Context: an optimization exercise on an open-source flow, tuned for small area. The choices shown serve that exercise and are no tape-out recipe. RTL that was checked went through simulation tests only; none was proved equivalent to the original. The series may have gaps, and a smaller design here may also do less where the tests do not look. For runs 8 and 9, only the layout was checked, not whether the RTL still works. Power figures rest on the tool's default switching activity, not on a simulated workload.

## design/flow/design.v

```verilog
module binary_to_segment(
    input [4:0] binary_in,
    output reg [6:0] seven_out
    );
always @(binary_in)
begin
	case(binary_in)								 
		5'b00000: seven_out =7'b0000001;			 
		5'b00001: seven_out =7'b1001111;			 
		5'b00010: seven_out =7'b0010010;			 
		5'b00011: seven_out =7'b0000110;			 
		5'b00100: seven_out =7'b1001100;			 
		5'b00101: seven_out =7'b0100100;			 
		5'b00110: seven_out =7'b0100000;			 
		5'b00111: seven_out =7'b0001111;			 
		5'b01000: seven_out =7'b0000000;			 
		5'b01001: seven_out =7'b0000100;			 
		5'b01010: seven_out =7'b0001000;			 
		5'b01011: seven_out =7'b1100000;			 
		5'b01100: seven_out =7'b0110001;			 
		5'b01101: seven_out =7'b1000010;			 
		5'b01110: seven_out =7'b0110000;			 
		5'b01111: seven_out =7'b0111000;			 
		5'b10000: seven_out =7'b1110000; 		 
		5'b10001: seven_out =7'b1111110;			 
		5'b10010: seven_out =7'b0011000;			 
		5'b10011: seven_out =7'b0100100;			 
		5'b10100: seven_out =7'b1000010;        
		5'b10101: seven_out =7'b0110001;			 
		5'b10110: seven_out =7'b1111111;			 
		5'b10111: seven_out =7'b1000001;			 
		5'b11000: seven_out =7'b1101010;			 
		5'b11001: seven_out =7'b1110001;			 
		default: seven_out = 7'h1;
	endcase
end
endmodule
module seven_segment(
    input clk,
    input en,
    input rst,
	 input [19:0] big_bin,
	 output reg [3:0]AN,
	 output [6:0]seven_out
    );
	reg [4:0] seven_in;
	reg [1:0] count;
	always @(posedge clk or posedge rst)
	begin
		if (rst) begin
			AN <= 4'b1110;
			seven_in <= 0;
			count <= 0;
		end
		else if (en) begin
		count <= count + 1;
		case (count)
	 	0: begin
			AN <= 4'b1110;
			seven_in <= big_bin[4:0];
	 	end
	 	1: begin
			AN <= 4'b1101;
			seven_in <= big_bin[9:5];
		end
		2: begin
			AN <= 4'b1011;
			seven_in <= big_bin[14:10];
		end
		3: begin
			AN <= 4'b0111;
			seven_in <= big_bin[19:15];
		end
		endcase
		end
	end
	binary_to_segment disp0(seven_in,seven_out);
endmodule
module debouncer(
	input 		clk,
	input 		en,
	input 		rst,
	input 		noisy_in,  
	output reg 	clean_out  
    );
reg noisy_in_reg;
reg clean_out_tmp1;  
reg clean_out_tmp2;  
always@(posedge clk or posedge rst)
begin
	if (rst==1'b1) begin
		noisy_in_reg <= 0;
		clean_out_tmp1 <= 0;
		clean_out_tmp2 <= 0;
		clean_out <= 0;
	end
	else if (en) begin
		noisy_in_reg <= noisy_in;  
				clean_out_tmp1 <= noisy_in_reg;
			clean_out_tmp2 <= clean_out_tmp1;
			clean_out <= ~clean_out_tmp2 & clean_out_tmp1;  
	end
end
endmodule
module clk_divider1k #(
	parameter toggle_value = 2,
	parameter W = 2
)(
	input clk_in,
	input rst,
	output reg divided_clk,
	output tick
    );
reg[W-1:0] cnt;
assign tick = (cnt==toggle_value) & ~divided_clk;
always@(posedge clk_in or posedge rst)
begin
	if (rst==1) begin
		cnt <= 0;
		divided_clk <= 0;
	end
	else begin
		if (cnt==toggle_value) begin
			cnt <= 0;
			divided_clk <= ~divided_clk;
		end
		else begin
			cnt <= cnt +1;
			divided_clk <= divided_clk;
		end
	end
end
endmodule
module clk_divider10M #(
	parameter toggle_value = 9,
	parameter W = 4
)(
	input clk_in,
	input rst,
	output reg divided_clk,
	output tick
    );
reg[W-1:0] cnt;
assign tick = (cnt==toggle_value) & ~divided_clk;
always@(posedge clk_in or posedge rst)
begin
	if (rst==1) begin
		cnt <= 0;
		divided_clk <= 0;
	end
	else begin
		if (cnt==toggle_value) begin
			cnt <= 0;
			divided_clk <= ~divided_clk;
		end
		else begin
			cnt <= cnt +1;
			divided_clk <= divided_clk;
		end
	end
end
endmodule
module ASM (input clk,
	 input en,
	 input ssd_en,
    input rst,
    input clr,
    input ent,
    input change,
	 output reg [4:0] led,
    input [3:0] sw,
	 output [3:0]AN,
	 output [6:0]seven_out
	 ); 
 reg [19:0] ssd;
 reg [15:0] password; 
 reg [15:0] inpassword;
 reg [5:0] current_state;
 reg islocked;
 reg [5:0] next_state;	
parameter IDLE = 5'b00000;  
parameter GETFIRSTDIGIT = 5'b00001;  
parameter GETSECONDDIGIT = 5'b00010;  
parameter GETTHIRDDIGIT = 5'b00011;  
parameter GETFOURTHDIGIT = 5'b00100;  
parameter NEWFIRSTDIGIT= 5'b00101;
parameter NEWSECONDDIGIT= 5'b00110;
parameter NEWTHIRDDIGIT= 5'b00111;
parameter NEWFOURTHDIGIT= 5'b01000;
parameter UNLOCKEDSTATE = 5'b01001;
parameter CHECKPASSWORD = 5'b01010;
parameter LOCKEDSTATE = 5'b01011;
parameter CLEAR = 5'b01100;
parameter C=5'b01111;  
parameter L=5'b01101;  
parameter S=5'b10011;
parameter d=5'b10100;
parameter O=5'b00000;
parameter P=5'b10010;
parameter E=5'b01110;
parameter n=5'b01100;
parameter dash=5'b10001;
parameter blank=5'b01010;
parameter zero = 1'b0;
	always @ (posedge clk or posedge rst)
	begin
		if(rst==1)
			current_state<= IDLE;
		else if(en)
		current_state<= next_state;
	end
	always @ (*)
	begin
			if(current_state == IDLE)
			begin
				if(ent == 1)
					next_state = GETFIRSTDIGIT;
				else if(clr == 1)
					next_state = GETFIRSTDIGIT;
				else 
					next_state = current_state;			
			end
			else if (current_state == UNLOCKEDSTATE)
			begin
				if (ent == 1)
					next_state = GETFIRSTDIGIT;
				else if (change == 1)
					next_state = NEWFIRSTDIGIT;
				else
					next_state = current_state;
			end
			else if (current_state == LOCKEDSTATE)
			begin
				if (ent == 1)
					next_state = GETFIRSTDIGIT;
				else
					next_state = current_state;
			end
			else if (current_state == GETFIRSTDIGIT)
			begin
				if (ent == 1)
					next_state = GETSECONDDIGIT;
				else if(clr == 1)
					next_state = GETFIRSTDIGIT;
				else
					next_state = current_state;
			end
			else if (current_state == GETSECONDDIGIT)
			begin
				if (ent == 1)
					next_state = GETTHIRDDIGIT;
				else if(clr == 1)
					next_state = GETFIRSTDIGIT;
				else
					next_state = current_state;
			end
			else if (current_state == GETTHIRDDIGIT)
			begin
				if (ent == 1)
					next_state = GETFOURTHDIGIT;
				else if(clr == 1)
					next_state = GETFIRSTDIGIT;
				else
					next_state = current_state;
			end
			else if (current_state == GETFOURTHDIGIT)
			begin
				if (ent == 1)
					next_state = CHECKPASSWORD;
				else if(clr == 1)
					next_state = GETFIRSTDIGIT;
				else
					next_state = current_state;
			end
			else if (current_state == NEWFIRSTDIGIT)
			begin
				if (ent == 1)
					next_state = NEWSECONDDIGIT;
				else if(clr == 1)
					next_state = NEWFIRSTDIGIT;
				else
					next_state = current_state;
			end
			else if (current_state == NEWSECONDDIGIT)
			begin
				if (ent == 1)
					next_state = NEWTHIRDDIGIT;
				else if(clr == 1)
					next_state = NEWFIRSTDIGIT;
				else
				next_state = current_state;
			end
			else if (current_state == NEWTHIRDDIGIT)
			begin
				if (ent == 1)
					next_state = NEWFOURTHDIGIT;
				else if(clr == 1)
					next_state = NEWFIRSTDIGIT;
				else
					next_state = current_state;
			end
			else if (current_state == NEWFOURTHDIGIT)
			begin
				if (ent == 1)
					next_state = LOCKEDSTATE;
				else if(clr == 1)
					next_state = NEWFIRSTDIGIT;
				else
					next_state = current_state;
			end
			else if (current_state == CHECKPASSWORD)
			begin
				if (inpassword == password)
				begin
					if (islocked == 1)
						next_state = UNLOCKEDSTATE;
					else
						next_state = LOCKEDSTATE;					
				end	
				else
				begin
					if (islocked == 1)
						next_state = LOCKEDSTATE;
					else
						next_state = UNLOCKEDSTATE;
				end
			end
			else
				next_state = current_state;
	end
	always @ (posedge clk or posedge rst)
	begin
		if(rst)
		begin
			password[15:0]<=16'b0000000000000000;
			islocked <= 1;
		end
		else if(en)
			if(current_state == IDLE)
			begin
			 	password[15:0] <= 16'b0000000000000000; 
			end
			else if(current_state == GETFIRSTDIGIT)
			begin
				if(ent==1)
					inpassword[15:12]<=sw[3:0];  
			end
			else if (current_state == GETSECONDDIGIT)
			begin
				if(ent==1)
					inpassword[11:8]<=sw[3:0];  
			end
			else if (current_state == GETTHIRDDIGIT)
			begin
				if(ent==1)
					inpassword[7:4]<=sw[3:0];  
			end
			else if (current_state == GETFOURTHDIGIT)
			begin
				if(ent==1)
					inpassword[3:0]<=sw[3:0];  
			end
			else if (current_state == LOCKEDSTATE || current_state == IDLE)
			begin
				islocked <= 1;
			end
			else if (current_state == UNLOCKEDSTATE)
			begin
				islocked <= 0;
			end
			else if(current_state == NEWFIRSTDIGIT)
			begin
				if(ent==1)
					password[15:12]<=sw[3:0];
			end
			else if (current_state == NEWSECONDDIGIT)
			begin
				if(ent==1)
					password[11:8]<=sw[3:0];
			end
			else if (current_state == NEWTHIRDDIGIT)
			begin
				if(ent==1)
					password[7:4]<=sw[3:0];
			end
			else if (current_state == NEWFOURTHDIGIT)
			begin
				if(ent==1)
					password[3:0]<=sw[3:0];
			end
	end
	always @(posedge clk or posedge rst)
	begin
		if(rst)
		begin
		ssd <= {C, L, S, d};
		led <= IDLE;
		end
		else if(!en)
		begin
		end
		else if(current_state == IDLE)
		begin
		ssd <= {C, L, S, d};	 
		led <= IDLE;
		end
		else if(current_state == GETFIRSTDIGIT)
		begin
		ssd <= { zero,sw[3:0], blank, blank, blank};	
		led <= GETFIRSTDIGIT;
		end
		else if(current_state == GETSECONDDIGIT)
		begin
		ssd <= { dash,zero,sw[3:0], blank, blank};
		led <= GETSECONDDIGIT;
		end
		else if(current_state == GETTHIRDDIGIT)
		begin
		ssd <= { dash , dash,zero,sw[3:0], blank};
		led <= GETTHIRDDIGIT;
		end
		else if(current_state == GETFOURTHDIGIT)
		begin
		ssd <= { dash , dash, dash,zero,sw[3:0]};
		led <= GETFOURTHDIGIT;
		end
		else if(current_state == NEWFIRSTDIGIT)
		begin
		ssd <= { zero, sw[3:0], blank, blank, blank};	 
		led <= NEWFIRSTDIGIT;
		end
		else if(current_state == NEWSECONDDIGIT)
		begin
		ssd <= {zero,password[15:12], zero,sw[3:0], blank, blank};	 
		led <= NEWSECONDDIGIT;
		end
		else if(current_state == NEWTHIRDDIGIT)
		begin
		ssd <= { zero,password[15:12] , zero, password[11:8], zero,sw[3:0], blank};	
		led <= NEWTHIRDDIGIT;
		end
		else if(current_state == NEWFOURTHDIGIT)
		begin
		ssd <= { zero,password[15:12] , zero, password[11:8], zero, password[7:4], zero,sw[3:0]};
		led <= NEWFOURTHDIGIT;
		end
		else if(current_state == UNLOCKEDSTATE)
		begin
		ssd <= {O, P, E, n};
		led <= UNLOCKEDSTATE;		
		end
		else if(current_state == LOCKEDSTATE)
		begin
		ssd <= {C, L, S, d};	
		led <= LOCKEDSTATE;			
		end
	end
    seven_segment SSD(clk, ssd_en, rst, ssd, AN, seven_out);
endmodule
module topmodule(input clk_in,
    input rst,
    input clr,
    input ent,
    input chg,
	 output [4:0]led,
	 output [3:0]AN,
    input [3:0]sw,
	 output [6:0]seven_out
    );
	wire clk_out1, clk_out2, tick1, tick2, clear, enter, change;
    clk_divider1k clock1k(clk_in, rst, clk_out1, tick1);
    clk_divider10M  clock10M(clk_in, rst, clk_out2, tick2);
    debouncer clear1(clk_in, tick2, rst, clr, clear);
    debouncer enter1(clk_in, tick2, rst, ent, enter);
    debouncer change1(clk_in, tick2, rst, chg, change);
    ASM ASMmodule(clk_in, tick2, tick1, rst, clear, enter, change, led, sw, AN, seven_out);
endmodule
```

## design/flow/config.mk

```make
export PLATFORM = sky130hd
export DESIGN_NAME = topmodule
export DESIGN_NICKNAME = topmodule
export VERILOG_FILES = /design/flow/design.v
export SDC_FILE = /design/flow/constraint.sdc
export NUM_CORES = 4
export LEC_CHECK = 0
export CAP_MARGIN = 20
export CORE_MARGIN = 2
export CORE_UTILIZATION = 40
export SLEW_MARGIN = 20
```

## design/flow/constraint.sdc

```tcl
create_clock -name core_clock -period 10.0 [get_ports {clk_in}]
set_input_delay 2.0000 -clock core_clock [delete_from_list [all_inputs] [get_ports {clk_in}]]
set_output_delay 2.0000 -clock core_clock [all_outputs]
set_load 0.01 [all_outputs]
```

## design/flow/run.sh

```bash
#!/bin/bash
# synth_recipe.tcl (not shown) runs the flow's synth.tcl, then flattens the netlist and writes it again
# the make line also repeats each setting of config.mk as NAME=value (left out here)
make -C /OpenROAD-flow-scripts/flow DESIGN_CONFIG=/design/flow/config.mk WORK_HOME=/design/flow/orfs CLKGATE_MAP_FILE= SYNTH_SCRIPT=/design/flow/synth_recipe.tcl finish
```

Fig. 1: run 1, wires at chosen ports, followed through buffers
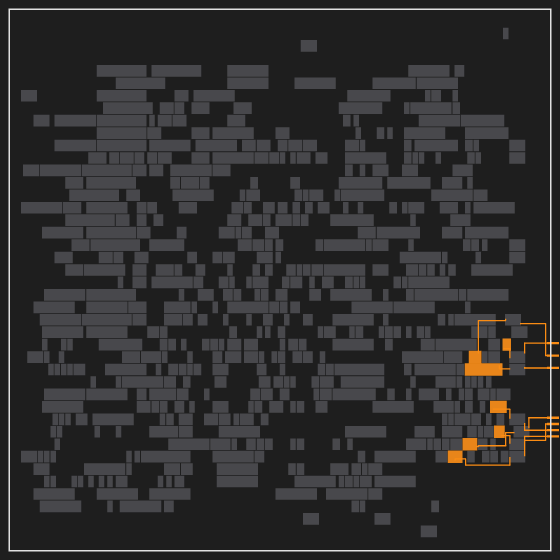
legend:
  `seven_out`:
    colour: orange
    direction: output
    end_cells: 7
    buffers: 7
    wire: 111 µm

Fig. 2: run 1, cell placement
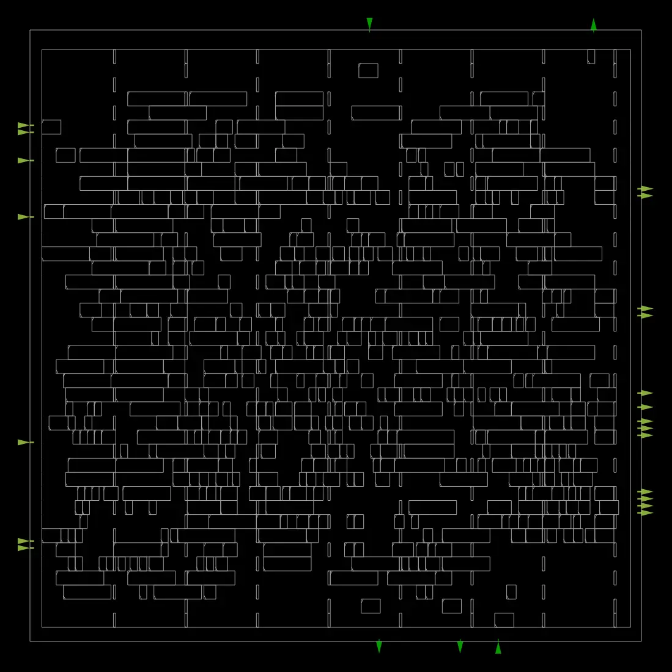
Seq/total area: 42.0%
Well Taps: 172
Cell Count, Final, Fillers Out: 720

Fig. 3: run 1, routed metal per tile
The die is cut into 24 by 24 equal tiles; dark blue is low, red is high, scaled to the fullest tile. Values are wire area over tile area, all layers added.
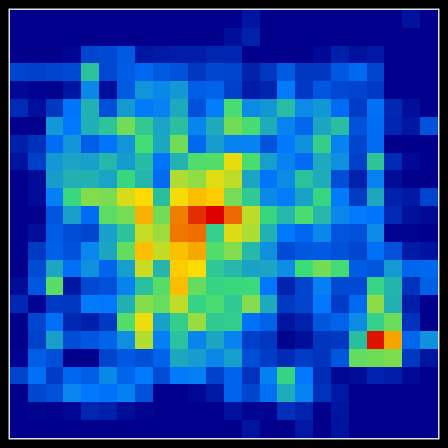
tiles over half the peak: 12%
mean over tiles: 0.14
fullest tile: 0.63
emptiest ninth of the die: upper right
densest ninth of the die: centre
nearly empty tiles: 25%

==> results.json, run 1 <==
{
  "end_kind": "output port",
  "grt_usage_pct": 18.2,
  "nMultiInputCombCells": 397,
  "row_count": 41,
  "vdd_ir_drop_max_mv": 0.122,
  "cts_made_buffers": 9,
  "die_h_um": 118,
  "tightest_slew_ns": 0.949,
  "crit_end": "seven_out[1]",
  "diodes": 0,
  "grt_use_met1_pct": 24.7,
  "maxCapViolCount": 0,
  "regArea_um2": 2450,
  "grt_pass1_vias": 3854,
  "ys_top_cells_by_area": "dfrtp_1, edfxtp_1, dfstp_2",
  "seq_area_frac_synth_pct": 47.2,
  "tns_ns": 0,
  "final_antenna_net_count": 0,
  "yosys_warnings": 6,
  "io_pins": 25,
  "multi_input_area_um2": 2520,
  "h-tree-depth": 3,
  "fill_cells": 1234,
  "startpoint": "ASMmodule.SSD.seven_in[0]$_DFFE_PP0P_",
  "grt-ovfl-total": 0,
  "regMostFlops": "ASMmodule.ssd",
  "fmaxAchievable_ghz": 0.225,
  "status": "timing/DRC/antenna clean",
  "cts_setup_buffers": 0,
  "arrival_ns": 2.45,
  "wl_per_cell_um": 17.1,
  "clock_area_share_pct": 5.75,
  "hold_class": "reg2reg",
  "largest_reg_flops": 20,
  "powerDensity_nw_per_um2": 134,
  "final_net_count": 562,
  "via_count": 3999,
  "top_layer_used": "met4",
  "gp_congestion": 0.904,
  "criticalPathCategory": "reg2out",
  "rr_worst_depth": 4,
  "grt_max_degree": 44,
  "drt_iter0_markers": 438,
  "grt.busiest_layer": "met2",
  "viasPerCell": 5.55,
  "dieWidth_um": 118,
  "netlist_area_um2": 5200,
  "area_growth_pct": 12.2,
  "power.total_w": 0.000780,
  "cts_max_path_buffers": 2,
  "syn_area_per_cell_um2": 9.54
}
run 1: report_power, final:
part,internal [W],total (W),switching (W)
registers,0.000391,0.000392,0.000000771
logic,0.00000376,0.0000144,0.0000106
clock network,0.000234,0.000374,0.000140
total,0.000629,0.000780,0.000151
run 1: synth_stat cells (all sizes together) (6+ instances only):
| master | count |
|---|---|
| nand2 | 90 |
| dfrtp | 62 |
| o21ai | 47 |
| nor2 | 38 |
| a21oi | 30 |
| clkbuf | 25 |
| mux2 | 20 |
| xnor2 | 19 |
| dfstp | 16 |
| edfxtp | 16 |
| buf | 15 |
| inv | 14 |
| nand2b | 11 |
| ha | 10 |
| nor4 | 8 |
| a21o | 6 |
| a31oi | 6 |
| and2 | 6 |
| nand3 | 6 |
| nor3 | 6 |
| o31ai | 6 |
run 1: placed cells by master, fill, tap and decap left out, drive strengths merged, types with 5 or more instances in the layout:
master         synthesis  layout
nor2                  38      38
a222oi                 5       5
nor3                   6       6
nand2b                11      11
and2                   6       6
a31oi                  6       6
xnor2                 19      19
o31ai                  6       6
inv                   14      13
o21ai                 47      47
nand3                  6       6
ha                    10      10
a211oi                 5       5
edfxtp                16      16
nand4                  5       5
nand2                 90      90
clkbuf                25      11
dfrtp                 62      62
a2bb2oi                5       5
clkdlybuf4s50          0      23
a21oi                 30      30
dfstp                 16      16
mux2                  20      20
a21o                   6       6
nor4                   8       8
nor2b                  5       5
run 1: metrics by stage:
stage	hold WS [ns]	setup WS, ns	utilization [%]	instances	instance area, µm²
after global placement	0.429	5.89	43.4	704	5500
after floorplan	0.418	5.17	-	545	5200
after CTS	0.450	5.55	46.0	720	5830
after global routing	0.469	5.40	46.0	720	5830
after detailed placement	0.441	5.77	43.4	704	5500
final	0.454	5.55	46.0	720	5830
run 1: logic make-up (layout without fill, tap and decap cells):
group           after synthesis  count (layout)  synth area share, %
compound gates              148             148                 19.2
xor+xnor                     19              19                 3.20
fa+ha+maj                    10              10                 2.41
buf+inv                      54              57                 4.45
flops                        94              94                 47.2
mux                          25              25                 5.53
other cells                   1               1               0.0721
simple gates                194             194                 18.0
run 1: critical path: stages (launching register included):
cell and delay, ns:
dfrtp_1 0.47, inv_1 0.13, ha_1 0.29, mux2_2 0.28, mux4_2 0.45, clkdlybuf4s50_1 0.49
Fig. 4: run 1, placement density heat map
The die is cut into 12 by 12 equal tiles; dark blue is low, red is high, 0 to 100% covered.
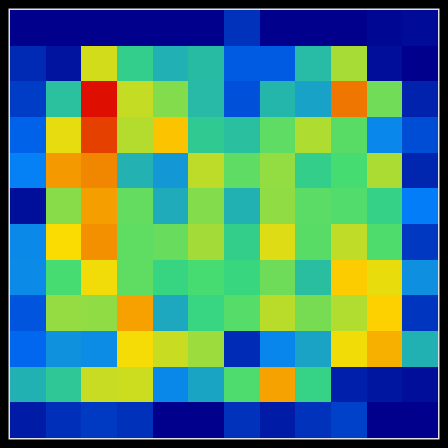

## Run 2: files that changed since run 1, shown whole
==> design/flow/design.v <==
module topmodule(input clk_in,
    input rst,
    input clr,
    input ent,
    input chg,
    output [4:0] led,
    output [3:0] AN,
    input [3:0] sw,
    output [6:0] seven_out
    );
    reg [1:0] m3;    
    reg [1:0] m4;    
    reg [2:0] m5;    
    always @(posedge clk_in or posedge rst)
        if (rst) begin
            m3 <= 2'b00;
            m4 <= 2'b00;
            m5 <= 3'b000;
        end else begin
            m3 <= {m3[0], ~(m3[1] | m3[0])};
            m4 <= {m4[1] ^ m4[0], ~m4[0]};
            m5 <= {m5[1:0], ~(m5[2] | m5[1])};
        end
    wire dtick = m3[1] & ~m4[0];
    wire btick = ~m4[1] & m4[0] & m5[2] & ~m5[1];
    reg [2:0] e_s, c_s, g_s;
    reg e_p, c_p, g_p;
    always @(posedge clk_in or posedge rst)
        if (rst) begin
            e_s <= 3'b000; c_s <= 3'b000; g_s <= 3'b000;
            e_p <= 1'b0; c_p <= 1'b0; g_p <= 1'b0;
        end else if (btick) begin
            e_s <= {e_s[1:0], ent};
            c_s <= {c_s[1:0], clr};
            g_s <= {g_s[1:0], chg};
            e_p <= e_s[1] & ~e_s[2];
            c_p <= c_s[1] & ~c_s[2];
            g_p <= g_s[1] & ~g_s[2];
        end
    localparam IDLE = 4'd0, G1 = 4'd1, G2 = 4'd2, G3 = 4'd3, G4 = 4'd4,
               N1 = 4'd5, N2 = 4'd6, N3 = 4'd7, N4 = 4'd8,
               UNL = 4'd9, CHK = 4'd10, LCK = 4'd11;
    reg [3:0] st;         
    reg [3:0] ls;         
    reg [3:0] sws;        
    reg [15:0] pw;        
    reg match;            
    reg locked;
    reg [3:0] nst;
    always @(*) begin
        nst = st;
        case (st)
            IDLE: if (e_p | c_p) nst = G1;
            G1:   if (e_p) nst = G2; else if (c_p) nst = G1;
            G2:   if (e_p) nst = G3; else if (c_p) nst = G1;
            G3:   if (e_p) nst = G4; else if (c_p) nst = G1;
            G4:   if (e_p) nst = CHK; else if (c_p) nst = G1;
            N1:   if (e_p) nst = N2; else if (c_p) nst = N1;
            N2:   if (e_p) nst = N3; else if (c_p) nst = N1;
            N3:   if (e_p) nst = N4; else if (c_p) nst = N1;
            N4:   if (e_p) nst = LCK; else if (c_p) nst = N1;
            UNL:  if (e_p) nst = G1; else if (g_p) nst = N1;
            LCK:  if (e_p) nst = G1;
            CHK:  nst = (match == locked) ? UNL : LCK;
            default: nst = st;
        endcase
    end
    always @(posedge clk_in or posedge rst)
        if (rst) begin
            st <= IDLE;
            ls <= IDLE;
        end else if (btick) begin
            st <= nst;
            if (st != CHK) ls <= st;
        end
    reg [3:0] pdig;
    always @(*)
        case (st)
            G1: pdig = pw[15:12];
            G2: pdig = pw[11:8];
            G3: pdig = pw[7:4];
            default: pdig = pw[3:0];
        endcase
    always @(posedge clk_in)
        if (btick) begin
            if (st != CHK) sws <= sw;
            if (st == IDLE) pw <= 16'h0000;
            if (e_p) begin
                if (st == N1) pw[15:12] <= sw;
                if (st == N2) pw[11:8] <= sw;
                if (st == N3) pw[7:4] <= sw;
                if (st == N4) pw[3:0] <= sw;
                if (st == G1) match <= (sw == pdig);
                if (st == G2 || st == G3 || st == G4) match <= match & (sw == pdig);
            end
            if (st == IDLE || st == LCK) locked <= 1'b1;
            if (st == UNL) locked <= 1'b0;
        end
    assign led = {1'b0, ls};
    localparam [4:0] CH_DASH = 5'b10000, CH_P = 5'b10001, CH_BL = 5'h0A;
    wire [4:0] csw = {1'b0, sws};
    reg [4:0] dg0, dg1, dg2, dg3;    
    always @(*) begin
        dg3 = CH_BL; dg2 = CH_BL; dg1 = CH_BL; dg0 = CH_BL;
        case (ls)
            G1, N1: dg3 = csw;
            G2: begin dg3 = CH_DASH; dg2 = csw; end
            G3: begin dg3 = CH_DASH; dg2 = CH_DASH; dg1 = csw; end
            G4: begin dg3 = CH_DASH; dg2 = CH_DASH; dg1 = CH_DASH; dg0 = csw; end
            N2: begin dg3 = {1'b0, pw[15:12]}; dg2 = csw; end
            N3: begin dg3 = {1'b0, pw[15:12]}; dg2 = {1'b0, pw[11:8]}; dg1 = csw; end
            N4: begin dg3 = {1'b0, pw[15:12]}; dg2 = {1'b0, pw[11:8]}; dg1 = {1'b0, pw[7:4]}; dg0 = csw; end
            UNL: begin dg3 = 5'h00; dg2 = CH_P; dg1 = 5'h0E; dg0 = 5'h0C; end
            default: begin dg3 = 5'h0F; dg2 = 5'h0D; dg1 = 5'h05; dg0 = 5'h0D; end
        endcase
    end
    reg [1:0] nd;       
    reg first;          
    reg [4:0] ch;       
    always @(posedge clk_in or posedge rst)
        if (rst) begin
            nd <= 2'd0;
            first <= 1'b1;
            ch <= 5'h00;
        end else if (dtick) begin
            nd <= nd + 2'd1;
            first <= 1'b0;
            case (nd)
                2'd0: ch <= dg0;
                2'd1: ch <= dg1;
                2'd2: ch <= dg2;
                default: ch <= dg3;
            endcase
        end
    assign AN[0] = ~(first | nd == 2'd1);
    assign AN[1] = ~(nd == 2'd2);
    assign AN[2] = ~(nd == 2'd3);
    assign AN[3] = ~(~first & nd == 2'd0);
    reg [6:0] seg;
    always @(*)
        if (ch[4])
            seg = ch[0] ? 7'b0011000 : 7'b1111110;
        else
            case (ch[3:0])
                4'h0: seg = 7'b0000001;
                4'h1: seg = 7'b1001111;
                4'h2: seg = 7'b0010010;
                4'h3: seg = 7'b0000110;
                4'h4: seg = 7'b1001100;
                4'h5: seg = 7'b0100100;
                4'h6: seg = 7'b0100000;
                4'h7: seg = 7'b0001111;
                4'h8: seg = 7'b0000000;
                4'h9: seg = 7'b0000100;
                4'hA: seg = 7'b0001000;
                4'hB: seg = 7'b1100000;
                4'hC: seg = 7'b0110001;
                4'hD: seg = 7'b1000010;
                4'hE: seg = 7'b0110000;
                default: seg = 7'b0111000;
            endcase
    assign seven_out = seg;
endmodule
Fig. 5: run 2, placement density heat map
The die is cut into 10 by 10 equal tiles; dark blue is low, red is high, 0 to 100% covered.
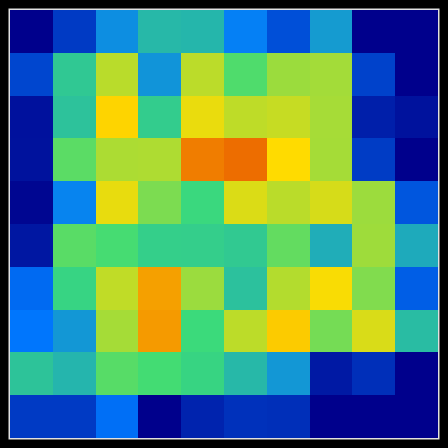
nearly empty tiles: 11%
densest ninth of the die: centre
fullest tile: 88%
tiles over 75% full: 7.0%
mean over tiles: 40%

Fig. 6: run 2, M2 wires
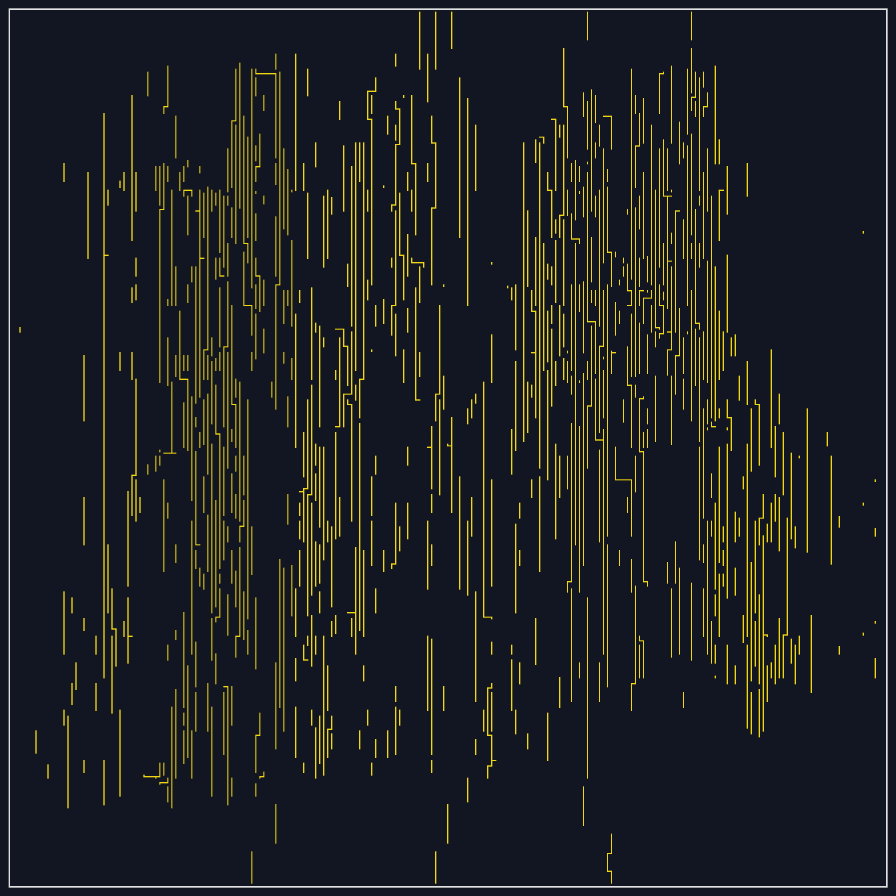
main direction: vertical
share of all routed wire: 48%

==> results.json, run 2 <==
{
  "final_antenna_net_count": 0,
  "dieWidth_um": 101,
  "io_pins": 25,
  "ys_top_cells_by_area": "dfrtp_1, edfxtp_1, nand2_1",
  "power.switching_fraction_pct": 19.8,
  "syn_area_per_cell_um2": 8.97,
  "final_net_count": 445,
  "yosys_warnings": 1,
  "p_seq_share_pct": 47.2,
  "h-tree-depth": 3,
  "p_comb_share_pct": 2.2,
  "grt_max_degree": 36,
  "tightest_slew_ns": 1.04,
  "cpMostUsedCell": "inv_1",
  "wl_per_cell_um": 16.1,
  "grt_pass1_vias": 2954,
  "area_growth_pct": 12.7,
  "fin_ws_ns": 5.44,
  "vdd_ir_drop_max_mv": 0.0723,
  "largest_reg_flops": 16,
  "end_kind": "output port",
  "criticalPathCategory": "reg2out",
  "power.internal_w": 0.000414,
  "via_count": 3098,
  "status": "timing/DRC/antenna clean",
  "layout_commonest_cell": "nand2_1",
  "path_cells": "inv_1 > ha_1 > inv_1 > mux4_2 > or2_2 > clkdlybuf4s50_1",
  "drt_iter0_markers": 187,
  "maxCapViolCount": 0,
  "critical_path.top_delay_family": "buffers and inverters",
  "cts_max_path_buffers": 2,
  "cp_num_buf_inv": 3,
  "mostFrequentLayoutCells": "nand2_1, dfrtp_1, nor2_1, o21ai_0, inv_1",
  "design_area_um2": 4230,
  "powerDensity_nw_per_um2": 122
}
Fig. 7: run 2, cell placement
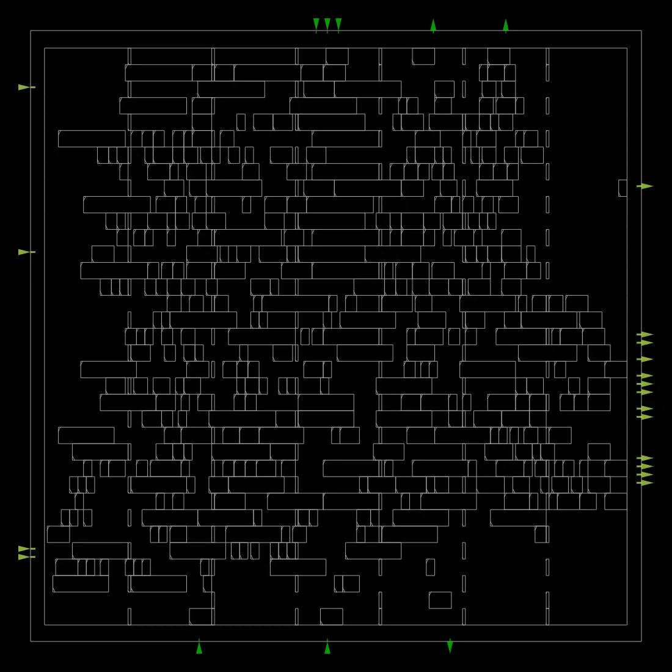
Layout fillers: 861
num sequential: 57

Fig. 8: run 2, wires at chosen ports, followed through buffers
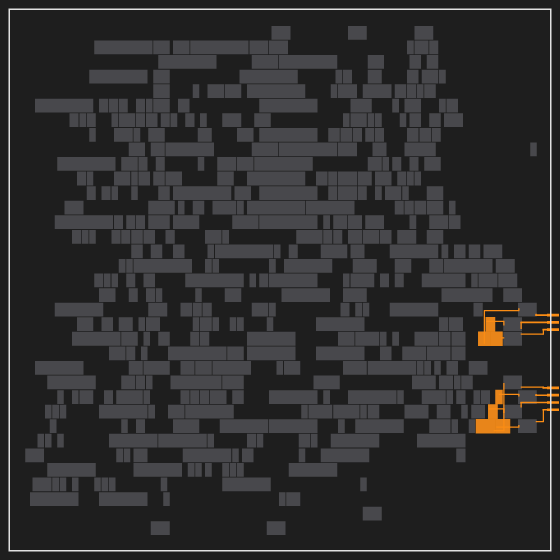
legend:
  `seven_out`:
    colour: orange
    direction: output
    end_cells: 7
    buffers: 7
    wire: 72.0 µm

run 2: cell types whose count changed after synthesis, moves of 9 or more:
cell | previous run | this run
dfrtp_1 | 62 | 34
nand2_1 | 89 | 61
mux2_2 | 20 | 1
o21ai_0 | 47 | 29
clkbuf_1 | 25 | 9
dfstp_2 | 16 | 1
a22o_1 | 1 | 15
xnor2_1 | 19 | 6
inv_1 | 14 | 24
nor2b_1 | 5 | 14
run 2: worst max-delay path by stage:
stage                 startpoint      endpoint  slack [ns]  depth (start not counted)
2_1_floorplan  ch[0]$_DFFE_PP0P_  seven_out[3]        6.39                          5
3_3_place_gp   ch[0]$_DFFE_PP0P_  seven_out[3]        5.87                          6
3_5_place_dp   ch[0]$_DFFE_PP0P_  seven_out[3]        5.79                          6
4_1_cts        ch[0]$_DFFE_PP0P_  seven_out[3]        5.41                          6
5_1_grt        ch[0]$_DFFE_PP0P_  seven_out[3]        5.29                          6
6_report       ch[0]$_DFFE_PP0P_  seven_out[3]        5.44                          6
run 2: area by class of cell:
type	count	area, µm²	share of cell area (%)
multi-input combinational	307	1970	46.6
clock buffer	14	215	5.09
clock inverter	2	36.3	0.858
timing repair buffer	24	238	5.62
inverter	25	93.8	2.22
sequential	57	1540	36.4
tap	111	139	3.28
run 2: cell families (layout without fill, tap and decap cells):
group,count (synthesis),count (layout),share of synthesized area [%]
simple gates,152,152,20.1
buf+inv,54,65,6.51
other cells,1,1,0.100
xor+xnor,7,7,1.64
flops,57,57,41.0
mux,7,7,2.24
fa+ha+maj,12,12,4.00
compound gates,128,128,24.5
run 2: power groups by stage:
stage          clock network (W)  registers, W   logic [W]
2_1_floorplan                  0      0.000248  0.00000536
3_3_place_gp                   0      0.000248   0.0000110
3_5_place_dp                   0      0.000248   0.0000113
4_1_cts                 0.000268      0.000244   0.0000114
5_1_grt                 0.000277      0.000244   0.0000128
6_report                0.000261      0.000244   0.0000111
run 2: metal layers:
layer | up-vias | track usage (%) | part of all wire, %
met1 | 1494 | 25.4 | 46
met5 | - | 0 | 0
met4 | 0 | 6.85 | 1.0
li1 | 1517 | - | -
met2 | 81 | 29.1 | 48
met3 | 6 | 3.26 | 4.9
run 2: per-stage QoR:
step	total power, W	hold WS, ns
2_1_floorplan	0.000254	0.331
3_5_place_dp	0.000260	0.343
6_report	0.000516	0.350
3_3_place_gp	0.000259	0.334
5_1_grt	0.000533	0.359
4_1_cts	0.000523	0.354
Fig. 9: run 2, routed metal per tile
The die is cut into 20 by 20 equal tiles; dark blue is low, red is high, scaled to the fullest tile. Values are wire area over tile area, all layers added.
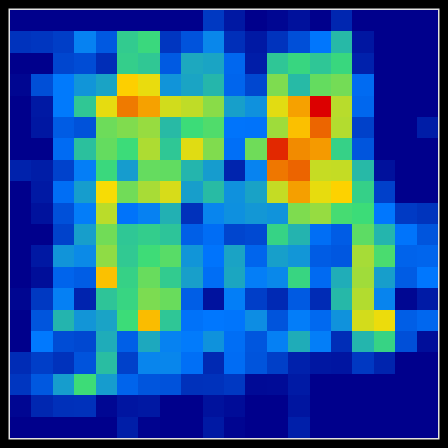

==> run 3: changes to the inputs <==
--- a/design/flow/config.mk
+++ b/design/flow/config.mk
@@ -6,6 +6,8 @@
 export NUM_CORES = 4
 export LEC_CHECK = 0
+export ABC_AREA = 1
 export CAP_MARGIN = 20
 export CORE_MARGIN = 2
 export CORE_UTILIZATION = 40
+export CTS_BUF_LIST = sky130_fd_sc_hd__clkbuf_4
 export SLEW_MARGIN = 20
Fig. 10: run 3, routed metal per tile
The die is cut into 19 by 19 equal tiles; dark blue is low, red is high, scaled to the fullest tile. Values are wire area over tile area, all layers added.
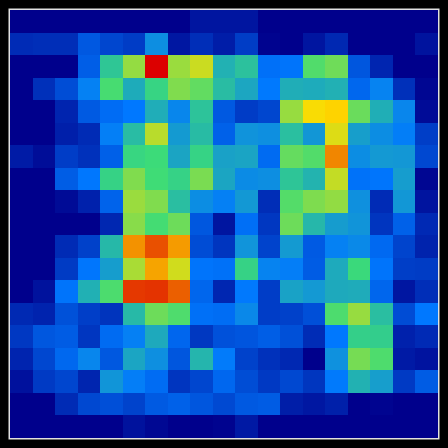
tiles over half the peak: 13%
mean over tiles: 0.14
nearly empty tiles: 19%
densest ninth of the die: centre

Fig. 11: run 3, placement density heat map
The die is cut into 10 by 10 equal tiles; dark blue is low, red is high, 0 to 100% covered.
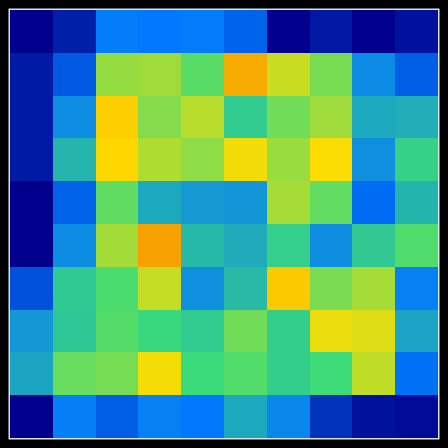
fullest tile: 82%
nearly empty tiles: 6.0%
tiles over 75% full: 5.0%
mean over tiles: 41%

==> results.json, run 3 <==
{
  "async_reset_ff_share_pct": 61.4,
  "maxCapViolCount": 0,
  "io_pins": 25,
  "grt.busiest_layer": "met2",
  "cts_max_path_buffers": 2,
  "grt_max_degree": 36,
  "startpoint": "ch[1]$_DFFE_PP0P_",
  "status": "timing/DRC/antenna clean",
  "cts_root_buf": "clkbuf_4",
  "grt_use_met1_pct": 24.4,
  "criticalPathCategory": "reg2out",
  "tightest_slew_ns": 0.633,
  "rsz0062_at_grt": "false",
  "final_net_count": 517,
  "layout_commonest_cell": "nand2_1",
  "power.total_w": 0.000442,
  "port_buffers": 23,
  "met3_usage_pct": 4.19,
  "mostFrequentLayoutCells": "nand2_1, inv_1, nor2_1, nand3_1, o21ai_0",
  "largest_reg_flops": 16,
  "yosys_warnings": 1,
  "ys_seq_elements": 57,
  "end_kind": "output port",
  "area_growth_pct": 14.0,
  "gp_congestion": 0.937,
  "met2_usage_pct": 28.8,
  "seq_area_frac_synth_pct": 44.5,
  "final_antenna_net_count": 0,
  "drt_iter0_markers": 172,
  "fill_cells": 823,
  "powerDensity_nw_per_um2": 112,
  "h-tree-depth": 3,
  "ys_top_cells_by_area": "dfrtp_1, edfxtp_1, nand2_1",
  "wl_per_cell_um": 13.9,
  "vdd_ir_drop_max_mv": 0.0569,
  "via_count": 3103
}
Fig. 12: run 3, wires at chosen ports, followed through buffers
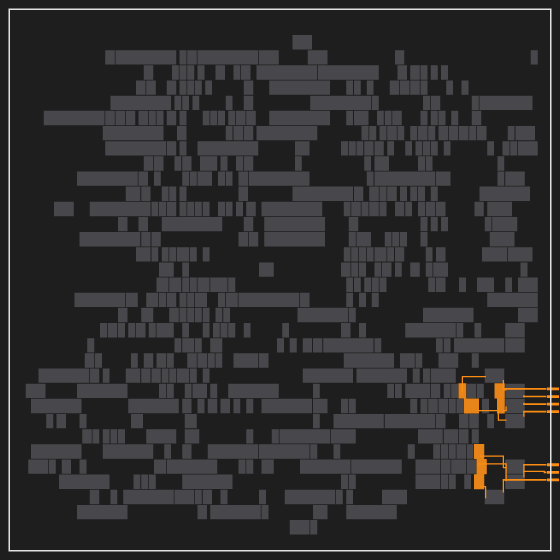
legend:
  `seven_out`:
    colour: orange
    direction: output
    end_cells: 7
    buffers: 7
    wire: 75.3 µm

Fig. 13: run 3, metal 4
Cells faint in the background.
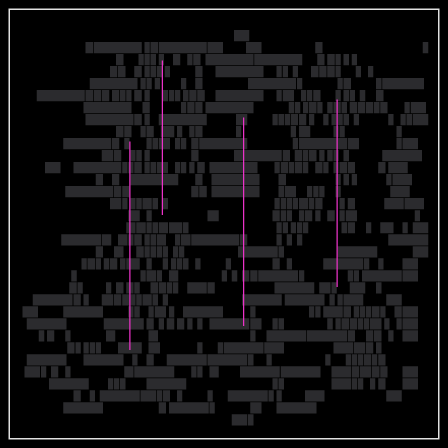
longest straight run: 46.9 µm
share of all routed wire: 2.0%
wire length on this layer: 171 µm

## run 3: final timing paths
kind / endpoint / slack, ns / depth (start not counted)
max: seven_out[6] / 5.72 / 9
min: m5[1]$_DFF_PP0_ / 0.36 / 0
max reg2reg: locked$_SDFFCE_PP0P_ / 7.90 / 9
min reg2reg: m5[1]$_DFF_PP0_ / 0.36 / 0
max in group asynchronous: first$_DFFE_PP1P_ / 7.68 / 3
min in group asynchronous: ls[3]$_DFFE_PP0P_ / 1.98 / 3
## run 3: final cells by class
type	count	area, µm²	share of cell area [%]
well taps	105	131	3.34
inverters	56	210	5.34
multi-input cells	347	1660	42.1
clock buffers	10	75.1	1.91
repair buffers	25	253	6.42
flip-flops and latches	57	1540	39.1
clock inverters	5	71.3	1.81
## run 3: layer usage
metal  share of wire [%]  routed length [µm]  up-vias
met1                  47                3920     1414
met4                 2.0                 170        0
met5                   0                   0        -
met2                  46                3880       89
li1                    -                   -     1587
met3                 5.1                 424       13
## run 3: kinds of logic after synthesis
group	count (synthesis)	synth area share, %
fa+ha+maj	12	4.35
other cells	1	0.109
compound gates	80	12.4
xor+xnor	2	0.508
simple gates	252	30.6
buf+inv	65	7.50
flops	57	44.5
## run 3: stage by stage
step	setup WS, ns	hold WS (ns)	utilization, %	instance area [µm²]
after floorplan	6.78	0.331	-	3450
after global placement	6.25	0.336	45.5	3770
after CTS	5.71	0.367	47.2	3920
after global routing	5.52	0.392	47.4	3930
final	5.72	0.365	47.4	3930
after detailed placement	6.18	0.346	45.5	3770
## run 3: critical path, stage by stage, from the launching register on
cell	delay, ns
dfrtp_1	0.47
inv_1	0.14
ha_1	0.20
inv_1	0.06
nor2_1	0.13
a21oi_1	0.05
o21ai_0	0.18
nand2_1	0.07
nand2_1	0.05
clkdlybuf4s50_1	0.52
## run 3: power by group
group          internal [W]   total, W  switching [W]
Clock              0.000101   0.000188      0.0000874
Sequential         0.000243   0.000243    0.000000425
Combinational    0.00000429  0.0000108     0.00000654
Fig. 14: run 3, cell placement
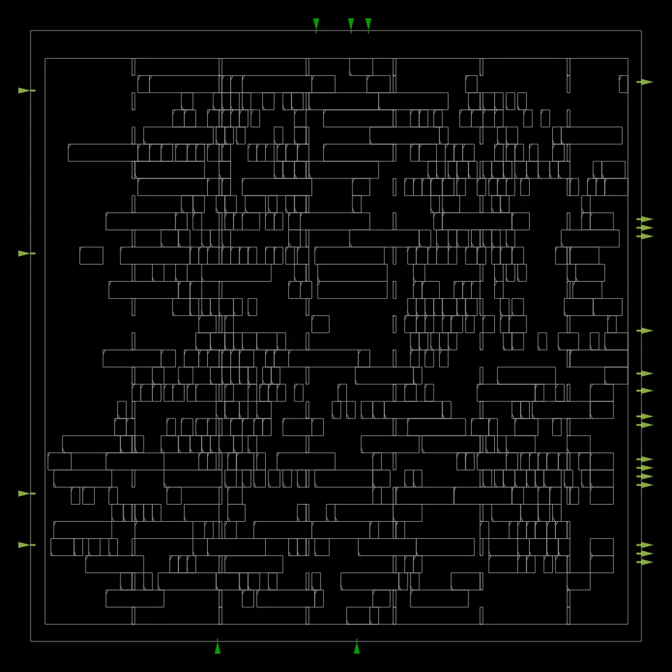

==> run 4: changes to the inputs <==
--- a/design/flow/config.mk
+++ b/design/flow/config.mk
@@ -10,4 +10,6 @@
 export CORE_MARGIN = 2
 export CORE_UTILIZATION = 40
-export CTS_BUF_LIST = sky130_fd_sc_hd__clkbuf_4
+export CTS_BUF_LIST = sky130_fd_sc_hd__clkbuf_8
+export CTS_CLUSTER_DIAMETER = 200
+export CTS_CLUSTER_SIZE = 60
 export SLEW_MARGIN = 20
Fig. 15: run 4, cell placement
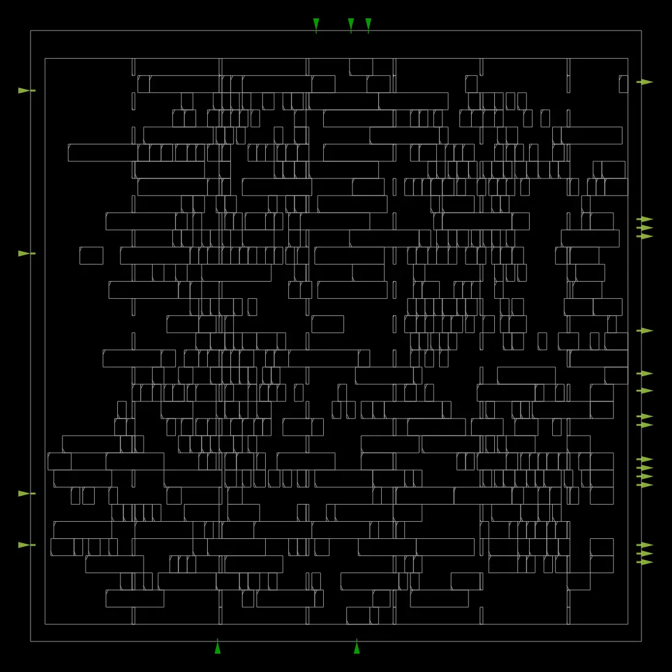
Well Taps: 105
Seq/total area: 38.3%
FP Rows: 33

Fig. 16: run 4, metal 4
Cells faint in the background.
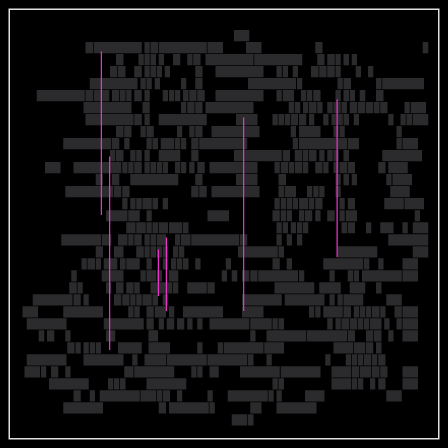
wire length on this layer: 186 µm
longest straight run: 43.5 µm
nets with wire on the layer: 5
share of all routed wire: 2.2%
main direction: vertical

==> results.json, run 4 <==
{
  "layout_commonest_cell": "nand2_1",
  "gp_congestion": 0.937,
  "cts_resized": 0,
  "cts_root_buf": "clkbuf_8",
  "syn-num-nets": 490,
  "via_count": 3113,
  "synth_top_family_by_area": "simple AND/OR/NAND/NOR gates",
  "powerDensity_nw_per_um2": 126,
  "grt_max_degree": 36,
  "final_net_count": 517,
  "ys_top_cells_by_area": "dfrtp_1, edfxtp_1, nand2_1",
  "synthAdderAreaFrac_pct": 4.35,
  "finalCriticalPeriod_ns": 4.18,
  "design_area_um2": 4020,
  "largest_reg_flops": 16,
  "wl_met2_um": 3770,
  "ys_types": 37,
  "wl_met1_um": 3920,
  "cts_max_path_buffers": 2,
  "die_h_um": 96.9,
  "final_antenna_net_count": 0,
  "seq_area_frac_synth_pct": 44.5,
  "yosys_warnings": 1,
  "fin_ws_ns": 5.82,
  "tightest_slew_ns": 0.644,
  "vdd_ir_drop_max_mv": 0.0649,
  "wl_per_cell_um": 13.7,
  "top_layer_used": "met4",
  "synth_compound_area_share_pct": 12.4,
  "port_buffers": 23,
  "cp_slowest_stage_delay_ns": 0.52,
  "drt_iter0_markers": 206,
  "dpl_cell_area_um2": 3770,
  "mostFrequentLayoutCells": "nand2_1, inv_1, nor2_1, nand3_1, o21ai_0",
  "synthSimpleGateAreaFrac_pct": 30.6,
  "grt_pass1_vias": 2890,
  "pre_cts_ws_ns": 6.18,
  "synth-xor-area-share_pct": 0.507,
  "end_kind": "output port",
  "slowest_stage": "clkdlybuf4s50_1",
  "maxCapViolCount": 0,
  "wl_met3_um": 400,
  "path_cells": "inv_1 > ha_1 > inv_1 > a21oi_1 > o21ai_0 > o21ai_0 > nand2_1 > nand2_1 > clkdlybuf4s50_1",
  "rsz0062_at_grt": "false",
  "io_pins": 25,
  "criticalPathCategory": "reg2out",
  "status": "timing/DRC/antenna clean",
  "area_growth_pct": 16.3,
  "fin_util_pct": 48.4,
  "ys_seq_elements": 57,
  "fin_hold_ws_ns": 0.362,
  "h-tree-depth": 3,
  "synthMuxAreaShare_pct": 0,
  "grt_first_pass_wirelength_um": 13900
}
Fig. 17: run 4, routed metal per tile
The die is cut into 19 by 19 equal tiles; dark blue is low, red is high, scaled to the fullest tile. Values are wire area over tile area, all layers added.
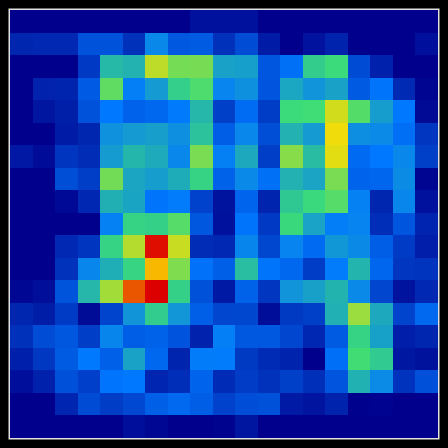
fullest tile: 0.70
nearly empty tiles: 19%
densest ninth of the die: centre
tiles over half the peak: 7.2%
mean over tiles: 0.14

Fig. 18: run 4, placement density heat map
The die is cut into 10 by 10 equal tiles; dark blue is low, red is high, 0 to 100% covered.
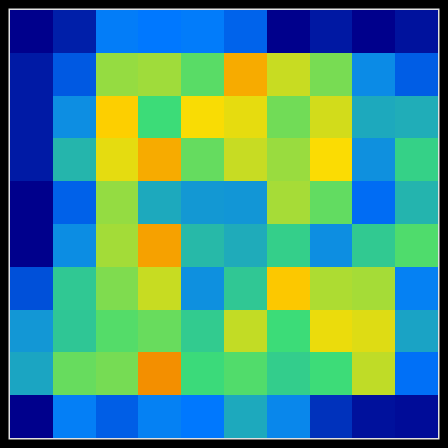
nearly empty tiles: 6.0%
fullest tile: 84%
tiles over 75% full: 6.0%
mean over tiles: 41%

[run 4: per-stage QoR]
stage | instances | total power [W]
6_report | 605 | 0.000505
5_1_grt | 605 | 0.000522
4_1_cts | 604 | 0.000513
3_5_place_dp | 589 | 0.000259
3_3_place_gp | 589 | 0.000259
2_1_floorplan | 469 | 0.000254
[run 4: layer usage]
layer / global-route usage, % / vias to the layer above
met4: 7.69 / 0
met3: 4.05 / 18
li1: - / 1587
met5: 0 / -
met2: 28.4 / 91
met1: 24.2 / 1417
[run 4: cell families after synthesis]
family / Yosys count
AND/OR/NAND/NOR: 252
AO/OA/AOI/OAI: 80
buffers and inverters: 65
flip-flops: 57
adder cells (fa/ha/maj): 12
XOR/XNOR: 2
other: 1
[run 4: final timing paths]
| kind | start | to | slack [ns] | cells past startpoint |
|---|---|---|---|---|
| worst min register to register | m5[0]$_DFF_PP0_ | m5[1]$_DFF_PP0_ | 0.36 | 0 |
| min in group asynchronous | rst | m5[1]$_DFF_PP0_ | 2.07 | 3 |
| worst max-delay path | ch[1]$_DFFE_PP0P_ | seven_out[6] | 5.82 | 9 |
| worst min-delay path | m5[0]$_DFF_PP0_ | m5[1]$_DFF_PP0_ | 0.36 | 0 |
| worst max register to register | m4[1]$_DFF_PP0_ | locked$_SDFFCE_PP0P_ | 7.90 | 9 |
| max in group asynchronous | rst | first$_DFFE_PP1P_ | 7.59 | 3 |
[run 4: report_power, final]
part / total (W) / switching [W] / internal (W) / leakage (nW)
logic: 0.0000110 / 0.00000668 / 0.00000429 / 1.12
clock network: 0.000251 / 0.0000923 / 0.000159 / 0.120
registers: 0.000243 / 0.000000433 / 0.000243 / 0.585
[run 4: area by class of cell]
class | count | area, µm²
fillers | 815 | 4280
clock inverters | 3 | 63.8
inverters | 56 | 210
well taps | 105 | 131
clock buffers | 12 | 165
repair buffers | 25 | 253
multi-input cells | 347 | 1660
flip-flops and latches | 57 | 1540
[run 4: worst max-delay path, delay by kind of cell (launching register included)]
kind,cells,cell delay (ns)
flip-flops,1,0.45
AO/OA/AOI/OAI,3,0.34
adder cells (fa/ha/maj),1,0.20
buffers and inverters,3,0.72
AND/OR/NAND/NOR,2,0.12
--- run 5 (changed files replaced; the others as in run 4) ---
removed: design/flow/run.sh
==> design/flow/design.v <==
module topmodule(input clk_in,
    input rst,
    input clr,
    input ent,
    input chg,
    output [4:0] led,
    output [3:0] AN,
    input [3:0] sw,
    output [6:0] seven_out
    );
    reg [1:0] m3;    
    reg [1:0] m4;    
    reg [2:0] m5;    
    always @(posedge clk_in or posedge rst)
        if (rst) begin
            m3 <= 2'b00;
            m4 <= 2'b00;
            m5 <= 3'b000;
        end else begin
            m3 <= {m3[0], ~(m3[1] | m3[0])};
            m4 <= {m4[1] ^ m4[0], ~m4[0]};
            m5 <= {m5[1:0], ~(m5[2] | m5[1])};
        end
    wire dtick = m3[1] & ~m4[0];                           
    wire btick = ~m4[1] & m4[0] & m5[2] & ~m5[1];          
    reg [2:0] e_s, c_s, g_s;
    reg e_p, c_p, g_p;
    always @(posedge clk_in or posedge rst)
        if (rst) begin
            e_s <= 3'b000; c_s <= 3'b000; g_s <= 3'b000;
            e_p <= 1'b0; c_p <= 1'b0; g_p <= 1'b0;
        end else if (btick) begin
            e_s <= {e_s[1:0], ent};
            c_s <= {c_s[1:0], clr};
            g_s <= {g_s[1:0], chg};
            e_p <= e_s[1] & ~e_s[2];
            c_p <= c_s[1] & ~c_s[2];
            g_p <= g_s[1] & ~g_s[2];
        end
    localparam [3:0] S_IDLE = 4'b1000, S_UNL = 4'b1001, S_LCK = 4'b1011,
                     S_CHK = 4'b1010, S_G1 = 4'b0000, S_N1 = 4'b0100;
    reg [3:0] st;         
    reg [3:0] ls;         
    reg [3:0] sws;        
    reg [15:0] pw;        
    reg match;            
    reg locked;
    wire s_ent  = ~st[3];
    wire s_idle = st[3] & ~st[1] & ~st[0];
    wire s_unl  = st[3] & ~st[1] & st[0];
    wire s_chk  = st[3] & st[1] & ~st[0];
    wire s_lck  = st[3] & st[1] & st[0];
    reg [3:0] nst;
    always @(*) begin
        nst = st;
        if (s_ent) begin
            if (e_p) nst = (st[1:0] == 2'b11) ? {2'b10, 1'b1, st[2]} : {st[3:2], st[1:0] + 2'd1};
            else if (c_p) nst = {st[3:2], 2'b00};
        end else if (s_chk)
            nst = (match == locked) ? S_UNL : S_LCK;
        else if (e_p)
            nst = S_G1;
        else if (s_idle & c_p)
            nst = S_G1;
        else if (s_unl & g_p)
            nst = S_N1;
    end
    always @(posedge clk_in or posedge rst)
        if (rst) begin
            st <= S_IDLE;
            ls <= S_IDLE;
        end else if (btick) begin
            st <= nst;
            if (!s_chk) ls <= st;
        end
    reg [3:0] pdig;
    always @(*)
        case (st[1:0])
            2'd0: pdig = pw[15:12];
            2'd1: pdig = pw[11:8];
            2'd2: pdig = pw[7:4];
            default: pdig = pw[3:0];
        endcase
    wire [3:0] pwd = sw & {4{~s_idle}};
    wire s_new = ~st[3] & st[2];
    always @(posedge clk_in)
        if (btick) begin
            if (!s_chk) sws <= sw;
            if (s_idle | (s_new & st[1:0] == 2'd0)) pw[15:12] <= pwd;
            if (s_idle | (s_new & st[1:0] == 2'd1)) pw[11:8] <= pwd;
            if (s_idle | (s_new & st[1:0] == 2'd2)) pw[7:4] <= pwd;
            if (s_idle | (s_new & st[1:0] == 2'd3)) pw[3:0] <= pwd;
            if (s_ent & ~st[2] & e_p) match <= (match | st[1:0] == 2'd0) & (sw == pdig);
            if (s_idle | s_lck) locked <= 1'b1;
            if (s_unl) locked <= 1'b0;
        end
    assign led[4] = 1'b0;
    assign led[3:0] = ls[3] ? {ls[0], 1'b0, ls[1], ls[0]}
                            : ({2'b00, ls[1:0]} + {1'b0, ls[2], 1'b0, 1'b1});
    reg [1:0] nd;       
    reg first;          
    reg [4:0] ch;       
    wire [1:0] pos = ~ls[1:0];           
    wire above = nd > pos;
    wire at    = nd == pos;
    reg [3:0] pwj;
    always @(*)
        case (nd)
            2'd0: pwj = pw[3:0];
            2'd1: pwj = pw[7:4];
            2'd2: pwj = pw[11:8];
            default: pwj = pw[15:12];
        endcase
    reg [4:0] cc;
    always @(*) begin
        if (!ls[3]) begin
            if (ls[2] & (above | at)) cc = {1'b0, pwj};
            else if (at) cc = {1'b0, sws};
            else if (above) cc = 5'b10000;       
            else cc = 5'h0A;                      
        end else if (ls[1:0] == 2'b01) begin      
            case (nd)
                2'd3: cc = 5'h00;
                2'd2: cc = 5'b10001;
                2'd1: cc = 5'h0E;
                default: cc = 5'h0C;
            endcase
        end else begin                            
            case (nd)
                2'd3: cc = 5'h0F;
                2'd2: cc = 5'h0D;
                2'd1: cc = 5'h05;
                default: cc = 5'h0D;
            endcase
        end
    end
    always @(posedge clk_in or posedge rst)
        if (rst) begin
            nd <= 2'd0;
            first <= 1'b1;
            ch <= 5'h00;
        end else if (dtick) begin
            nd <= nd + 2'd1;
            first <= 1'b0;
            ch <= cc;
        end
    assign AN[0] = ~(first | nd == 2'd1);
    assign AN[1] = ~(nd == 2'd2);
    assign AN[2] = ~(nd == 2'd3);
    assign AN[3] = ~(~first & nd == 2'd0);
    reg [6:0] seg;
    always @(*)
        if (ch[4])
            seg = ch[0] ? 7'b0011000 : 7'b1111110;
        else
            case (ch[3:0])
                4'h0: seg = 7'b0000001;
                4'h1: seg = 7'b1001111;
                4'h2: seg = 7'b0010010;
                4'h3: seg = 7'b0000110;
                4'h4: seg = 7'b1001100;
                4'h5: seg = 7'b0100100;
                4'h6: seg = 7'b0100000;
                4'h7: seg = 7'b0001111;
                4'h8: seg = 7'b0000000;
                4'h9: seg = 7'b0000100;
                4'hA: seg = 7'b0001000;
                4'hB: seg = 7'b1100000;
                4'hC: seg = 7'b0110001;
                4'hD: seg = 7'b1000010;
                4'hE: seg = 7'b0110000;
                default: seg = 7'b0111000;
            endcase
    assign seven_out = seg;
endmodule
==> design/flow/flow/run.sh <==
#!/bin/bash
# Layout flow: the standard synthesis, then the combinational logic is
# mapped again for area (flip-flops kept as synthesized), then the standard flow's
# standard layout with small port buffers.
set -euo pipefail
W=$(pwd)
F=$W/flow
LIB=$FLOW_HOME/platforms/sky130hd/lib/sky130_fd_sc_hd__tt_025C_1v80.lib
R=$W/orfs/results/sky130hd/topmodule/base

bash standard.sh synth > $W/synth.log 2>&1
cp $R/1_2_yosys.v $W/std_synth.v

DU=$(grep -oE 'cell \("?sky130_fd_sc_hd__(lpflow|probe)[A-Za-z0-9_]*' $LIB | sed -E 's/cell \("?//' | tr '\n' ' ')
RS_IN=$W/std_synth.v RS_OUT=$W/resynth.v RS_LIB=$LIB RS_SCRIPT=$F/area.abc RS_DONTUSE="$DU" \
    yosys -c $F/resynth.tcl > $W/resynth.log 2>&1
cp $W/resynth.v $R/1_2_yosys.v
touch $R/1_2_yosys.v

export BUFFER_PORTS_ARGS="-buffer_cell sky130_fd_sc_hd__buf_1"
bash standard.sh finish > $W/layout.log 2>&1
==> design/flow/flow/area.abc <==
strash
&get -n
&deepsyn -T 20
&put
dch -f
amap
topo
==> design/flow/flow/resynth.tcl <==
# Re-map the combinational logic of a synthesized netlist; flip-flop instances are kept as they are.
# env: RS_IN RS_OUT RS_LIB RS_SCRIPT RS_DONTUSE
yosys read_liberty -ignore_miss_func $::env(RS_LIB)
yosys read_verilog $::env(RS_IN)
yosys hierarchy -top topmodule
yosys setattr -mod -set keep_hierarchy 1 sky130_fd_sc_hd__df* sky130_fd_sc_hd__edf* sky130_fd_sc_hd__sdf* sky130_fd_sc_hd__dl* sky130_fd_sc_hd__conb_1
yosys flatten
yosys opt_clean -purge
yosys stat
set du ""
foreach c $::env(RS_DONTUSE) { append du " -dont_use $c" }
yosys "abc -script $::env(RS_SCRIPT) -liberty $::env(RS_LIB) $du"
yosys opt_clean -purge
yosys hierarchy -top topmodule
yosys "stat -liberty $::env(RS_LIB)"
yosys write_verilog -noattr -noexpr -nohex -nodec $::env(RS_OUT)
==> design/flow/standard.sh <==
#!/bin/bash
# synth_recipe.tcl (not shown) runs the flow's synth.tcl, then flattens the netlist and writes it again
# the make line also repeats each setting of config.mk as NAME=value (left out here)
make -C /OpenROAD-flow-scripts/flow DESIGN_CONFIG=/design/flow/config.mk WORK_HOME=/design/flow/orfs CLKGATE_MAP_FILE= SYNTH_SCRIPT=/design/flow/synth_recipe.tcl "${@:-finish}"
==> design/flow/config.mk <==
export PLATFORM = sky130hd
export DESIGN_NAME = topmodule
export DESIGN_NICKNAME = topmodule
export VERILOG_FILES = /design/flow/design.v
export SDC_FILE = /design/flow/constraint.sdc
export NUM_CORES = 4
export LEC_CHECK = 0
export ABC_AREA = 1
export CAP_MARGIN = 20
export CORE_MARGIN = 2
export CORE_UTILIZATION = 40
export CTS_BUF_LIST = sky130_fd_sc_hd__clkbuf_4
export SLEW_MARGIN = 20
==> results.json, run 5 <==
{
  "yosys_warnings": 1,
  "firstError": "[ERROR ORD-2013] instance c_p$_DFFE_PP0P_/Q_reg LEF master $_DFF_PN0_ not found.",
  "status": "aborted with a tool error",
  "stop_stage": "netlist read-in after synthesis"
}
==> run 6: changes to the inputs <==
--- a/design/flow/flow/resynth.tcl
+++ b/design/flow/flow/resynth.tcl
@@ -13,4 +13,9 @@
 yosys opt_clean -purge
 yosys hierarchy -top topmodule
+yosys splitnets
+yosys opt_clean -purge
+yosys insbuf -buf sky130_fd_sc_hd__buf_1 A X
+yosys "rename -hide w:*.*"
 yosys "stat -liberty $::env(RS_LIB)"
+yosys "blackbox sky130_fd_sc_hd__*"
 yosys write_verilog -noattr -noexpr -nohex -nodec $::env(RS_OUT)
Fig. 19: run 6, wires at chosen ports, followed through buffers
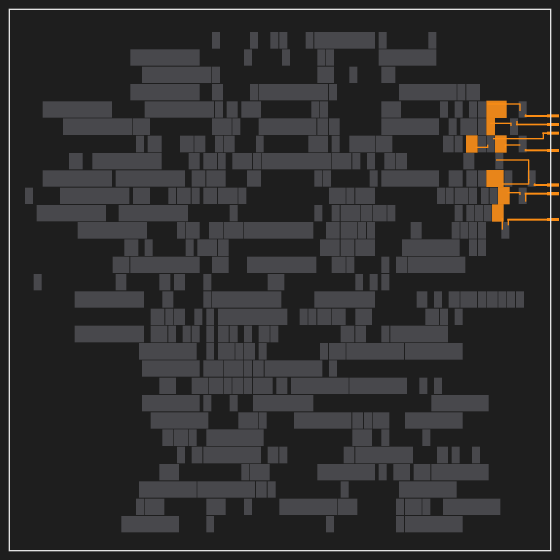
legend:
  `seven_out`:
    colour: orange
    direction: output
    end_cells: 7
    buffers: 7
    wire: 67.0 µm

Fig. 20: run 6, routed metal per tile
The die is cut into 17 by 17 equal tiles; dark blue is low, red is high, scaled to the fullest tile. Values are wire area over tile area, all layers added.
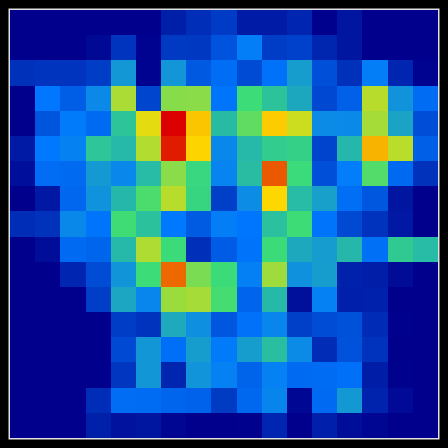
fullest tile: 0.55
tiles over half the peak: 11%
nearly empty tiles: 24%

Fig. 21: run 6, placement density heat map
The die is cut into 9 by 9 equal tiles; dark blue is low, red is high, 0 to 100% covered.
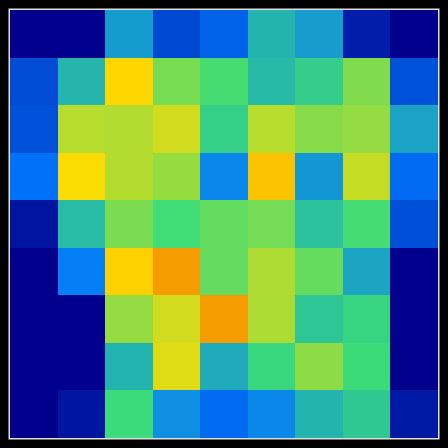
mean over tiles: 39%
tiles over 75% full: 6.2%
fullest tile: 82%
emptiest ninth of the die: lower left

Fig. 22: run 6, M2 wires
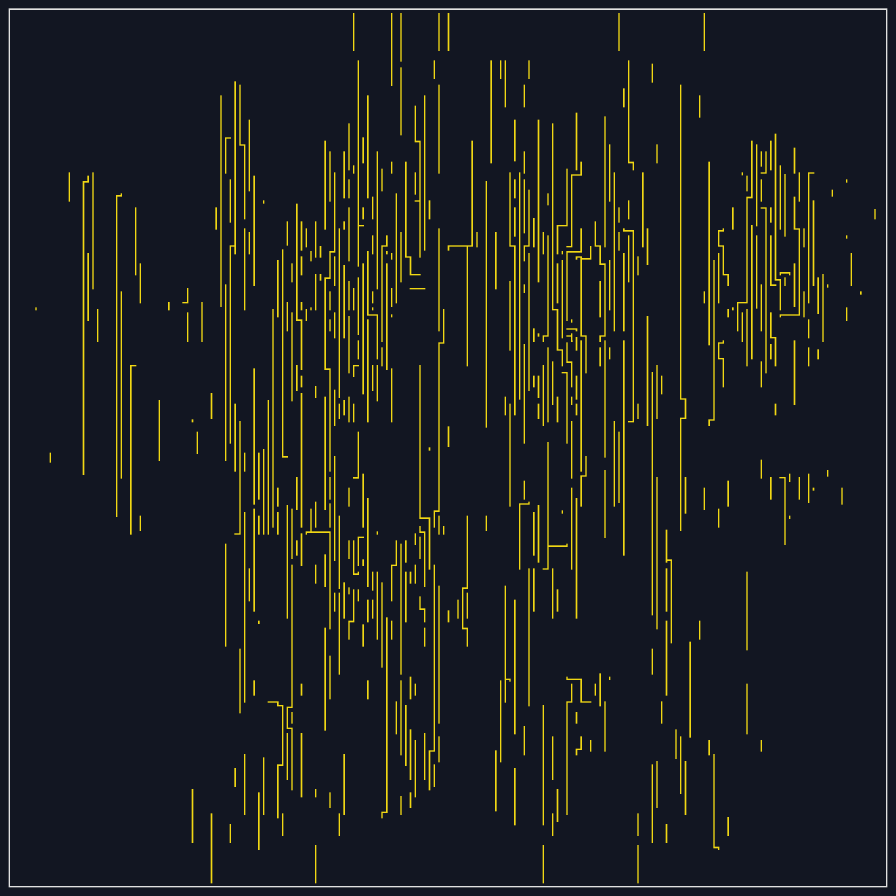
longest straight run: 31.1 µm
main direction: vertical
wire length on this layer: 2550 µm

==> results.json, run 6 <==
{
  "status": "timing/DRC/antenna clean",
  "cp_slowest_stage_delay_ns": 0.40,
  "cts_max_path_buffers": 2,
  "powerDensity_nw_per_um2": 134,
  "cts_setup_buffers": 0,
  "cpMostUsedCell": "clkinv_1",
  "die_h_um": 85.0,
  "grt_usage_pct": 17.1,
  "yosys_warnings": 1,
  "end_kind": "output port",
  "clk_pin_slew_ns": 0.11,
  "grt-ovfl-total": 0,
  "largest_registers": "pw: 16 flops, ch: 5 flops",
  "dieWidth_um": 85.0,
  "area_growth_pct": 11.5,
  "syn-num-nets": 281,
  "arrival_ns": 1.96,
  "critical_path.top_delay_family": "buffers and inverters",
  "drt_iter0_markers": 153,
  "h-tree-depth": 3,
  "clock_latency_ns": 0.40,
  "gp_congestion": 0.902,
  "dr.pass1.iters": 4,
  "fin_util_pct": 46.1,
  "row_count": 29,
  "io_pins": 25,
  "critPathMaxFanout": 7,
  "ctsHoldBuffers": 0,
  "vdd_ir_drop_max_mv": 0.0646,
  "design_area_um2": 2930,
  "slew_headroom_pct": 47.8,
  "antenna_found_initial": 0,
  "syn_area_per_cell_um2": 9.65,
  "drc_errors": 0,
  "start_util_pct": 41.3,
  "finalCriticalPeriod_ns": 3.96,
  "finalSetupViolations": 0,
  "port_buffers": 23,
  "cts_tree": "built",
  "path_cells": "clkinv_1 > or3_1 > o211ai_1 > clkinv_1 > o21ai_0 > buf_1",
  "skew_ns": 0.0149,
  "cts.sinks": 57,
  "synth_cells": 272,
  "grt_pass1_vias": 1995
}
## run 6: per-stage QoR
step	setup slack (ns)	power, W	hold slack (ns)
global placement	6.53	0.000259	0.336
floorplan	6.45	0.000255	0.331
CTS	6.03	0.000396	0.363
finish	6.04	0.000393	0.360
detailed placement	6.48	0.000259	0.343
global route	5.88	0.000410	0.373
## run 6: area by class of cell
class | instances | area (µm²)
clock inverter | 6 | 32.5
timing repair buffer | 25 | 101
multi-input combinational | 169 | 912
inverter | 45 | 169
fill | 597 | 3420
sequential | 57 | 1540
tap | 77 | 96.3
clock buffer | 10 | 75.1
## run 6: path summary, 6_finish.rpt
check,start,to,slack [ns],cells past startpoint
max,ch[1]$_DFFE_PP0P_,seven_out[6],6.04,6
min reg2reg,m5[0]$_DFF_PP0_,m5[1]$_DFF_PP0_,0.36,0
max in group asynchronous,rst,st[3]$_DFFE_PP1P_,8.01,3
max reg2reg,m4[1]$_DFF_PP0_,locked$_SDFFCE_PN0P_,7.21,8
min,m5[0]$_DFF_PP0_,m5[1]$_DFF_PP0_,0.36,0
min in group asynchronous,rst,m5[1]$_DFF_PP0_,1.63,3
## run 6: where the power goes
group / switching, W / internal (W)
clock: 0.0000868 / 0.0000525
sequential: 0.000000528 / 0.000244
combinational: 0.00000616 / 0.00000302
## run 6: worst register-to-register path, stage by stage (launching register included)
cell and delay [ns]:
dfrtp_1 0.38, clkinv_1 0.05, nand2_1 0.06, nor3b_1 0.18, buf_4 0.23, clkinv_1 0.44, nor2_1 0.72, clkinv_1 0.27
nor2_1 0.17
## run 6: layer usage
| layer | vias to the layer above | GRT usage, % | share of wire (%) |
|---|---|---|---|
| li1 | 1055 | - | - |
| met1 | 1015 | 22.7 | 49 |
| met2 | 63 | 26.8 | 45 |
| met3 | 10 | 3.70 | 4.4 |
| met4 | 0 | 8.37 | 1.7 |
| met5 | - | 0 | 0 |
Fig. 23: run 6, cell placement
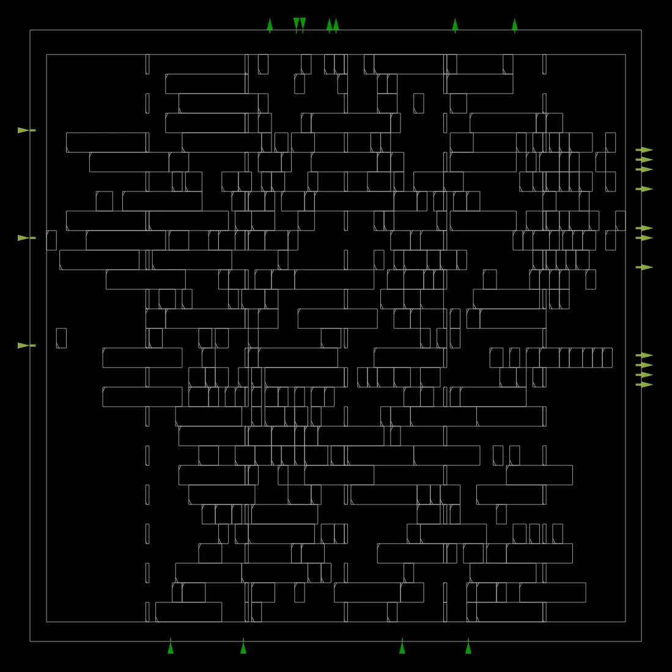

==> run 7: changes to the inputs <==
==> design/flow/run.sh (new file) <==
#!/bin/bash
# synth_recipe.tcl (not shown) runs the flow's synth.tcl, then flattens the netlist and writes it again
# the make line also repeats each setting of config.mk as NAME=value (left out here)
make -C /OpenROAD-flow-scripts/flow DESIGN_CONFIG=/design/flow/config.mk WORK_HOME=/design/flow/orfs CLKGATE_MAP_FILE= SYNTH_SCRIPT=/design/flow/synth_recipe.tcl finish
removed: design/flow/flow/run.sh
removed: design/flow/flow/area.abc
removed: design/flow/flow/resynth.tcl
removed: design/flow/standard.sh
Fig. 24: run 7, cell placement
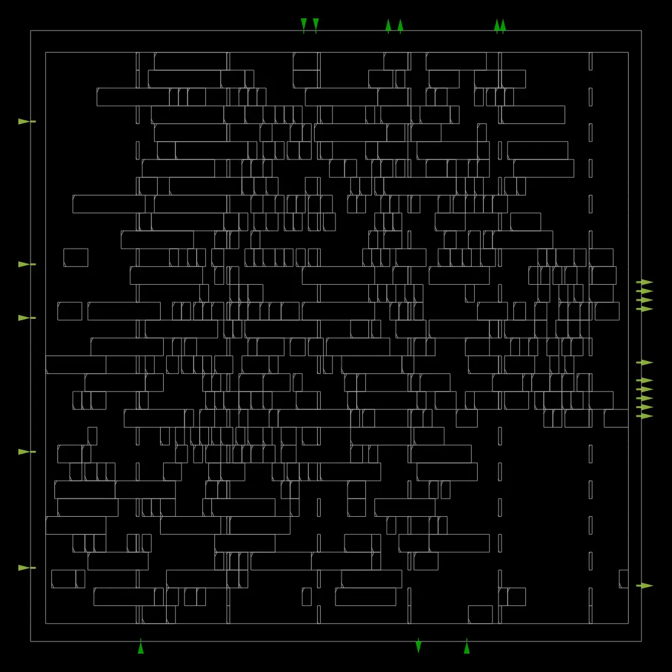
FP Rows: 32
Core ar.: 7730 µm²
Well Taps: 102

Fig. 25: run 7, placement density heat map
The die is cut into 9 by 9 equal tiles; dark blue is low, red is high, 0 to 100% covered.
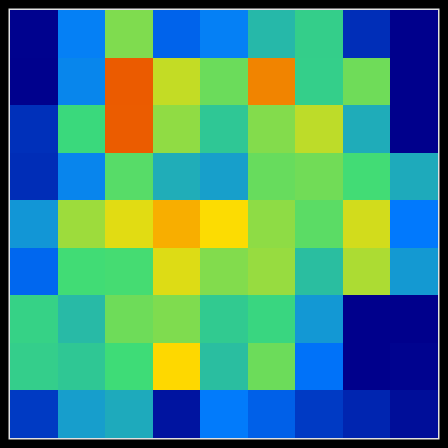
nearly empty tiles: 11%
mean over tiles: 40%
tiles over 75% full: 6.2%

==> results.json, run 7 <==
{
  "status": "timing/DRC/antenna clean",
  "vdd_ir_drop_max_mv": 0.0592,
  "path_cells": "inv_1 > ha_1 > inv_1 > a21oi_1 > o21ai_0 > o21ai_0 > nand2_1 > nand2_1 > clkdlybuf4s50_1",
  "finalSetupViolations": 0,
  "syn_area_per_cell_um2": 8.33,
  "wl_met3_um": 216,
  "p_seq_share_pct": 58.5,
  "crit_end": "seven_out[6]",
  "dieWidth_um": 93.1,
  "regArea_um2": 1540,
  "p_comb_share_pct": 2.7,
  "multi_input_area_um2": 1380,
  "p_sw_w": 0.0000895,
  "h-tree-depth": 3,
  "antenna_found_initial": 0,
  "area_growth_pct": 13.7,
  "fin_ws_ns": 5.75,
  "power.switching_fraction_pct": 21.4,
  "clockPowerShare_pct": 38.8,
  "skew_ns": 0.0130,
  "syn-num-nets": 408,
  "startpoint": "ch[1]$_DFFE_PP0P_",
  "ctsHoldBuffers": 0,
  "rr_startpoint": "m4[1]$_DFF_PP0_",
  "wl_met1_um": 2990,
  "slew_headroom_pct": 51.6,
  "wl_met2_um": 3250,
  "start_util_pct": 41.1,
  "cts_max_path_buffers": 2,
  "synth_cells": 381,
  "powerDensity_nw_per_um2": 116,
  "end_kind": "output port",
  "cts.sinks": 57,
  "yosys_warnings": 1,
  "cp_slowest_stage_delay_ns": 0.53,
  "fin_util_pct": 46.7,
  "r2r_slack_ns": 7.65,
  "grt-ovfl-total": 0,
  "power.internal_w": 0.000328,
  "largest_registers": "pw: 16 flops, ch: 5 flops",
  "clock_latency_ns": 0.41,
  "drc_errors": 0,
  "arrival_ns": 2.25,
  "die_h_um": 93.1,
  "fin_hold_ws_ns": 0.365,
  "grt_usage_pct": 16.6,
  "cts_setup_buffers": 0,
  "reg2reg_to": "pw[14]$_DFFE_PP_",
  "top_layer_used": "met4"
}
Fig. 26: run 7, wires at chosen ports, followed through buffers
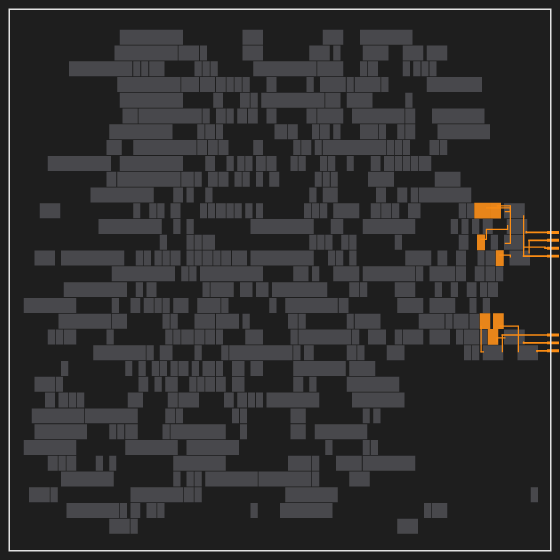
legend:
  `seven_out`:
    colour: orange
    direction: output
    end_cells: 7
    buffers: 7
    wire: 79.3 µm

Fig. 27: run 7, routed metal per tile
The die is cut into 19 by 19 equal tiles; dark blue is low, red is high, scaled to the fullest tile. Values are wire area over tile area, all layers added.
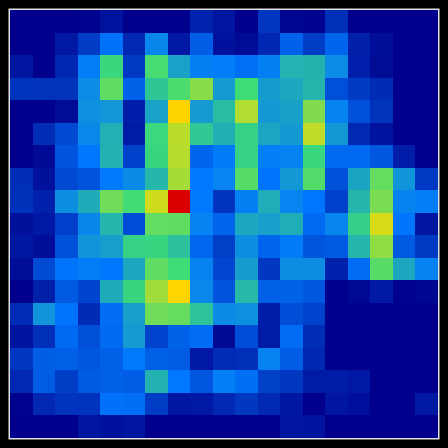
tiles over half the peak: 8.6%
densest ninth of the die: centre
nearly empty tiles: 20%
emptiest ninth of the die: lower right
mean over tiles: 0.12

run 7: cell type report:
class,instances,area share (%)
Sequential cell,57,42.7
Inverter,50,5.27
Clock inverter,5,1.32
Clock buffer,11,2.29
Timing Repair Buffer,24,6.59
Tap cell,102,3.54
Multi-Input combinational cell,265,38.3
run 7: cells by family after synthesis:
kind of cell | after synthesis | synth area share (%)
xor gates and xnor gates | 4 | 1.10
DFF | 57 | 48.5
AOI/OAI and AO/OA | 68 | 11.4
buffers and inverters | 59 | 7.88
other | 1 | 0.118
adders and majority gates | 18 | 7.10
and+or+nand+nor | 174 | 23.9
run 7: worst min-delay path by stage:
| stage | startpoint | endpoint | cells past startpoint |
|---|---|---|---|
| 3_3_place_gp | m5[0]$_DFF_PP0_ | m5[1]$_DFF_PP0_ | 0 |
| 2_1_floorplan | m5[0]$_DFF_PP0_ | m5[1]$_DFF_PP0_ | 0 |
| 4_1_cts | m5[0]$_DFF_PP0_ | m5[1]$_DFF_PP0_ | 0 |
| 5_1_grt | m5[0]$_DFF_PP0_ | m5[1]$_DFF_PP0_ | 0 |
| 3_5_place_dp | m5[0]$_DFF_PP0_ | m5[1]$_DFF_PP0_ | 0 |
| 6_report | m5[0]$_DFF_PP0_ | m5[1]$_DFF_PP0_ | 0 |
run 7: per-stage QoR:
step                total power, W  cells  area, µm²
floorplan                 0.000255    381       3170
CTS                       0.000423    514       3610
global route              0.000436    514       3610
global placement          0.000261    498       3480
finish                    0.000417    514       3610
detailed placement        0.000261    498       3480
run 7: power groups by stage:
stage	Combinational, W	Clock [W]	Sequential, W
6_report	0.0000113	0.000162	0.000244
5_1_grt	0.0000133	0.000178	0.000245
4_1_cts	0.0000117	0.000167	0.000244
3_5_place_dp	0.0000116	0	0.000249
3_3_place_gp	0.0000114	0	0.000249
2_1_floorplan	0.00000626	0	0.000249
run 7: layer usage:
| metal | up-vias | GRT usage [%] |
|---|---|---|
| met3 | 11 | 3.14 |
| met2 | 48 | 28.4 |
| met4 | 0 | 8.09 |
| li1 | 1287 | - |
| met1 | 1164 | 20.1 |
| met5 | - | 0 |
run 7: critical path, delay by kind of cell, from the launching register on:
| kind | cells | cell delay (ns) |
|---|---|---|
| simple gates | 2 | 0.12 |
| flops | 1 | 0.46 |
| compound gates | 3 | 0.34 |
| fa+ha+maj | 1 | 0.20 |
| buf+inv | 3 | 0.73 |
==> run 8: changes to the inputs <==
--- a/design/flow/design.v
+++ b/design/flow/design.v
@@ -9,19 +9,20 @@
     output [6:0] seven_out
     );
+    reg [1:0] nd;    
     reg [1:0] m3;    
-    reg [1:0] m4;    
+    reg       odd;   
     reg [2:0] m5;    
     always @(posedge clk_in or posedge rst)
         if (rst) begin
             m3 <= 2'b00;
-            m4 <= 2'b00;
+            odd <= 1'b0;
             m5 <= 3'b000;
         end else begin
             m3 <= {m3[0], ~(m3[1] | m3[0])};
-            m4 <= {m4[1] ^ m4[0], ~m4[0]};
+            odd <= ~odd;
             m5 <= {m5[1:0], ~(m5[2] | m5[1])};
         end
-    wire dtick = m3[1] & ~m4[0];                           
-    wire btick = ~m4[1] & m4[0] & m5[2] & ~m5[1];          
+    wire dtick = m3[1] & ~odd;                             
+    wire btick = odd & (nd[0] ~^ m3[1]) & m5[2] & ~m5[1];  
     reg [2:0] e_s, c_s, g_s;
     reg e_p, c_p, g_p;
@@ -98,5 +99,4 @@
     assign led[3:0] = ls[3] ? {ls[0], 1'b0, ls[1], ls[0]}
                             : ({2'b00, ls[1:0]} + {1'b0, ls[2], 1'b0, 1'b1});
-    reg [1:0] nd;       
     reg first;          
     reg [4:0] ch;       
==> design/flow/flow/run.sh (new file) <==
#!/bin/bash
# Layout flow: the standard synthesis; then the combinational logic is
# mapped again for area with a few ABC scripts (flip-flops kept exactly as
# synthesized) and the smallest result is kept; then the standard layout
# with the smallest buffer on the ports and a clock tree without dummy loads.
set -euo pipefail
W=$(pwd)
F=$W/flow
LIB=$FLOW_HOME/platforms/sky130hd/lib/sky130_fd_sc_hd__tt_025C_1v80.lib
R=$W/orfs/results/sky130hd/topmodule/base

bash standard.sh synth > $W/synth.log 2>&1
cp $R/1_2_yosys.v $W/std_synth.v

DU=$(grep -oE 'cell \("?sky130_fd_sc_hd__(lpflow|probe)[A-Za-z0-9_]*' $LIB | sed -E 's/cell \("?//' | tr '\n' ' ')
for s in $F/s*.abc; do
    n=$(basename $s .abc)
    RS_IN=$W/std_synth.v RS_OUT=$W/resynth_$n.v RS_LIB=$LIB RS_SCRIPT=$s RS_DONTUSE="$DU" \
        yosys -c $F/resynth.tcl > $W/resynth_$n.log 2>&1 &
done
wait
best=""; barea=""
for s in $F/s*.abc; do
    n=$(basename $s .abc)
    a=$(grep "Chip area for top module" $W/resynth_$n.log | awk '{print $NF}')
    echo "$n $a" >> $W/resynth_areas.txt
    if [[ -z "$barea" ]] || awk "BEGIN{exit !($a < $barea)}"; then best=$n; barea=$a; fi
done
echo "best $best $barea" >> $W/resynth_areas.txt
cp $W/resynth_$best.v $R/1_2_yosys.v
touch $R/1_2_yosys.v

export BUFFER_PORTS_ARGS="-buffer_cell sky130_fd_sc_hd__buf_1"
export CTS_ARGS="$(cat $F/cts_args)"
bash standard.sh finish > $W/layout.log 2>&1
==> design/flow/flow/cts_args (new file) <==
-sink_clustering_enable -repair_clock_nets -dont_use_dummy_load -sink_clustering_size 30 -sink_clustering_max_diameter 200 -buf_list sky130_fd_sc_hd__clkbuf_8
==> design/flow/flow/resynth.tcl (new file) <==
# Re-map the combinational logic of a synthesized netlist; flip-flop instances are kept as they are.
# env: RS_IN RS_OUT RS_LIB RS_SCRIPT RS_DONTUSE
yosys read_liberty -ignore_miss_func $::env(RS_LIB)
yosys read_verilog $::env(RS_IN)
yosys hierarchy -top topmodule
yosys setattr -mod -set keep_hierarchy 1 sky130_fd_sc_hd__df* sky130_fd_sc_hd__edf* sky130_fd_sc_hd__sdf* sky130_fd_sc_hd__dl* sky130_fd_sc_hd__conb_1
yosys flatten
yosys opt_clean -purge
yosys stat
set du ""
foreach c $::env(RS_DONTUSE) { append du " -dont_use $c" }
yosys "abc -script $::env(RS_SCRIPT) -liberty $::env(RS_LIB) $du"
yosys opt_clean -purge
yosys hierarchy -top topmodule
yosys splitnets
yosys opt_clean -purge
yosys insbuf -buf sky130_fd_sc_hd__buf_1 A X
yosys "rename -hide w:*.*"
yosys "stat -liberty $::env(RS_LIB)"
yosys "blackbox sky130_fd_sc_hd__*"
yosys write_verilog -noattr -noexpr -nohex -nodec $::env(RS_OUT)
==> design/flow/flow/s1.abc (new file) <==
strash
&get -n
&deepsyn -T 20
&put
dch -f
amap
topo
==> design/flow/flow/s2.abc (new file) <==
strash
&get -n
&deepsyn -T 20 -S 7
&put
dch -f
map -a
topo
==> design/flow/flow/s3.abc (new file) <==
strash
dch -f
amap
topo
==> design/flow/flow/s4.abc (new file) <==
strash
&get -n
&deepsyn -T 20 -S 3
&put
dch -f
amap
topo
==> design/flow/standard.sh (new file) <==
#!/bin/bash
# synth_recipe.tcl (not shown) runs the flow's synth.tcl, then flattens the netlist and writes it again
# the make line also repeats each setting of config.mk as NAME=value (left out here)
make -C /OpenROAD-flow-scripts/flow DESIGN_CONFIG=/design/flow/config.mk WORK_HOME=/design/flow/orfs CLKGATE_MAP_FILE= SYNTH_SCRIPT=/design/flow/synth_recipe.tcl "${@:-finish}"
--- a/design/flow/config.mk
+++ b/design/flow/config.mk
@@ -7,7 +7,6 @@
 export LEC_CHECK = 0
 export ABC_AREA = 1
-export CAP_MARGIN = 20
+export CAP_MARGIN = 0
 export CORE_MARGIN = 2
 export CORE_UTILIZATION = 40
-export CTS_BUF_LIST = sky130_fd_sc_hd__clkbuf_4
-export SLEW_MARGIN = 20
+export SLEW_MARGIN = 0
removed: design/flow/run.sh
Fig. 28: run 8, cell placement
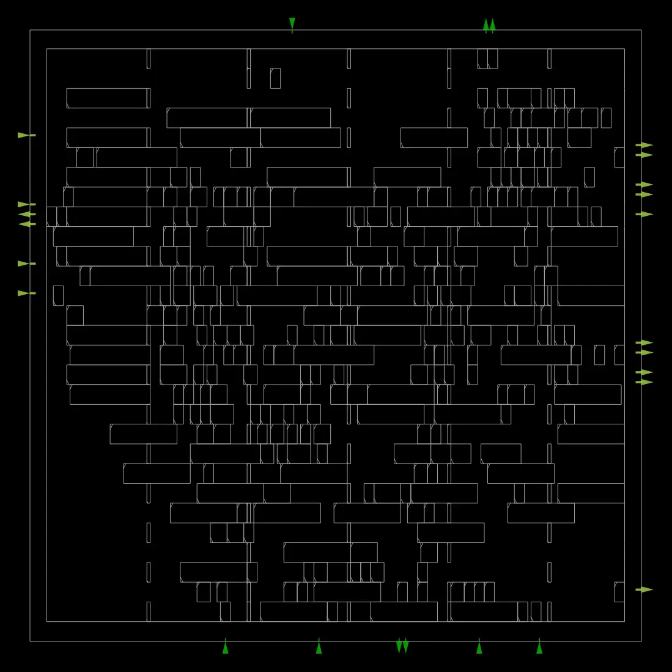
Cell Count, Final, Fillers Out: 376
Seq/total area: 53.3%

Fig. 29: run 8, wires at chosen ports, followed through buffers
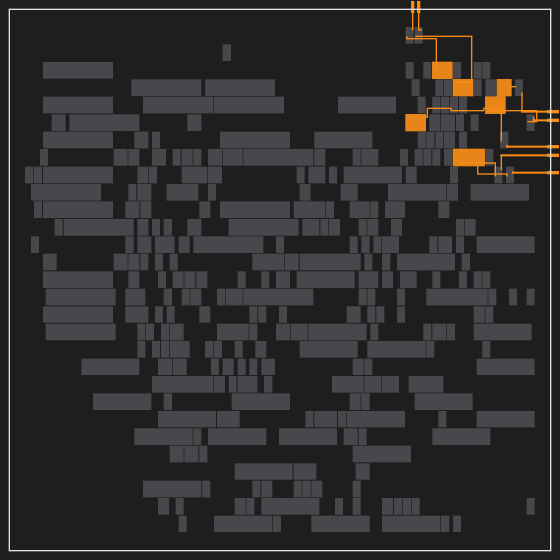
legend:
  `seven_out`:
    colour: orange
    direction: output
    end_cells: 7
    buffers: 7
    wire: 110 µm

Fig. 30: run 8, routed metal per tile
The die is cut into 17 by 17 equal tiles; dark blue is low, red is high, scaled to the fullest tile. Values are wire area over tile area, all layers added.
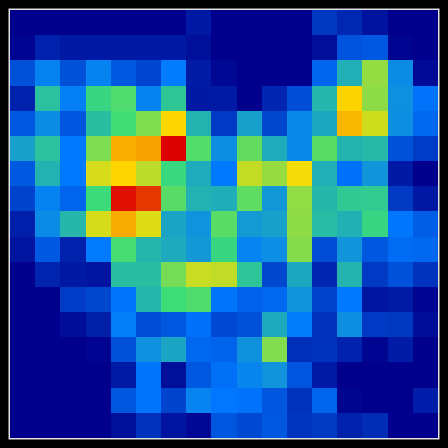
nearly empty tiles: 21%
mean over tiles: 0.13
tiles over half the peak: 14%
emptiest ninth of the die: lower left

Fig. 31: run 8, M2 wires
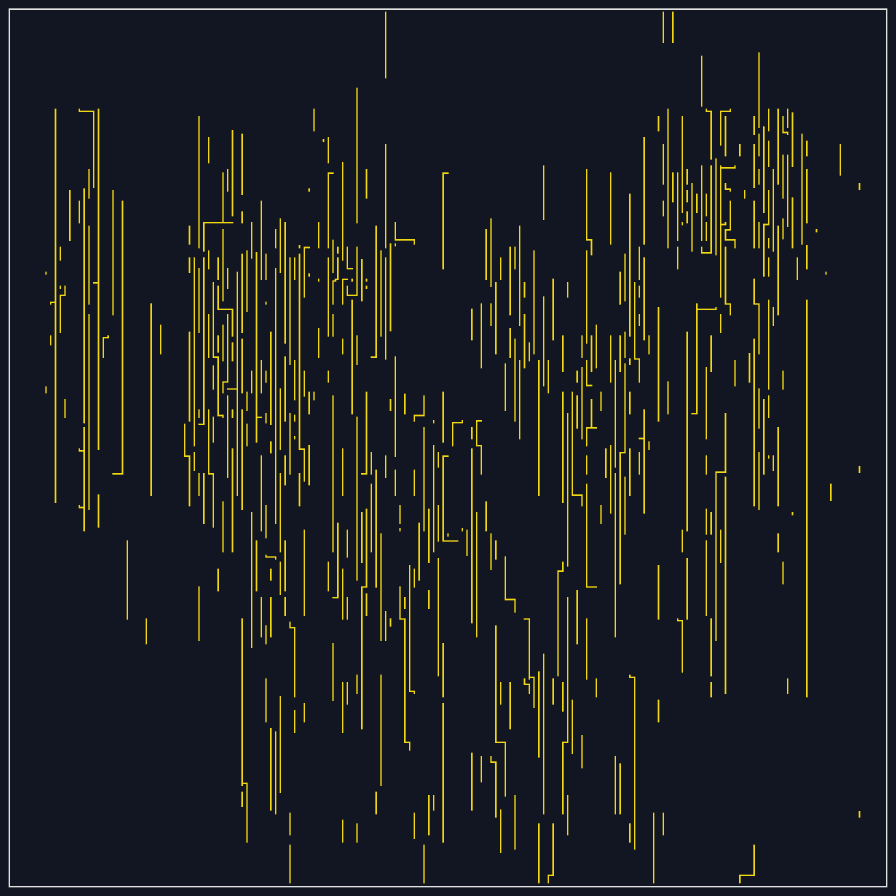
longest straight run: 38.1 µm
share of all routed wire: 43%

==> results.json, run 8 <==
{
  "status": "timing/DRC/antenna clean",
  "cts_max_path_buffers": 2,
  "tightest_slew_ns": 0.856,
  "arrival_ns": 1.76,
  "fin_util_pct": 45.3,
  "drc_errors": 0,
  "ctsHoldBuffers": 0,
  "antenna_found_initial": 0,
  "h-tree-depth": 2,
  "synth_cells": 270,
  "core_area_um2": 6280,
  "cts_tree": "built",
  "syn-num-nets": 279,
  "skew_ns": 0.0220,
  "clock_latency_ns": 0.31,
  "finalSetupViolations": 0,
  "row_count": 29,
  "cts_made_buffers": 5,
  "fin_ws_ns": 6.24,
  "hold_violations": 0,
  "largest_registers": "pw: 16 flops, ch: 5 flops",
  "area_growth_pct": 10.5,
  "r2r_slack_ns": 7.15,
  "power.total_w": 0.000360,
  "powerDensity_nw_per_um2": 127,
  "drv_slew": 0,
  "dieWidth_um": 84.2,
  "grt-ovfl-total": 0,
  "gp_congestion": 0.914,
  "grt_first_pass_wirelength_um": 9290,
  "slew_headroom_pct": 42.4,
  "cts_resized": 0,
  "syn_area_per_cell_um2": 9.53,
  "criticalPathCategory": "reg2out",
  "period_share_pct": 37.6,
  "fin_hold_ws_ns": 0.355,
  "cp_slowest_stage_delay_ns": 0.38,
  "path_cells": "clkinv_1 > nor2_1 > clkinv_1 > nor2_1 > nor3_1 > o221ai_1 > buf_1",
  "start_util_pct": 41.0,
  "end_kind": "output port",
  "grt_usage_pct": 16.5,
  "wl_per_cell_um": 15.0,
  "maxCapViolCount": 0,
  "vdd_ir_drop_max_mv": 0.0800,
  "cts.sinks": 56,
  "cts_setup_buffers": 0,
  "yosys_warnings": 1,
  "die_h_um": 84.2
}
run 8: cell types whose count changed in the layout (fill, tap and decap cells not counted), sizes merged, moves of 6 or more:
cell / change
o21ai: -15
o22ai: +17
nand2: -82
clkinv: +36
o221ai: +7
a21oi: -13
clkbuf: -6
inv: -49
buf: +24
nor2: +16
ha: -18
nand3: -18
clkdlybuf4s50: -23
run 8: worst max-delay path: cells and delay by family, from the launching register on:
kind | cells | cell delay, ns
DFF | 1 | 0.38
AOI/OAI and AO/OA | 1 | 0.19
and+or+nand+nor | 3 | 0.47
buffers and inverters | 3 | 0.43
run 8: layout make-up:
| type | count | area [µm²] |
|---|---|---|
| clock buffers | 5 | 68.8 |
| fillers | 629 | 3440 |
| inverters | 41 | 154 |
| multi-input cells | 172 | 906 |
| flip-flops and latches | 56 | 1520 |
| well taps | 77 | 96.3 |
| repair buffers | 25 | 101 |
run 8: metrics by stage:
| stage | cell area [µm²] | instances |
|---|---|---|
| after floorplan | 2570 | 270 |
| after CTS | 2840 | 376 |
| after global placement | 2770 | 371 |
| final | 2840 | 376 |
| after global routing | 2840 | 376 |
| after detailed placement | 2770 | 371 |
run 8: final timing paths:
kind,start,end,cells past startpoint
worst min-delay path,m5[0]$_DFF_PP0_,m5[1]$_DFF_PP0_,0
worst min register to register,m5[0]$_DFF_PP0_,m5[1]$_DFF_PP0_,0
max in group asynchronous,rst,ls[3]$_DFFE_PP1P_,3
worst max-delay path,ch[2]$_DFFE_PP0P_,seven_out[6],7
worst max register to register,nd[0]$_DFFE_PP0P_,locked$_SDFFCE_PN0P_,8
min in group asynchronous,rst,c_s[0]$_DFFE_PP0P_,2
run 8: power breakdown:
| part | switching, W | internal (W) | leakage, nW |
|---|---|---|---|
| logic | 0.00000605 | 0.00000262 | 0.397 |
| registers | 0.000000583 | 0.000240 | 0.609 |
| clock network | 0.0000657 | 0.0000454 | 0.0359 |
| total | 0.0000723 | 0.000288 | 1.04 |
run 8: metal layers:
metal / wire, µm / track usage, %
met2: 2420 / 24.4
met1: 2860 / 24.4
met4: 57 / 5.13
met3: 317 / 3.44
met5: 0 / 0
Fig. 32: run 8, placement density heat map
The die is cut into 8 by 8 equal tiles; dark blue is low, red is high, 0 to 100% covered.
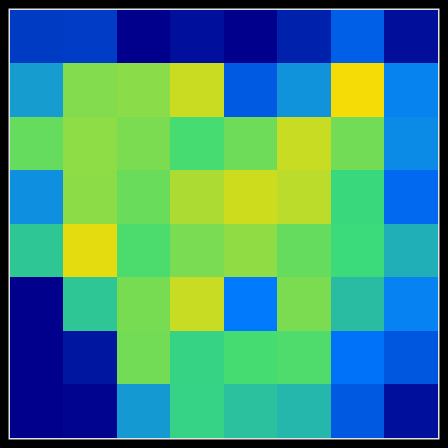

==> run 9: changes to the inputs <==
--- a/design/flow/design.v
+++ b/design/flow/design.v
@@ -39,64 +39,52 @@
             g_p <= g_s[1] & ~g_s[2];
         end
-    localparam [3:0] S_IDLE = 4'b1000, S_UNL = 4'b1001, S_LCK = 4'b1011,
-                     S_CHK = 4'b1010, S_G1 = 4'b0000, S_N1 = 4'b0100;
-    reg [3:0] st;         
-    reg [3:0] ls;         
+    reg [3:0] ls;
+    reg [1:0] ev;
     reg [3:0] sws;        
     reg [15:0] pw;        
     reg match;            
     reg locked;
-    wire s_ent  = ~st[3];
-    wire s_idle = st[3] & ~st[1] & ~st[0];
-    wire s_unl  = st[3] & ~st[1] & st[0];
-    wire s_chk  = st[3] & st[1] & ~st[0];
-    wire s_lck  = st[3] & st[1] & st[0];
-    reg [3:0] nst;
-    always @(*) begin
-        nst = st;
-        if (s_ent) begin
-            if (e_p) nst = (st[1:0] == 2'b11) ? {2'b10, 1'b1, st[2]} : {st[3:2], st[1:0] + 2'd1};
-            else if (c_p) nst = {st[3:2], 2'b00};
-        end else if (s_chk)
-            nst = (match == locked) ? S_UNL : S_LCK;
-        else if (e_p)
-            nst = S_G1;
-        else if (s_idle & c_p)
-            nst = S_G1;
-        else if (s_unl & g_p)
-            nst = S_N1;
-    end
+    wire l_dig = ~ls[3];
+    wire l_idle = ls[3] & ls[0];
+    wire l_unl = ls[3] & ~ls[1];
+    wire s_chk  = l_dig & ~ls[2] & (ls[1:0] == 2'b11) & (ev == 2'b01);
+    wire s_rest = (l_dig & ~ls[2] & (ls[1:0] == 2'b11) & (ev == 2'b11))
+                | (l_dig & ls[2] & (ls[1:0] == 2'b11) & (ev == 2'b01))
+                | (ls[3] & ~ls[0] & (ev == 2'b00));
+    wire s_idle = l_idle & (ev == 2'b00);
+    wire s_dig  = ~s_chk & ~s_rest & ~s_idle;
+    wire s_new  = l_dig ? ls[2] : (ev == 2'b11);
+    wire [1:0] s_idx = (ev == 2'b01) ? ls[1:0] + 2'd1 : (ev[1] | ~l_dig) ? 2'd00 : ls[1:0];
     always @(posedge clk_in or posedge rst)
         if (rst) begin
-            st <= S_IDLE;
-            ls <= S_IDLE;
+            ls <= 4'b1111;
+            ev <= 2'b00;
         end else if (btick) begin
-            st <= nst;
-            if (!s_chk) ls <= st;
+            if (s_chk)
+                ev <= 2'b11;
+            else begin
+                ls <= s_dig ? {2'b00, s_new, s_idx} : s_rest ? {2'b10, locked, 1'b0} : 4'b1111;
+                if (s_dig)
+                    ev <= e_p ? 2'b01 : c_p ? 2'b10 : 2'b00;
+                else if (s_idle)
+                    ev <= (e_p | c_p) ? 2'b10 : 2'b00;
+                else
+                    ev <= e_p ? 2'b10 : (g_p & ~locked) ? 2'b11 : 2'b00;
+            end
         end
-    reg [3:0] pdig;
-    always @(*)
-        case (st[1:0])
-            2'd0: pdig = pw[15:12];
-            2'd1: pdig = pw[11:8];
-            2'd2: pdig = pw[7:4];
-            default: pdig = pw[3:0];
-        endcase
     wire [3:0] pwd = sw & {4{~s_idle}};
-    wire s_new = ~st[3] & st[2];
+    wire w_new = s_dig & s_new;
     always @(posedge clk_in)
         if (btick) begin
             if (!s_chk) sws <= sw;
-            if (s_idle | (s_new & st[1:0] == 2'd0)) pw[15:12] <= pwd;
-            if (s_idle | (s_new & st[1:0] == 2'd1)) pw[11:8] <= pwd;
-            if (s_idle | (s_new & st[1:0] == 2'd2)) pw[7:4] <= pwd;
-            if (s_idle | (s_new & st[1:0] == 2'd3)) pw[3:0] <= pwd;
-            if (s_ent & ~st[2] & e_p) match <= (match | st[1:0] == 2'd0) & (sw == pdig);
-            if (s_idle | s_lck) locked <= 1'b1;
-            if (s_unl) locked <= 1'b0;
+            if (s_idle | (w_new & s_idx == 2'd0)) pw[15:12] <= pwd;
+            if (s_idle | (w_new & s_idx == 2'd1)) pw[11:8] <= pwd;
+            if (s_idle | (w_new & s_idx == 2'd2)) pw[7:4] <= pwd;
+            if (s_idle | (w_new & s_idx == 2'd3)) pw[3:0] <= pwd;
+            if (s_idle | (w_new & s_idx == 2'd3 & e_p)) locked <= 1'b1;
+            if (s_chk) locked <= match ^ locked;
         end
     assign led[4] = 1'b0;
-    assign led[3:0] = ls[3] ? {ls[0], 1'b0, ls[1], ls[0]}
-                            : ({2'b00, ls[1:0]} + {1'b0, ls[2], 1'b0, 1'b1});
+    assign led[3:0] = ls + 4'd1;
     reg first;          
     reg [4:0] ch;       
@@ -119,5 +107,5 @@
             else if (above) cc = 5'b10000;       
             else cc = 5'h0A;                      
-        end else if (ls[1:0] == 2'b01) begin      
+        end else if (l_unl) begin                  
             case (nd)
                 2'd3: cc = 5'h00;
@@ -135,4 +123,7 @@
         end
     end
+    wire entered = ~ls[3] & ~ls[2] & (ev == 2'b01);
+    always @(posedge clk_in)
+        if (entered & at) match <= (match | ls[1:0] == 2'd0) & (sws == pwj);
     always @(posedge clk_in or posedge rst)
         if (rst) begin
--- a/design/flow/flow/run.sh
+++ b/design/flow/flow/run.sh
@@ -18,4 +18,5 @@
     RS_IN=$W/std_synth.v RS_OUT=$W/resynth_$n.v RS_LIB=$LIB RS_SCRIPT=$s RS_DONTUSE="$DU" \
         yosys -c $F/resynth.tcl > $W/resynth_$n.log 2>&1 &
+    [[ $(jobs -r | wc -l) -ge ${NUM_CORES:-4} ]] && wait -n
 done
 wait
==> design/flow/flow/s1.abc (replaced) <==
strash
&get -n
&deepsyn -T 20 -S 7
&put
dch -f
amap
topo
==> design/flow/flow/s2.abc (replaced) <==
strash
&get -n
&deepsyn -T 20 -S 14
&put
dch -f
amap
topo
==> design/flow/flow/s3.abc (replaced) <==
strash
&get -n
&deepsyn -T 20 -S 21
&put
dch -f
amap
topo
==> design/flow/flow/s4.abc (replaced) <==
strash
&get -n
&deepsyn -T 20 -S 28
&put
dch -f
amap
topo
==> design/flow/flow/s5.abc (new file) <==
strash
&get -n
&deepsyn -T 20 -S 35
&put
dch -f
amap
topo
==> design/flow/flow/s6.abc (new file) <==
strash
&get -n
&deepsyn -T 20 -S 42
&put
dch -f
amap
topo
==> design/flow/flow/s7.abc (new file) <==
strash
&get -n
&deepsyn -T 20 -S 49
&put
dch -f
amap
topo
==> design/flow/flow/s8.abc (new file) <==
strash
&get -n
&deepsyn -T 20 -S 56
&put
dch -f
amap
topo
==> design/flow/flow/s9.abc (new file) <==
strash
dch -f
amap
topo
--- a/design/flow/config.mk
+++ b/design/flow/config.mk
@@ -10,3 +10,4 @@
 export CORE_MARGIN = 2
 export CORE_UTILIZATION = 40
+export GPL_TIMING_DRIVEN = 0
 export SLEW_MARGIN = 0
Fig. 33: run 9, placement density heat map
The die is cut into 8 by 8 equal tiles; dark blue is low, red is high, 0 to 100% covered.
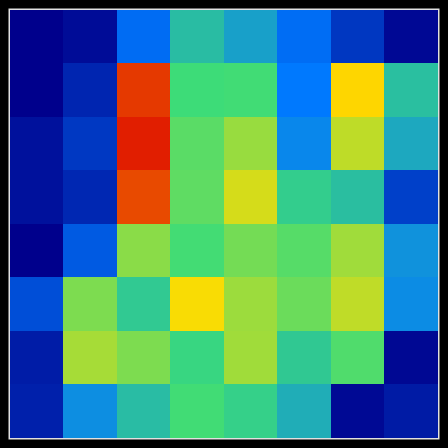
fullest tile: 97%
tiles over 75% full: 6.2%
mean over tiles: 39%
emptiest ninth of the die: upper left

Fig. 34: run 9, routed metal per tile
The die is cut into 16 by 16 equal tiles; dark blue is low, red is high, scaled to the fullest tile. Values are wire area over tile area, all layers added.
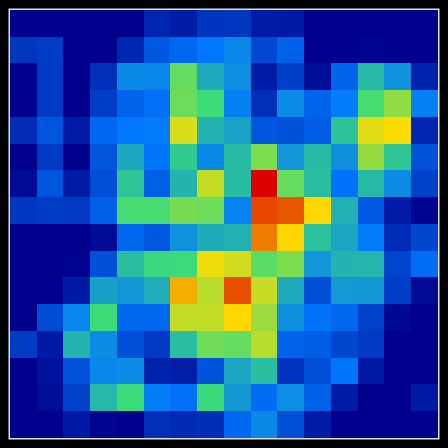
nearly empty tiles: 20%
tiles over half the peak: 14%
densest ninth of the die: centre
mean over tiles: 0.12
fullest tile: 0.48

==> results.json, run 9 <==
{
  "yosys_warnings": 1,
  "status": "timing/DRC/antenna clean",
  "slew_headroom_pct": 25.9,
  "final-nonclk-buf-share_pct": 3.60,
  "die_h_um": 82.2,
  "start_util_pct": 41.3,
  "inverters": 39,
  "tightest_slew_ns": 1.10,
  "grt_first_pass_wirelength_um": 8360,
  "syn-num-nets": 259,
  "clock_area_share_pct": 2.54,
  "nMultiInputCombCells": 156,
  "period_share_pct": 41.0,
  "power.switching_fraction_pct": 19.5,
  "cts.sinks": 54,
  "h-tree-depth": 2,
  "dominant-cell-class": "flip-flops and latches",
  "cts_tree": "built",
  "cts_made_buffers": 5,
  "finalSetupViolations": 0,
  "fin_hold_ws_ns": 0.378,
  "multi_input_area_share_pct": 30.8,
  "drv_slew": 0,
  "nClkBuffers": 5,
  "signal_buffers": 25,
  "drc_errors": 0,
  "taps": 75,
  "clockPowerShare_pct": 31.0,
  "maxCapViolCount": 0
}
Fig. 35: run 9, M2 wires
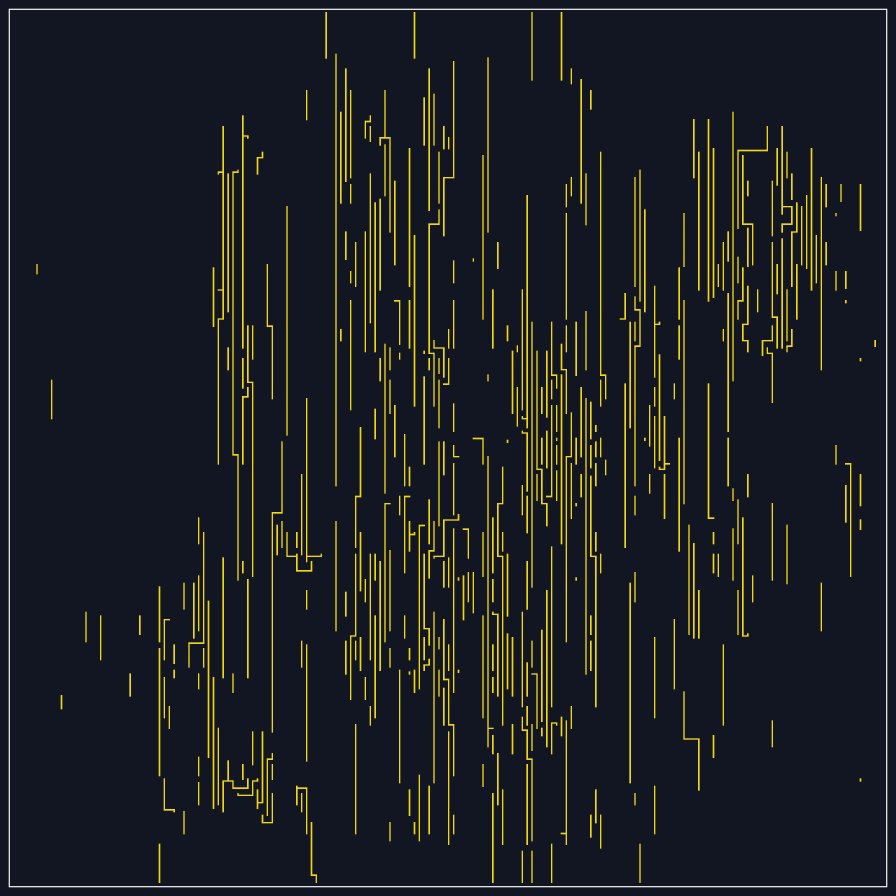
wire length on this layer: 2420 µm
longest straight run: 40.5 µm
main direction: vertical
nets with wire on the layer: 244
share of all routed wire: 47%

Fig. 36: run 9, cell placement
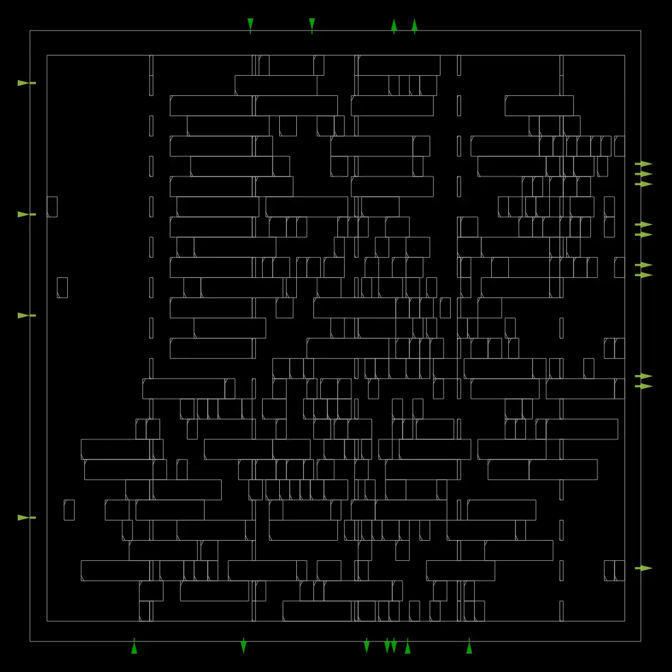
Cell Count, Final, Fillers Out: 354
Core ar.: 5920 µm²
Seq/total area: 54.2%

## run 9: through the flow
step           power (W)  util (%)  instance area [µm²]  instances  setup slack (ns)
2_1_floorplan   0.000242         -                 2450        250              5.77
3_3_place_gp    0.000244      44.4                 2630        348              3.96
3_5_place_dp    0.000244      44.6                 2640        349              5.92
4_1_cts         0.000351      45.8                 2710        354              5.89
5_1_grt         0.000360      45.8                 2710        354              5.63
6_report        0.000347      45.8                 2710        354              5.90
## run 9: critical path, stage by stage (launching register included)
cell      delay, ns
dfrtp_1        0.43
clkinv_1       0.15
o22ai_1        0.10
nor4b_2        0.66
buf_4          0.30
clkinv_1       0.34
nor2_1         0.64
clkinv_1       0.29
o32ai_1        0.37
nor2b_1        0.45
## run 9: worst paths after layout
kind | to | slack [ns] | cells after the start | from
worst max-delay path | pw[11]$_DFFE_PP_ | 5.90 | 9 | nd[0]$_DFFE_PP0P_
worst min-delay path | m5[1]$_DFF_PP0_ | 0.38 | 0 | m5[0]$_DFF_PP0_
worst max register to register | pw[11]$_DFFE_PP_ | 5.90 | 9 | nd[0]$_DFFE_PP0P_
worst min register to register | m5[1]$_DFF_PP0_ | 0.38 | 0 | m5[0]$_DFF_PP0_
max in group asynchronous | ch[1]$_DFFE_PP0P_ | 7.68 | 2 | rst
min in group asynchronous | g_s[1]$_DFFE_PP0P_ | 1.80 | 2 | rst
## run 9: per-layer routing
| layer | share of wire [%] | vias up | global-route usage [%] |
|---|---|---|---|
| met5 | 0 | - | 0 |
| met4 | 1.2 | 0 | 5.50 |
| met3 | 3.4 | 7 | 3.59 |
| met2 | 47 | 42 | 27.7 |
| met1 | 48 | 923 | 21.2 |
| li1 | - | 954 | - |
## run 9: power by group through the flow
| stage | sequential [W] | combinational [W] | clock (W) |
|---|---|---|---|
| floorplan | 0.000237 | 0.00000489 | 0 |
| global placement | 0.000237 | 0.00000733 | 0 |
| detailed placement | 0.000237 | 0.00000753 | 0 |
| CTS | 0.000232 | 0.00000755 | 0.000111 |
| global route | 0.000233 | 0.00000857 | 0.000119 |
| finish | 0.000232 | 0.00000726 | 0.000108 |
Fig. 37: run 9, wires at chosen ports, followed through buffers
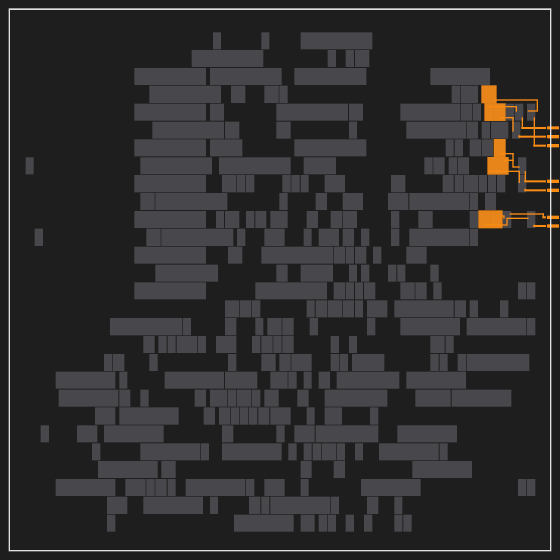

==> run 10: changes to the inputs <==
--- a/design/flow/design.v
+++ b/design/flow/design.v
@@ -46,10 +46,10 @@
     reg locked;
     wire l_dig = ~ls[3];
-    wire l_idle = ls[3] & ls[0];
-    wire l_unl = ls[3] & ~ls[1];
+    wire l_idle = ls[3] & ~ls[0];
+    wire l_unl = ls[3] & ~ls[1] & ls[0];
     wire s_chk  = l_dig & ~ls[2] & (ls[1:0] == 2'b11) & (ev == 2'b01);
     wire s_rest = (l_dig & ~ls[2] & (ls[1:0] == 2'b11) & (ev == 2'b11))
                 | (l_dig & ls[2] & (ls[1:0] == 2'b11) & (ev == 2'b01))
-                | (ls[3] & ~ls[0] & (ev == 2'b00));
+                | (ls[3] & ls[0] & (ev == 2'b00));
     wire s_idle = l_idle & (ev == 2'b00);
     wire s_dig  = ~s_chk & ~s_rest & ~s_idle;
@@ -58,5 +58,5 @@
     always @(posedge clk_in or posedge rst)
         if (rst) begin
-            ls <= 4'b1111;
+            ls <= 4'b1000;
             ev <= 2'b00;
         end else if (btick) begin
@@ -64,5 +64,5 @@
                 ev <= 2'b11;
             else begin
-                ls <= s_dig ? {2'b00, s_new, s_idx} : s_rest ? {2'b10, locked, 1'b0} : 4'b1111;
+                ls <= s_dig ? {2'b00, s_new, s_idx} : s_rest ? {2'b10, locked, 1'b1} : 4'b1000;
                 if (s_dig)
                     ev <= e_p ? 2'b01 : c_p ? 2'b10 : 2'b00;
@@ -86,5 +86,6 @@
         end
     assign led[4] = 1'b0;
-    assign led[3:0] = ls + 4'd1;
+    assign led[3:0] = ls[3] ? {ls[0], 1'b0, ls[1], ls[0]}
+                            : ({2'b00, ls[1:0]} + {1'b0, ls[2], 1'b0, 1'b1});
     reg first;          
     reg [4:0] ch;       
@@ -107,5 +108,5 @@
             else if (above) cc = 5'b10000;       
             else cc = 5'h0A;                      
-        end else if (l_unl) begin                  
+        end else if (ls[1:0] == 2'b01) begin      
             case (nd)
                 2'd3: cc = 5'h00;
--- a/design/flow/config.mk
+++ b/design/flow/config.mk
@@ -10,4 +10,3 @@
 export CORE_MARGIN = 2
 export CORE_UTILIZATION = 40
-export GPL_TIMING_DRIVEN = 0
 export SLEW_MARGIN = 0
Fig. 38: run 10, wires at chosen ports, followed through buffers
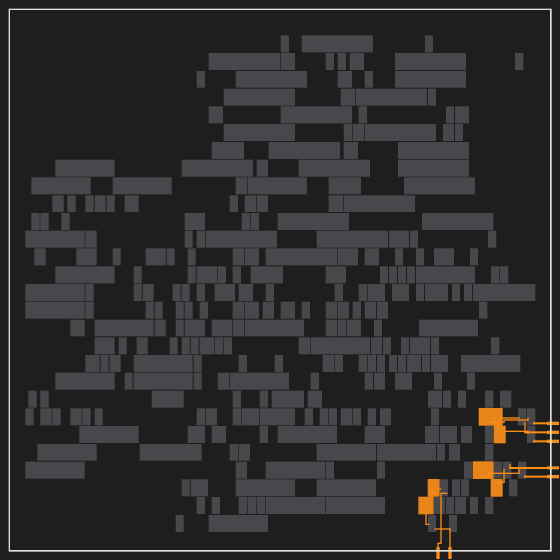
legend:
  `seven_out`:
    colour: orange
    direction: output
    end_cells: 7
    buffers: 7
    wire: 65.8 µm

Fig. 39: run 10, routed metal per tile
The die is cut into 17 by 17 equal tiles; dark blue is low, red is high, scaled to the fullest tile. Values are wire area over tile area, all layers added.
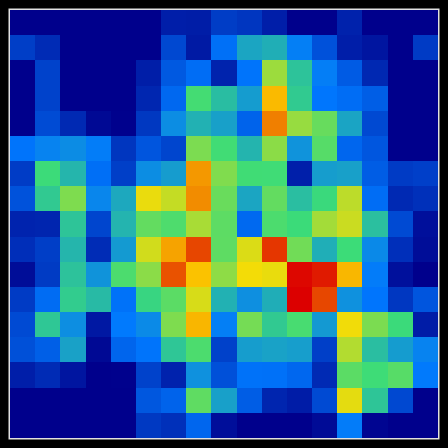
mean over tiles: 0.12
nearly empty tiles: 19%
fullest tile: 0.45
emptiest ninth of the die: upper left
densest ninth of the die: centre
tiles over half the peak: 22%

Fig. 40: run 10, cell placement
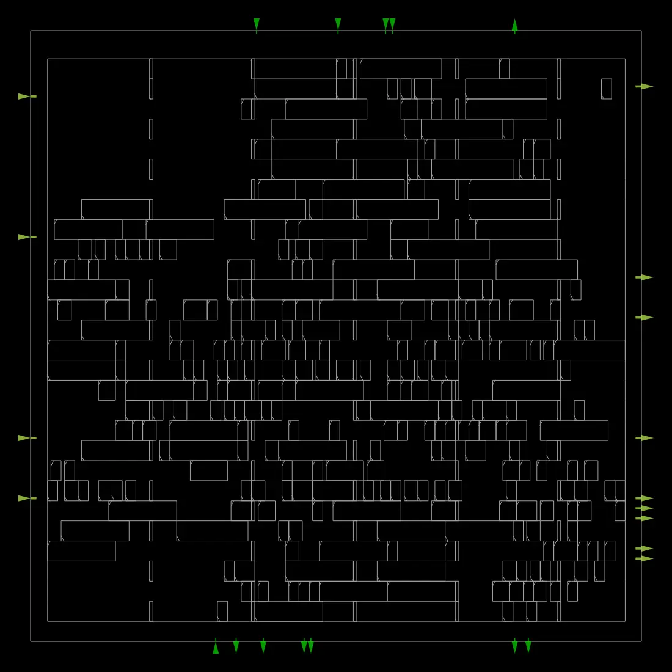
Well Taps: 75
Layout fillers: 591
Cell Count, Final, Fillers Out: 368

Fig. 41: run 10, M2 wires
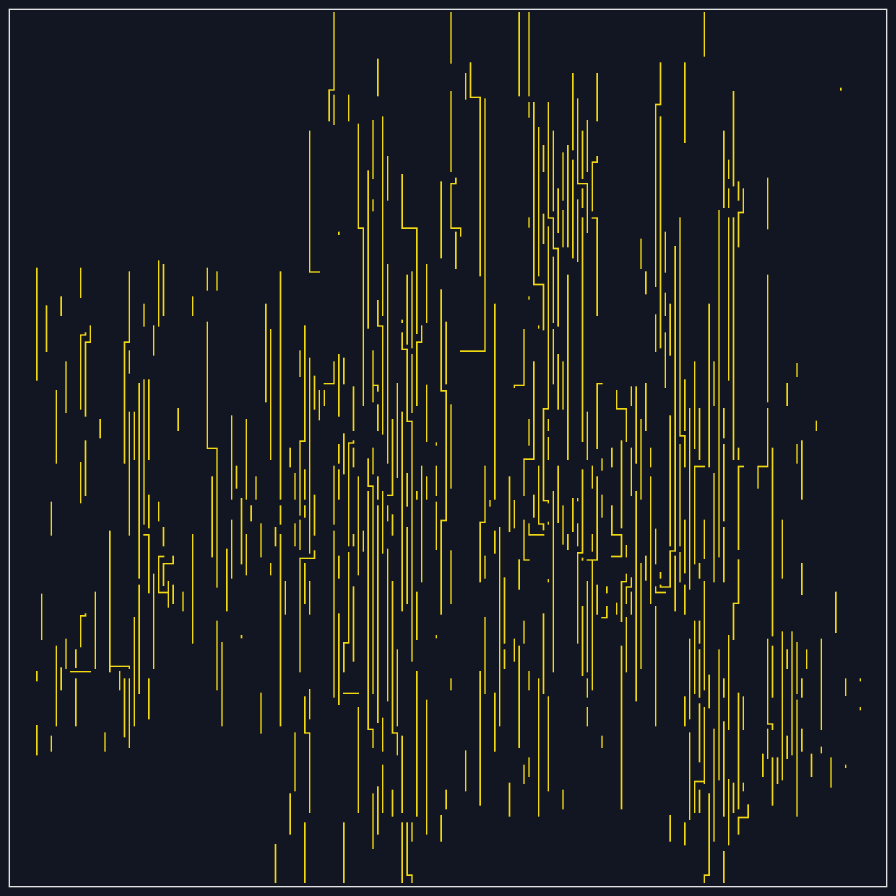
nets with wire on the layer: 258
longest straight run: 32.6 µm

==> results.json, run 10 <==
{
  "drive_gt1_share_pct": 3.41,
  "io_pins": 25,
  "yosys_warnings": 1,
  "h-tree-depth": 2,
  "cts_root_buf": "clkbuf_8",
  "maxCapViolCount": 0,
  "die_h_um": 82.7,
  "rr_startpoint": "nd[0]$_DFFE_PP0P_",
  "vdd_ir_drop_max_mv": 0.0535,
  "die_area_um2": 6840,
  "slowest_stage": "dfrtp_1",
  "power.switching_fraction_pct": 20.0,
  "startpoint_type": "register",
  "cts.sinks": 54,
  "syn-num-nets": 273,
  "drc_errors": 0,
  "min_path_cells": 0,
  "drv_slew": 0,
  "core_area_um2": 5960,
  "hp-start": "m5[0]$_DFF_PP0_",
  "start_util_pct": 41.6,
  "cts_made_buffers": 5,
  "clk_pin_slew_ns": 0.09,
  "reg2reg_to": "pw[12]$_DFFE_PP_",
  "p_seq_share_pct": 66.5,
  "slew_headroom_pct": 41.9,
  "period_share_pct": 38.4,
  "final_net_count": 304,
  "mostFrequentLayoutCells": "nor2_1, clkinv_1, dfrtp_1, o21ai_0",
  "design_area_um2": 2740,
  "cts_tree": "built",
  "grt_first_pass_wirelength_um": 8890,
  "rr_worst_depth": 10,
  "criticalPathCategory": "reg2out",
  "cts_max_path_buffers": 2,
  "finalSetupViolations": 0,
  "status": "timing/DRC/antenna clean",
  "power.total_w": 0.000349,
  "path_cells": "clkinv_1 > nor2_1 > nand3_1 > and3_1 > buf_1",
  "dp_hpwl_um": 4050,
  "cp_slowest_stage_delay_ns": 0.49,
  "tightest_slew_ns": 0.865,
  "dpl_cell_area_um2": 2680,
  "grt-ovfl-total": 0,
  "r2r_slack_ns": 6.43,
  "clockPowerShare_pct": 31.3
}
## run 10: cell count changes in the layout (fill, tap and decap cells not counted), moves of 3 or more
cell / delta
nor2_1: +16
o22ai_1: -6
a211oi_1: +4
clkinv_1: +3
dfrtp_1: +3
dfstp_2: -3
nand3_1: -3
o221ai_1: +3
## run 10: layer usage
layer	part of all wire, %	GRT usage, %	vias to the layer above
met5	0	0	-
li1	-	-	981
met3	5.0	3.48	6
met4	1.2	4.59	0
met2	50	30.5	52
met1	44	21.9	952
## run 10: stage by stage
step | setup WS [ns] | hold slack (ns) | instances | utilization (%)
after detailed placement | 6.48 | 0.348 | 363 | 44.9
after global placement | 6.48 | 0.334 | 363 | 44.9
final | 6.16 | 0.357 | 368 | 46.1
after floorplan | 5.62 | 0.331 | 264 | -
after CTS | 6.15 | 0.359 | 368 | 46.1
after global routing | 5.92 | 0.368 | 368 | 46.1
## run 10: cell type report
class / instances / area, µm² / share of cell area, %
multi-input combinational: 167 / 858 / 31.3
clock buffer: 5 / 68.8 / 2.51
tap: 75 / 93.8 / 3.42
sequential: 54 / 1460 / 53.4
inverter: 42 / 158 / 5.75
timing repair buffer: 25 / 101 / 3.69
## run 10: power groups by stage
stage	clock network, W	logic [W]	registers (W)
finish	0.000109	0.00000761	0.000232
global route	0.000122	0.00000908	0.000232
CTS	0.000112	0.00000795	0.000232
detailed placement	0	0.00000792	0.000237
global placement	0	0.00000777	0.000237
floorplan	0	0.00000474	0.000237
## run 10: how the worst max path moves through the flow
stage | from | to | cells past startpoint
4_1_cts | ls[0]$_DFFE_PP0P_ | led[3] | 5
6_report | ls[0]$_DFFE_PP0P_ | led[3] | 5
2_1_floorplan | nd[0]$_DFFE_PP0P_ | pw[12]$_DFFE_PP_ | 9
5_1_grt | ch[2]$_DFFE_PP0P_ | seven_out[1] | 7
3_3_place_gp | ls[0]$_DFFE_PP0P_ | led[3] | 5
3_5_place_dp | ls[0]$_DFFE_PP0P_ | led[3] | 5
## run 10: worst max-delay path, delay by kind of cell (launching register included)
kind,cells,cell delay [ns]
flops,1,0.49
simple gates,3,0.71
buf+inv,2,0.35
Fig. 42: run 10, placement density heat map
The die is cut into 8 by 8 equal tiles; dark blue is low, red is high, 0 to 100% covered.
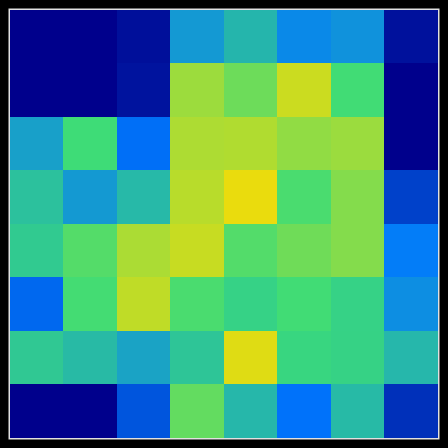

==> run 11: too many edits to list; what changed since run 10 <==
design/flow/design.v: 167 -> 170 lines; modules unchanged: 0
  topmodule: edited, 167 -> 170 lines
--- a/design/flow/config.mk
+++ b/design/flow/config.mk
@@ -10,3 +10,4 @@
 export CORE_MARGIN = 2
 export CORE_UTILIZATION = 40
+export GPL_TIMING_DRIVEN = 0
 export SLEW_MARGIN = 0
Fig. 43: run 11, placement density heat map
The die is cut into 8 by 8 equal tiles; dark blue is low, red is high, 0 to 100% covered.
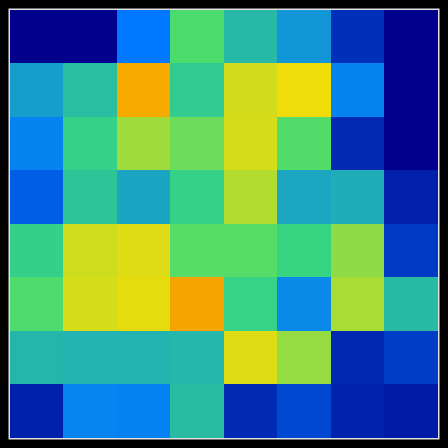
fullest tile: 81%
tiles over 75% full: 3.1%
mean over tiles: 39%
nearly empty tiles: 7.8%
emptiest ninth of the die: upper right

Fig. 44: run 11, wires at chosen ports, followed through buffers
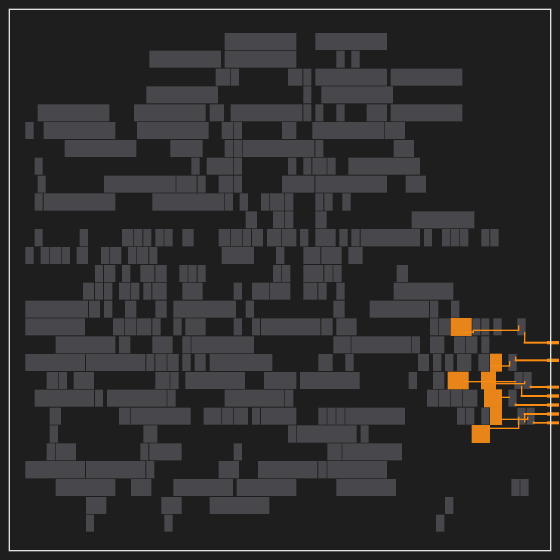
legend:
  `seven_out`:
    colour: orange
    direction: output
    end_cells: 7
    buffers: 7
    wire: 68.5 µm

Fig. 45: run 11, cell placement
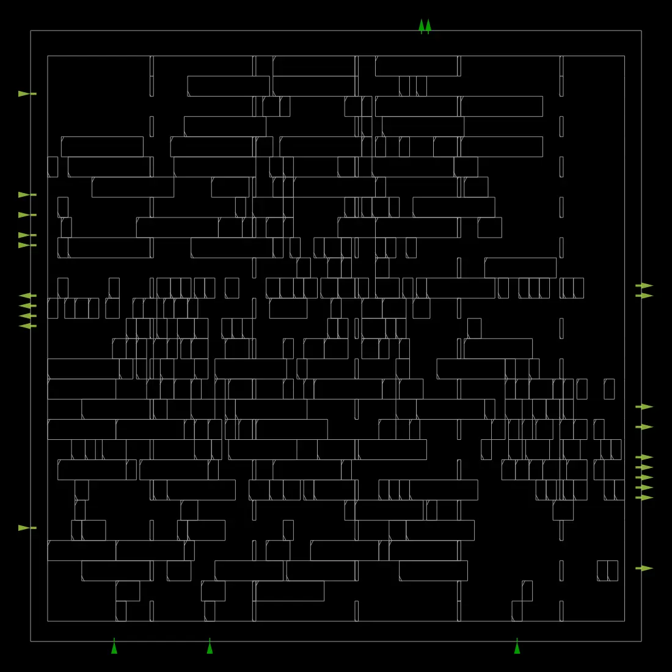
num sequential: 54
Layout fillers: 566

Fig. 46: run 11, M2 wires
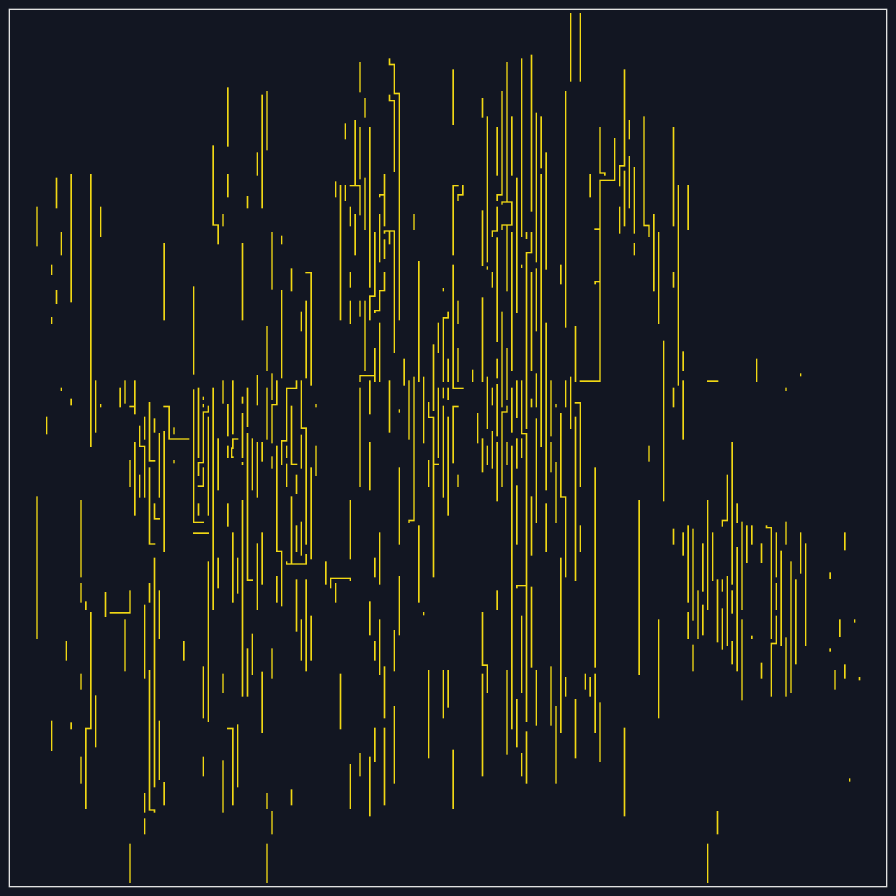
share of all routed wire: 44%
nets with wire on the layer: 243
wire length on this layer: 2170 µm
longest straight run: 27.0 µm
main direction: vertical

==> results.json, run 11 <==
{
  "status": "timing/DRC/antenna clean",
  "clockPowerShare_pct": 31.0,
  "die_area_um2": 6770,
  "core_area_um2": 5920,
  "grt_first_pass_wirelength_um": 8250,
  "cts_root_buf": "clkbuf_8",
  "period_share_pct": 44.8,
  "reg2reg_to": "ls[1]$_DFFE_PP1P_",
  "powerClk_w": 0.000107,
  "drv_slew": 0,
  "startpoint_type": "register",
  "tightest_slew_ns": 1.09,
  "crit_end": "seven_out[3]",
  "cp_slowest_stage_delay_ns": 0.44,
  "grt-ovfl-total": 0,
  "die_h_um": 82.3,
  "clk_pin_slew_ns": 0.09,
  "finalSetupViolations": 0,
  "criticalPathCategory": "reg2out",
  "cts_tree": "built",
  "min_path_cells": 0,
  "power.total_w": 0.000344,
  "io_pins": 25,
  "top_power_group": "sequential cells",
  "mostFrequentLayoutCells": "clkinv_1, nor2_1, dfrtp_1, buf_1, edfxtp_1"
}
## run 11: cell count changes in the layout (fill, tap and decap cells not counted), sizes merged, moves of 5 or more
cell / previous run / this run
nor2: 51 / 42
o21ai: 26 / 17
nand2: 23 / 12
a21oi: 13 / 18
o22ai: 10 / 15
a22o: 0 / 5
## run 11: cell type report
cell class / count / area, µm² / area share [%]
Clock buffer: 5 / 68.8 / 2.53
Tap cell: 75 / 93.8 / 3.46
Multi-Input combinational cell: 150 / 818 / 30.1
Inverter: 45 / 169 / 6.22
Timing Repair Buffer: 24 / 93.8 / 3.46
Buffer: 1 / 3.75 / 0.138
Sequential cell: 54 / 1470 / 54.1
## run 11: metal layers
metal  global-route usage, %  part of all wire (%)  vias up
met5                       0                     0        -
met4                    5.50                   1.4        0
met3                    3.37                   5.0        8
met2                    22.9                    44       57
met1                    24.2                    50      907
li1                        -                     -      957
## run 11: per-stage QoR
step	setup slack (ns)	hold slack [ns]	utilization, %	std cells
final	5.52	0.364	45.9	354
after global routing	5.33	0.371	45.9	354
after CTS	5.59	0.369	45.9	354
after detailed placement	5.94	0.352	44.7	349
after global placement	5.10	0.334	44.5	348
after floorplan	6.35	0.331	-	250
## run 11: worst max-delay path, delay by kind of cell, from the launching register on
kind            cells  cell delay, ns
flops               1            0.44
buf+inv             4            0.58
compound gates      5            1.12
simple gates        1            0.04

[re-timing with driven ports]
Ports are ideal in the flow. The routed layouts listed here were re-timed in OpenROAD. Step 1, drivers: a clkbuf_16 drives clk_in and a buf_2 each remaining input, both assumed. Step 2 also shifts input and output timing later by t, the mid clock arrival at the registers, as if the neighbouring blocks saw the same clock. Slacks: ideal ports / drivers / drivers and shift; pairs: ideal ports / drivers.
run	t, ns	setup WS [ns]
run 1	0.381	5.551 / 5.512 / 5.842
run 2	0.354	5.440 / 5.412 / 5.766
run 3	0.433	5.716 / 5.686 / 6.119
run 4	0.364	5.819 / 5.788 / 6.153
run 6	0.422	6.044 / 6.018 / 6.440
run 7	0.427	5.752 / 5.724 / 6.152
run 8	0.324	6.239 / 6.210 / 6.534
run 9	0.324	5.900 / 5.900 / 5.900
run 10	0.324	6.163 / 6.136 / 6.430
run 11	0.320	5.516 / 5.490 / 5.809
After both steps setup and hold are still met in every run listed.
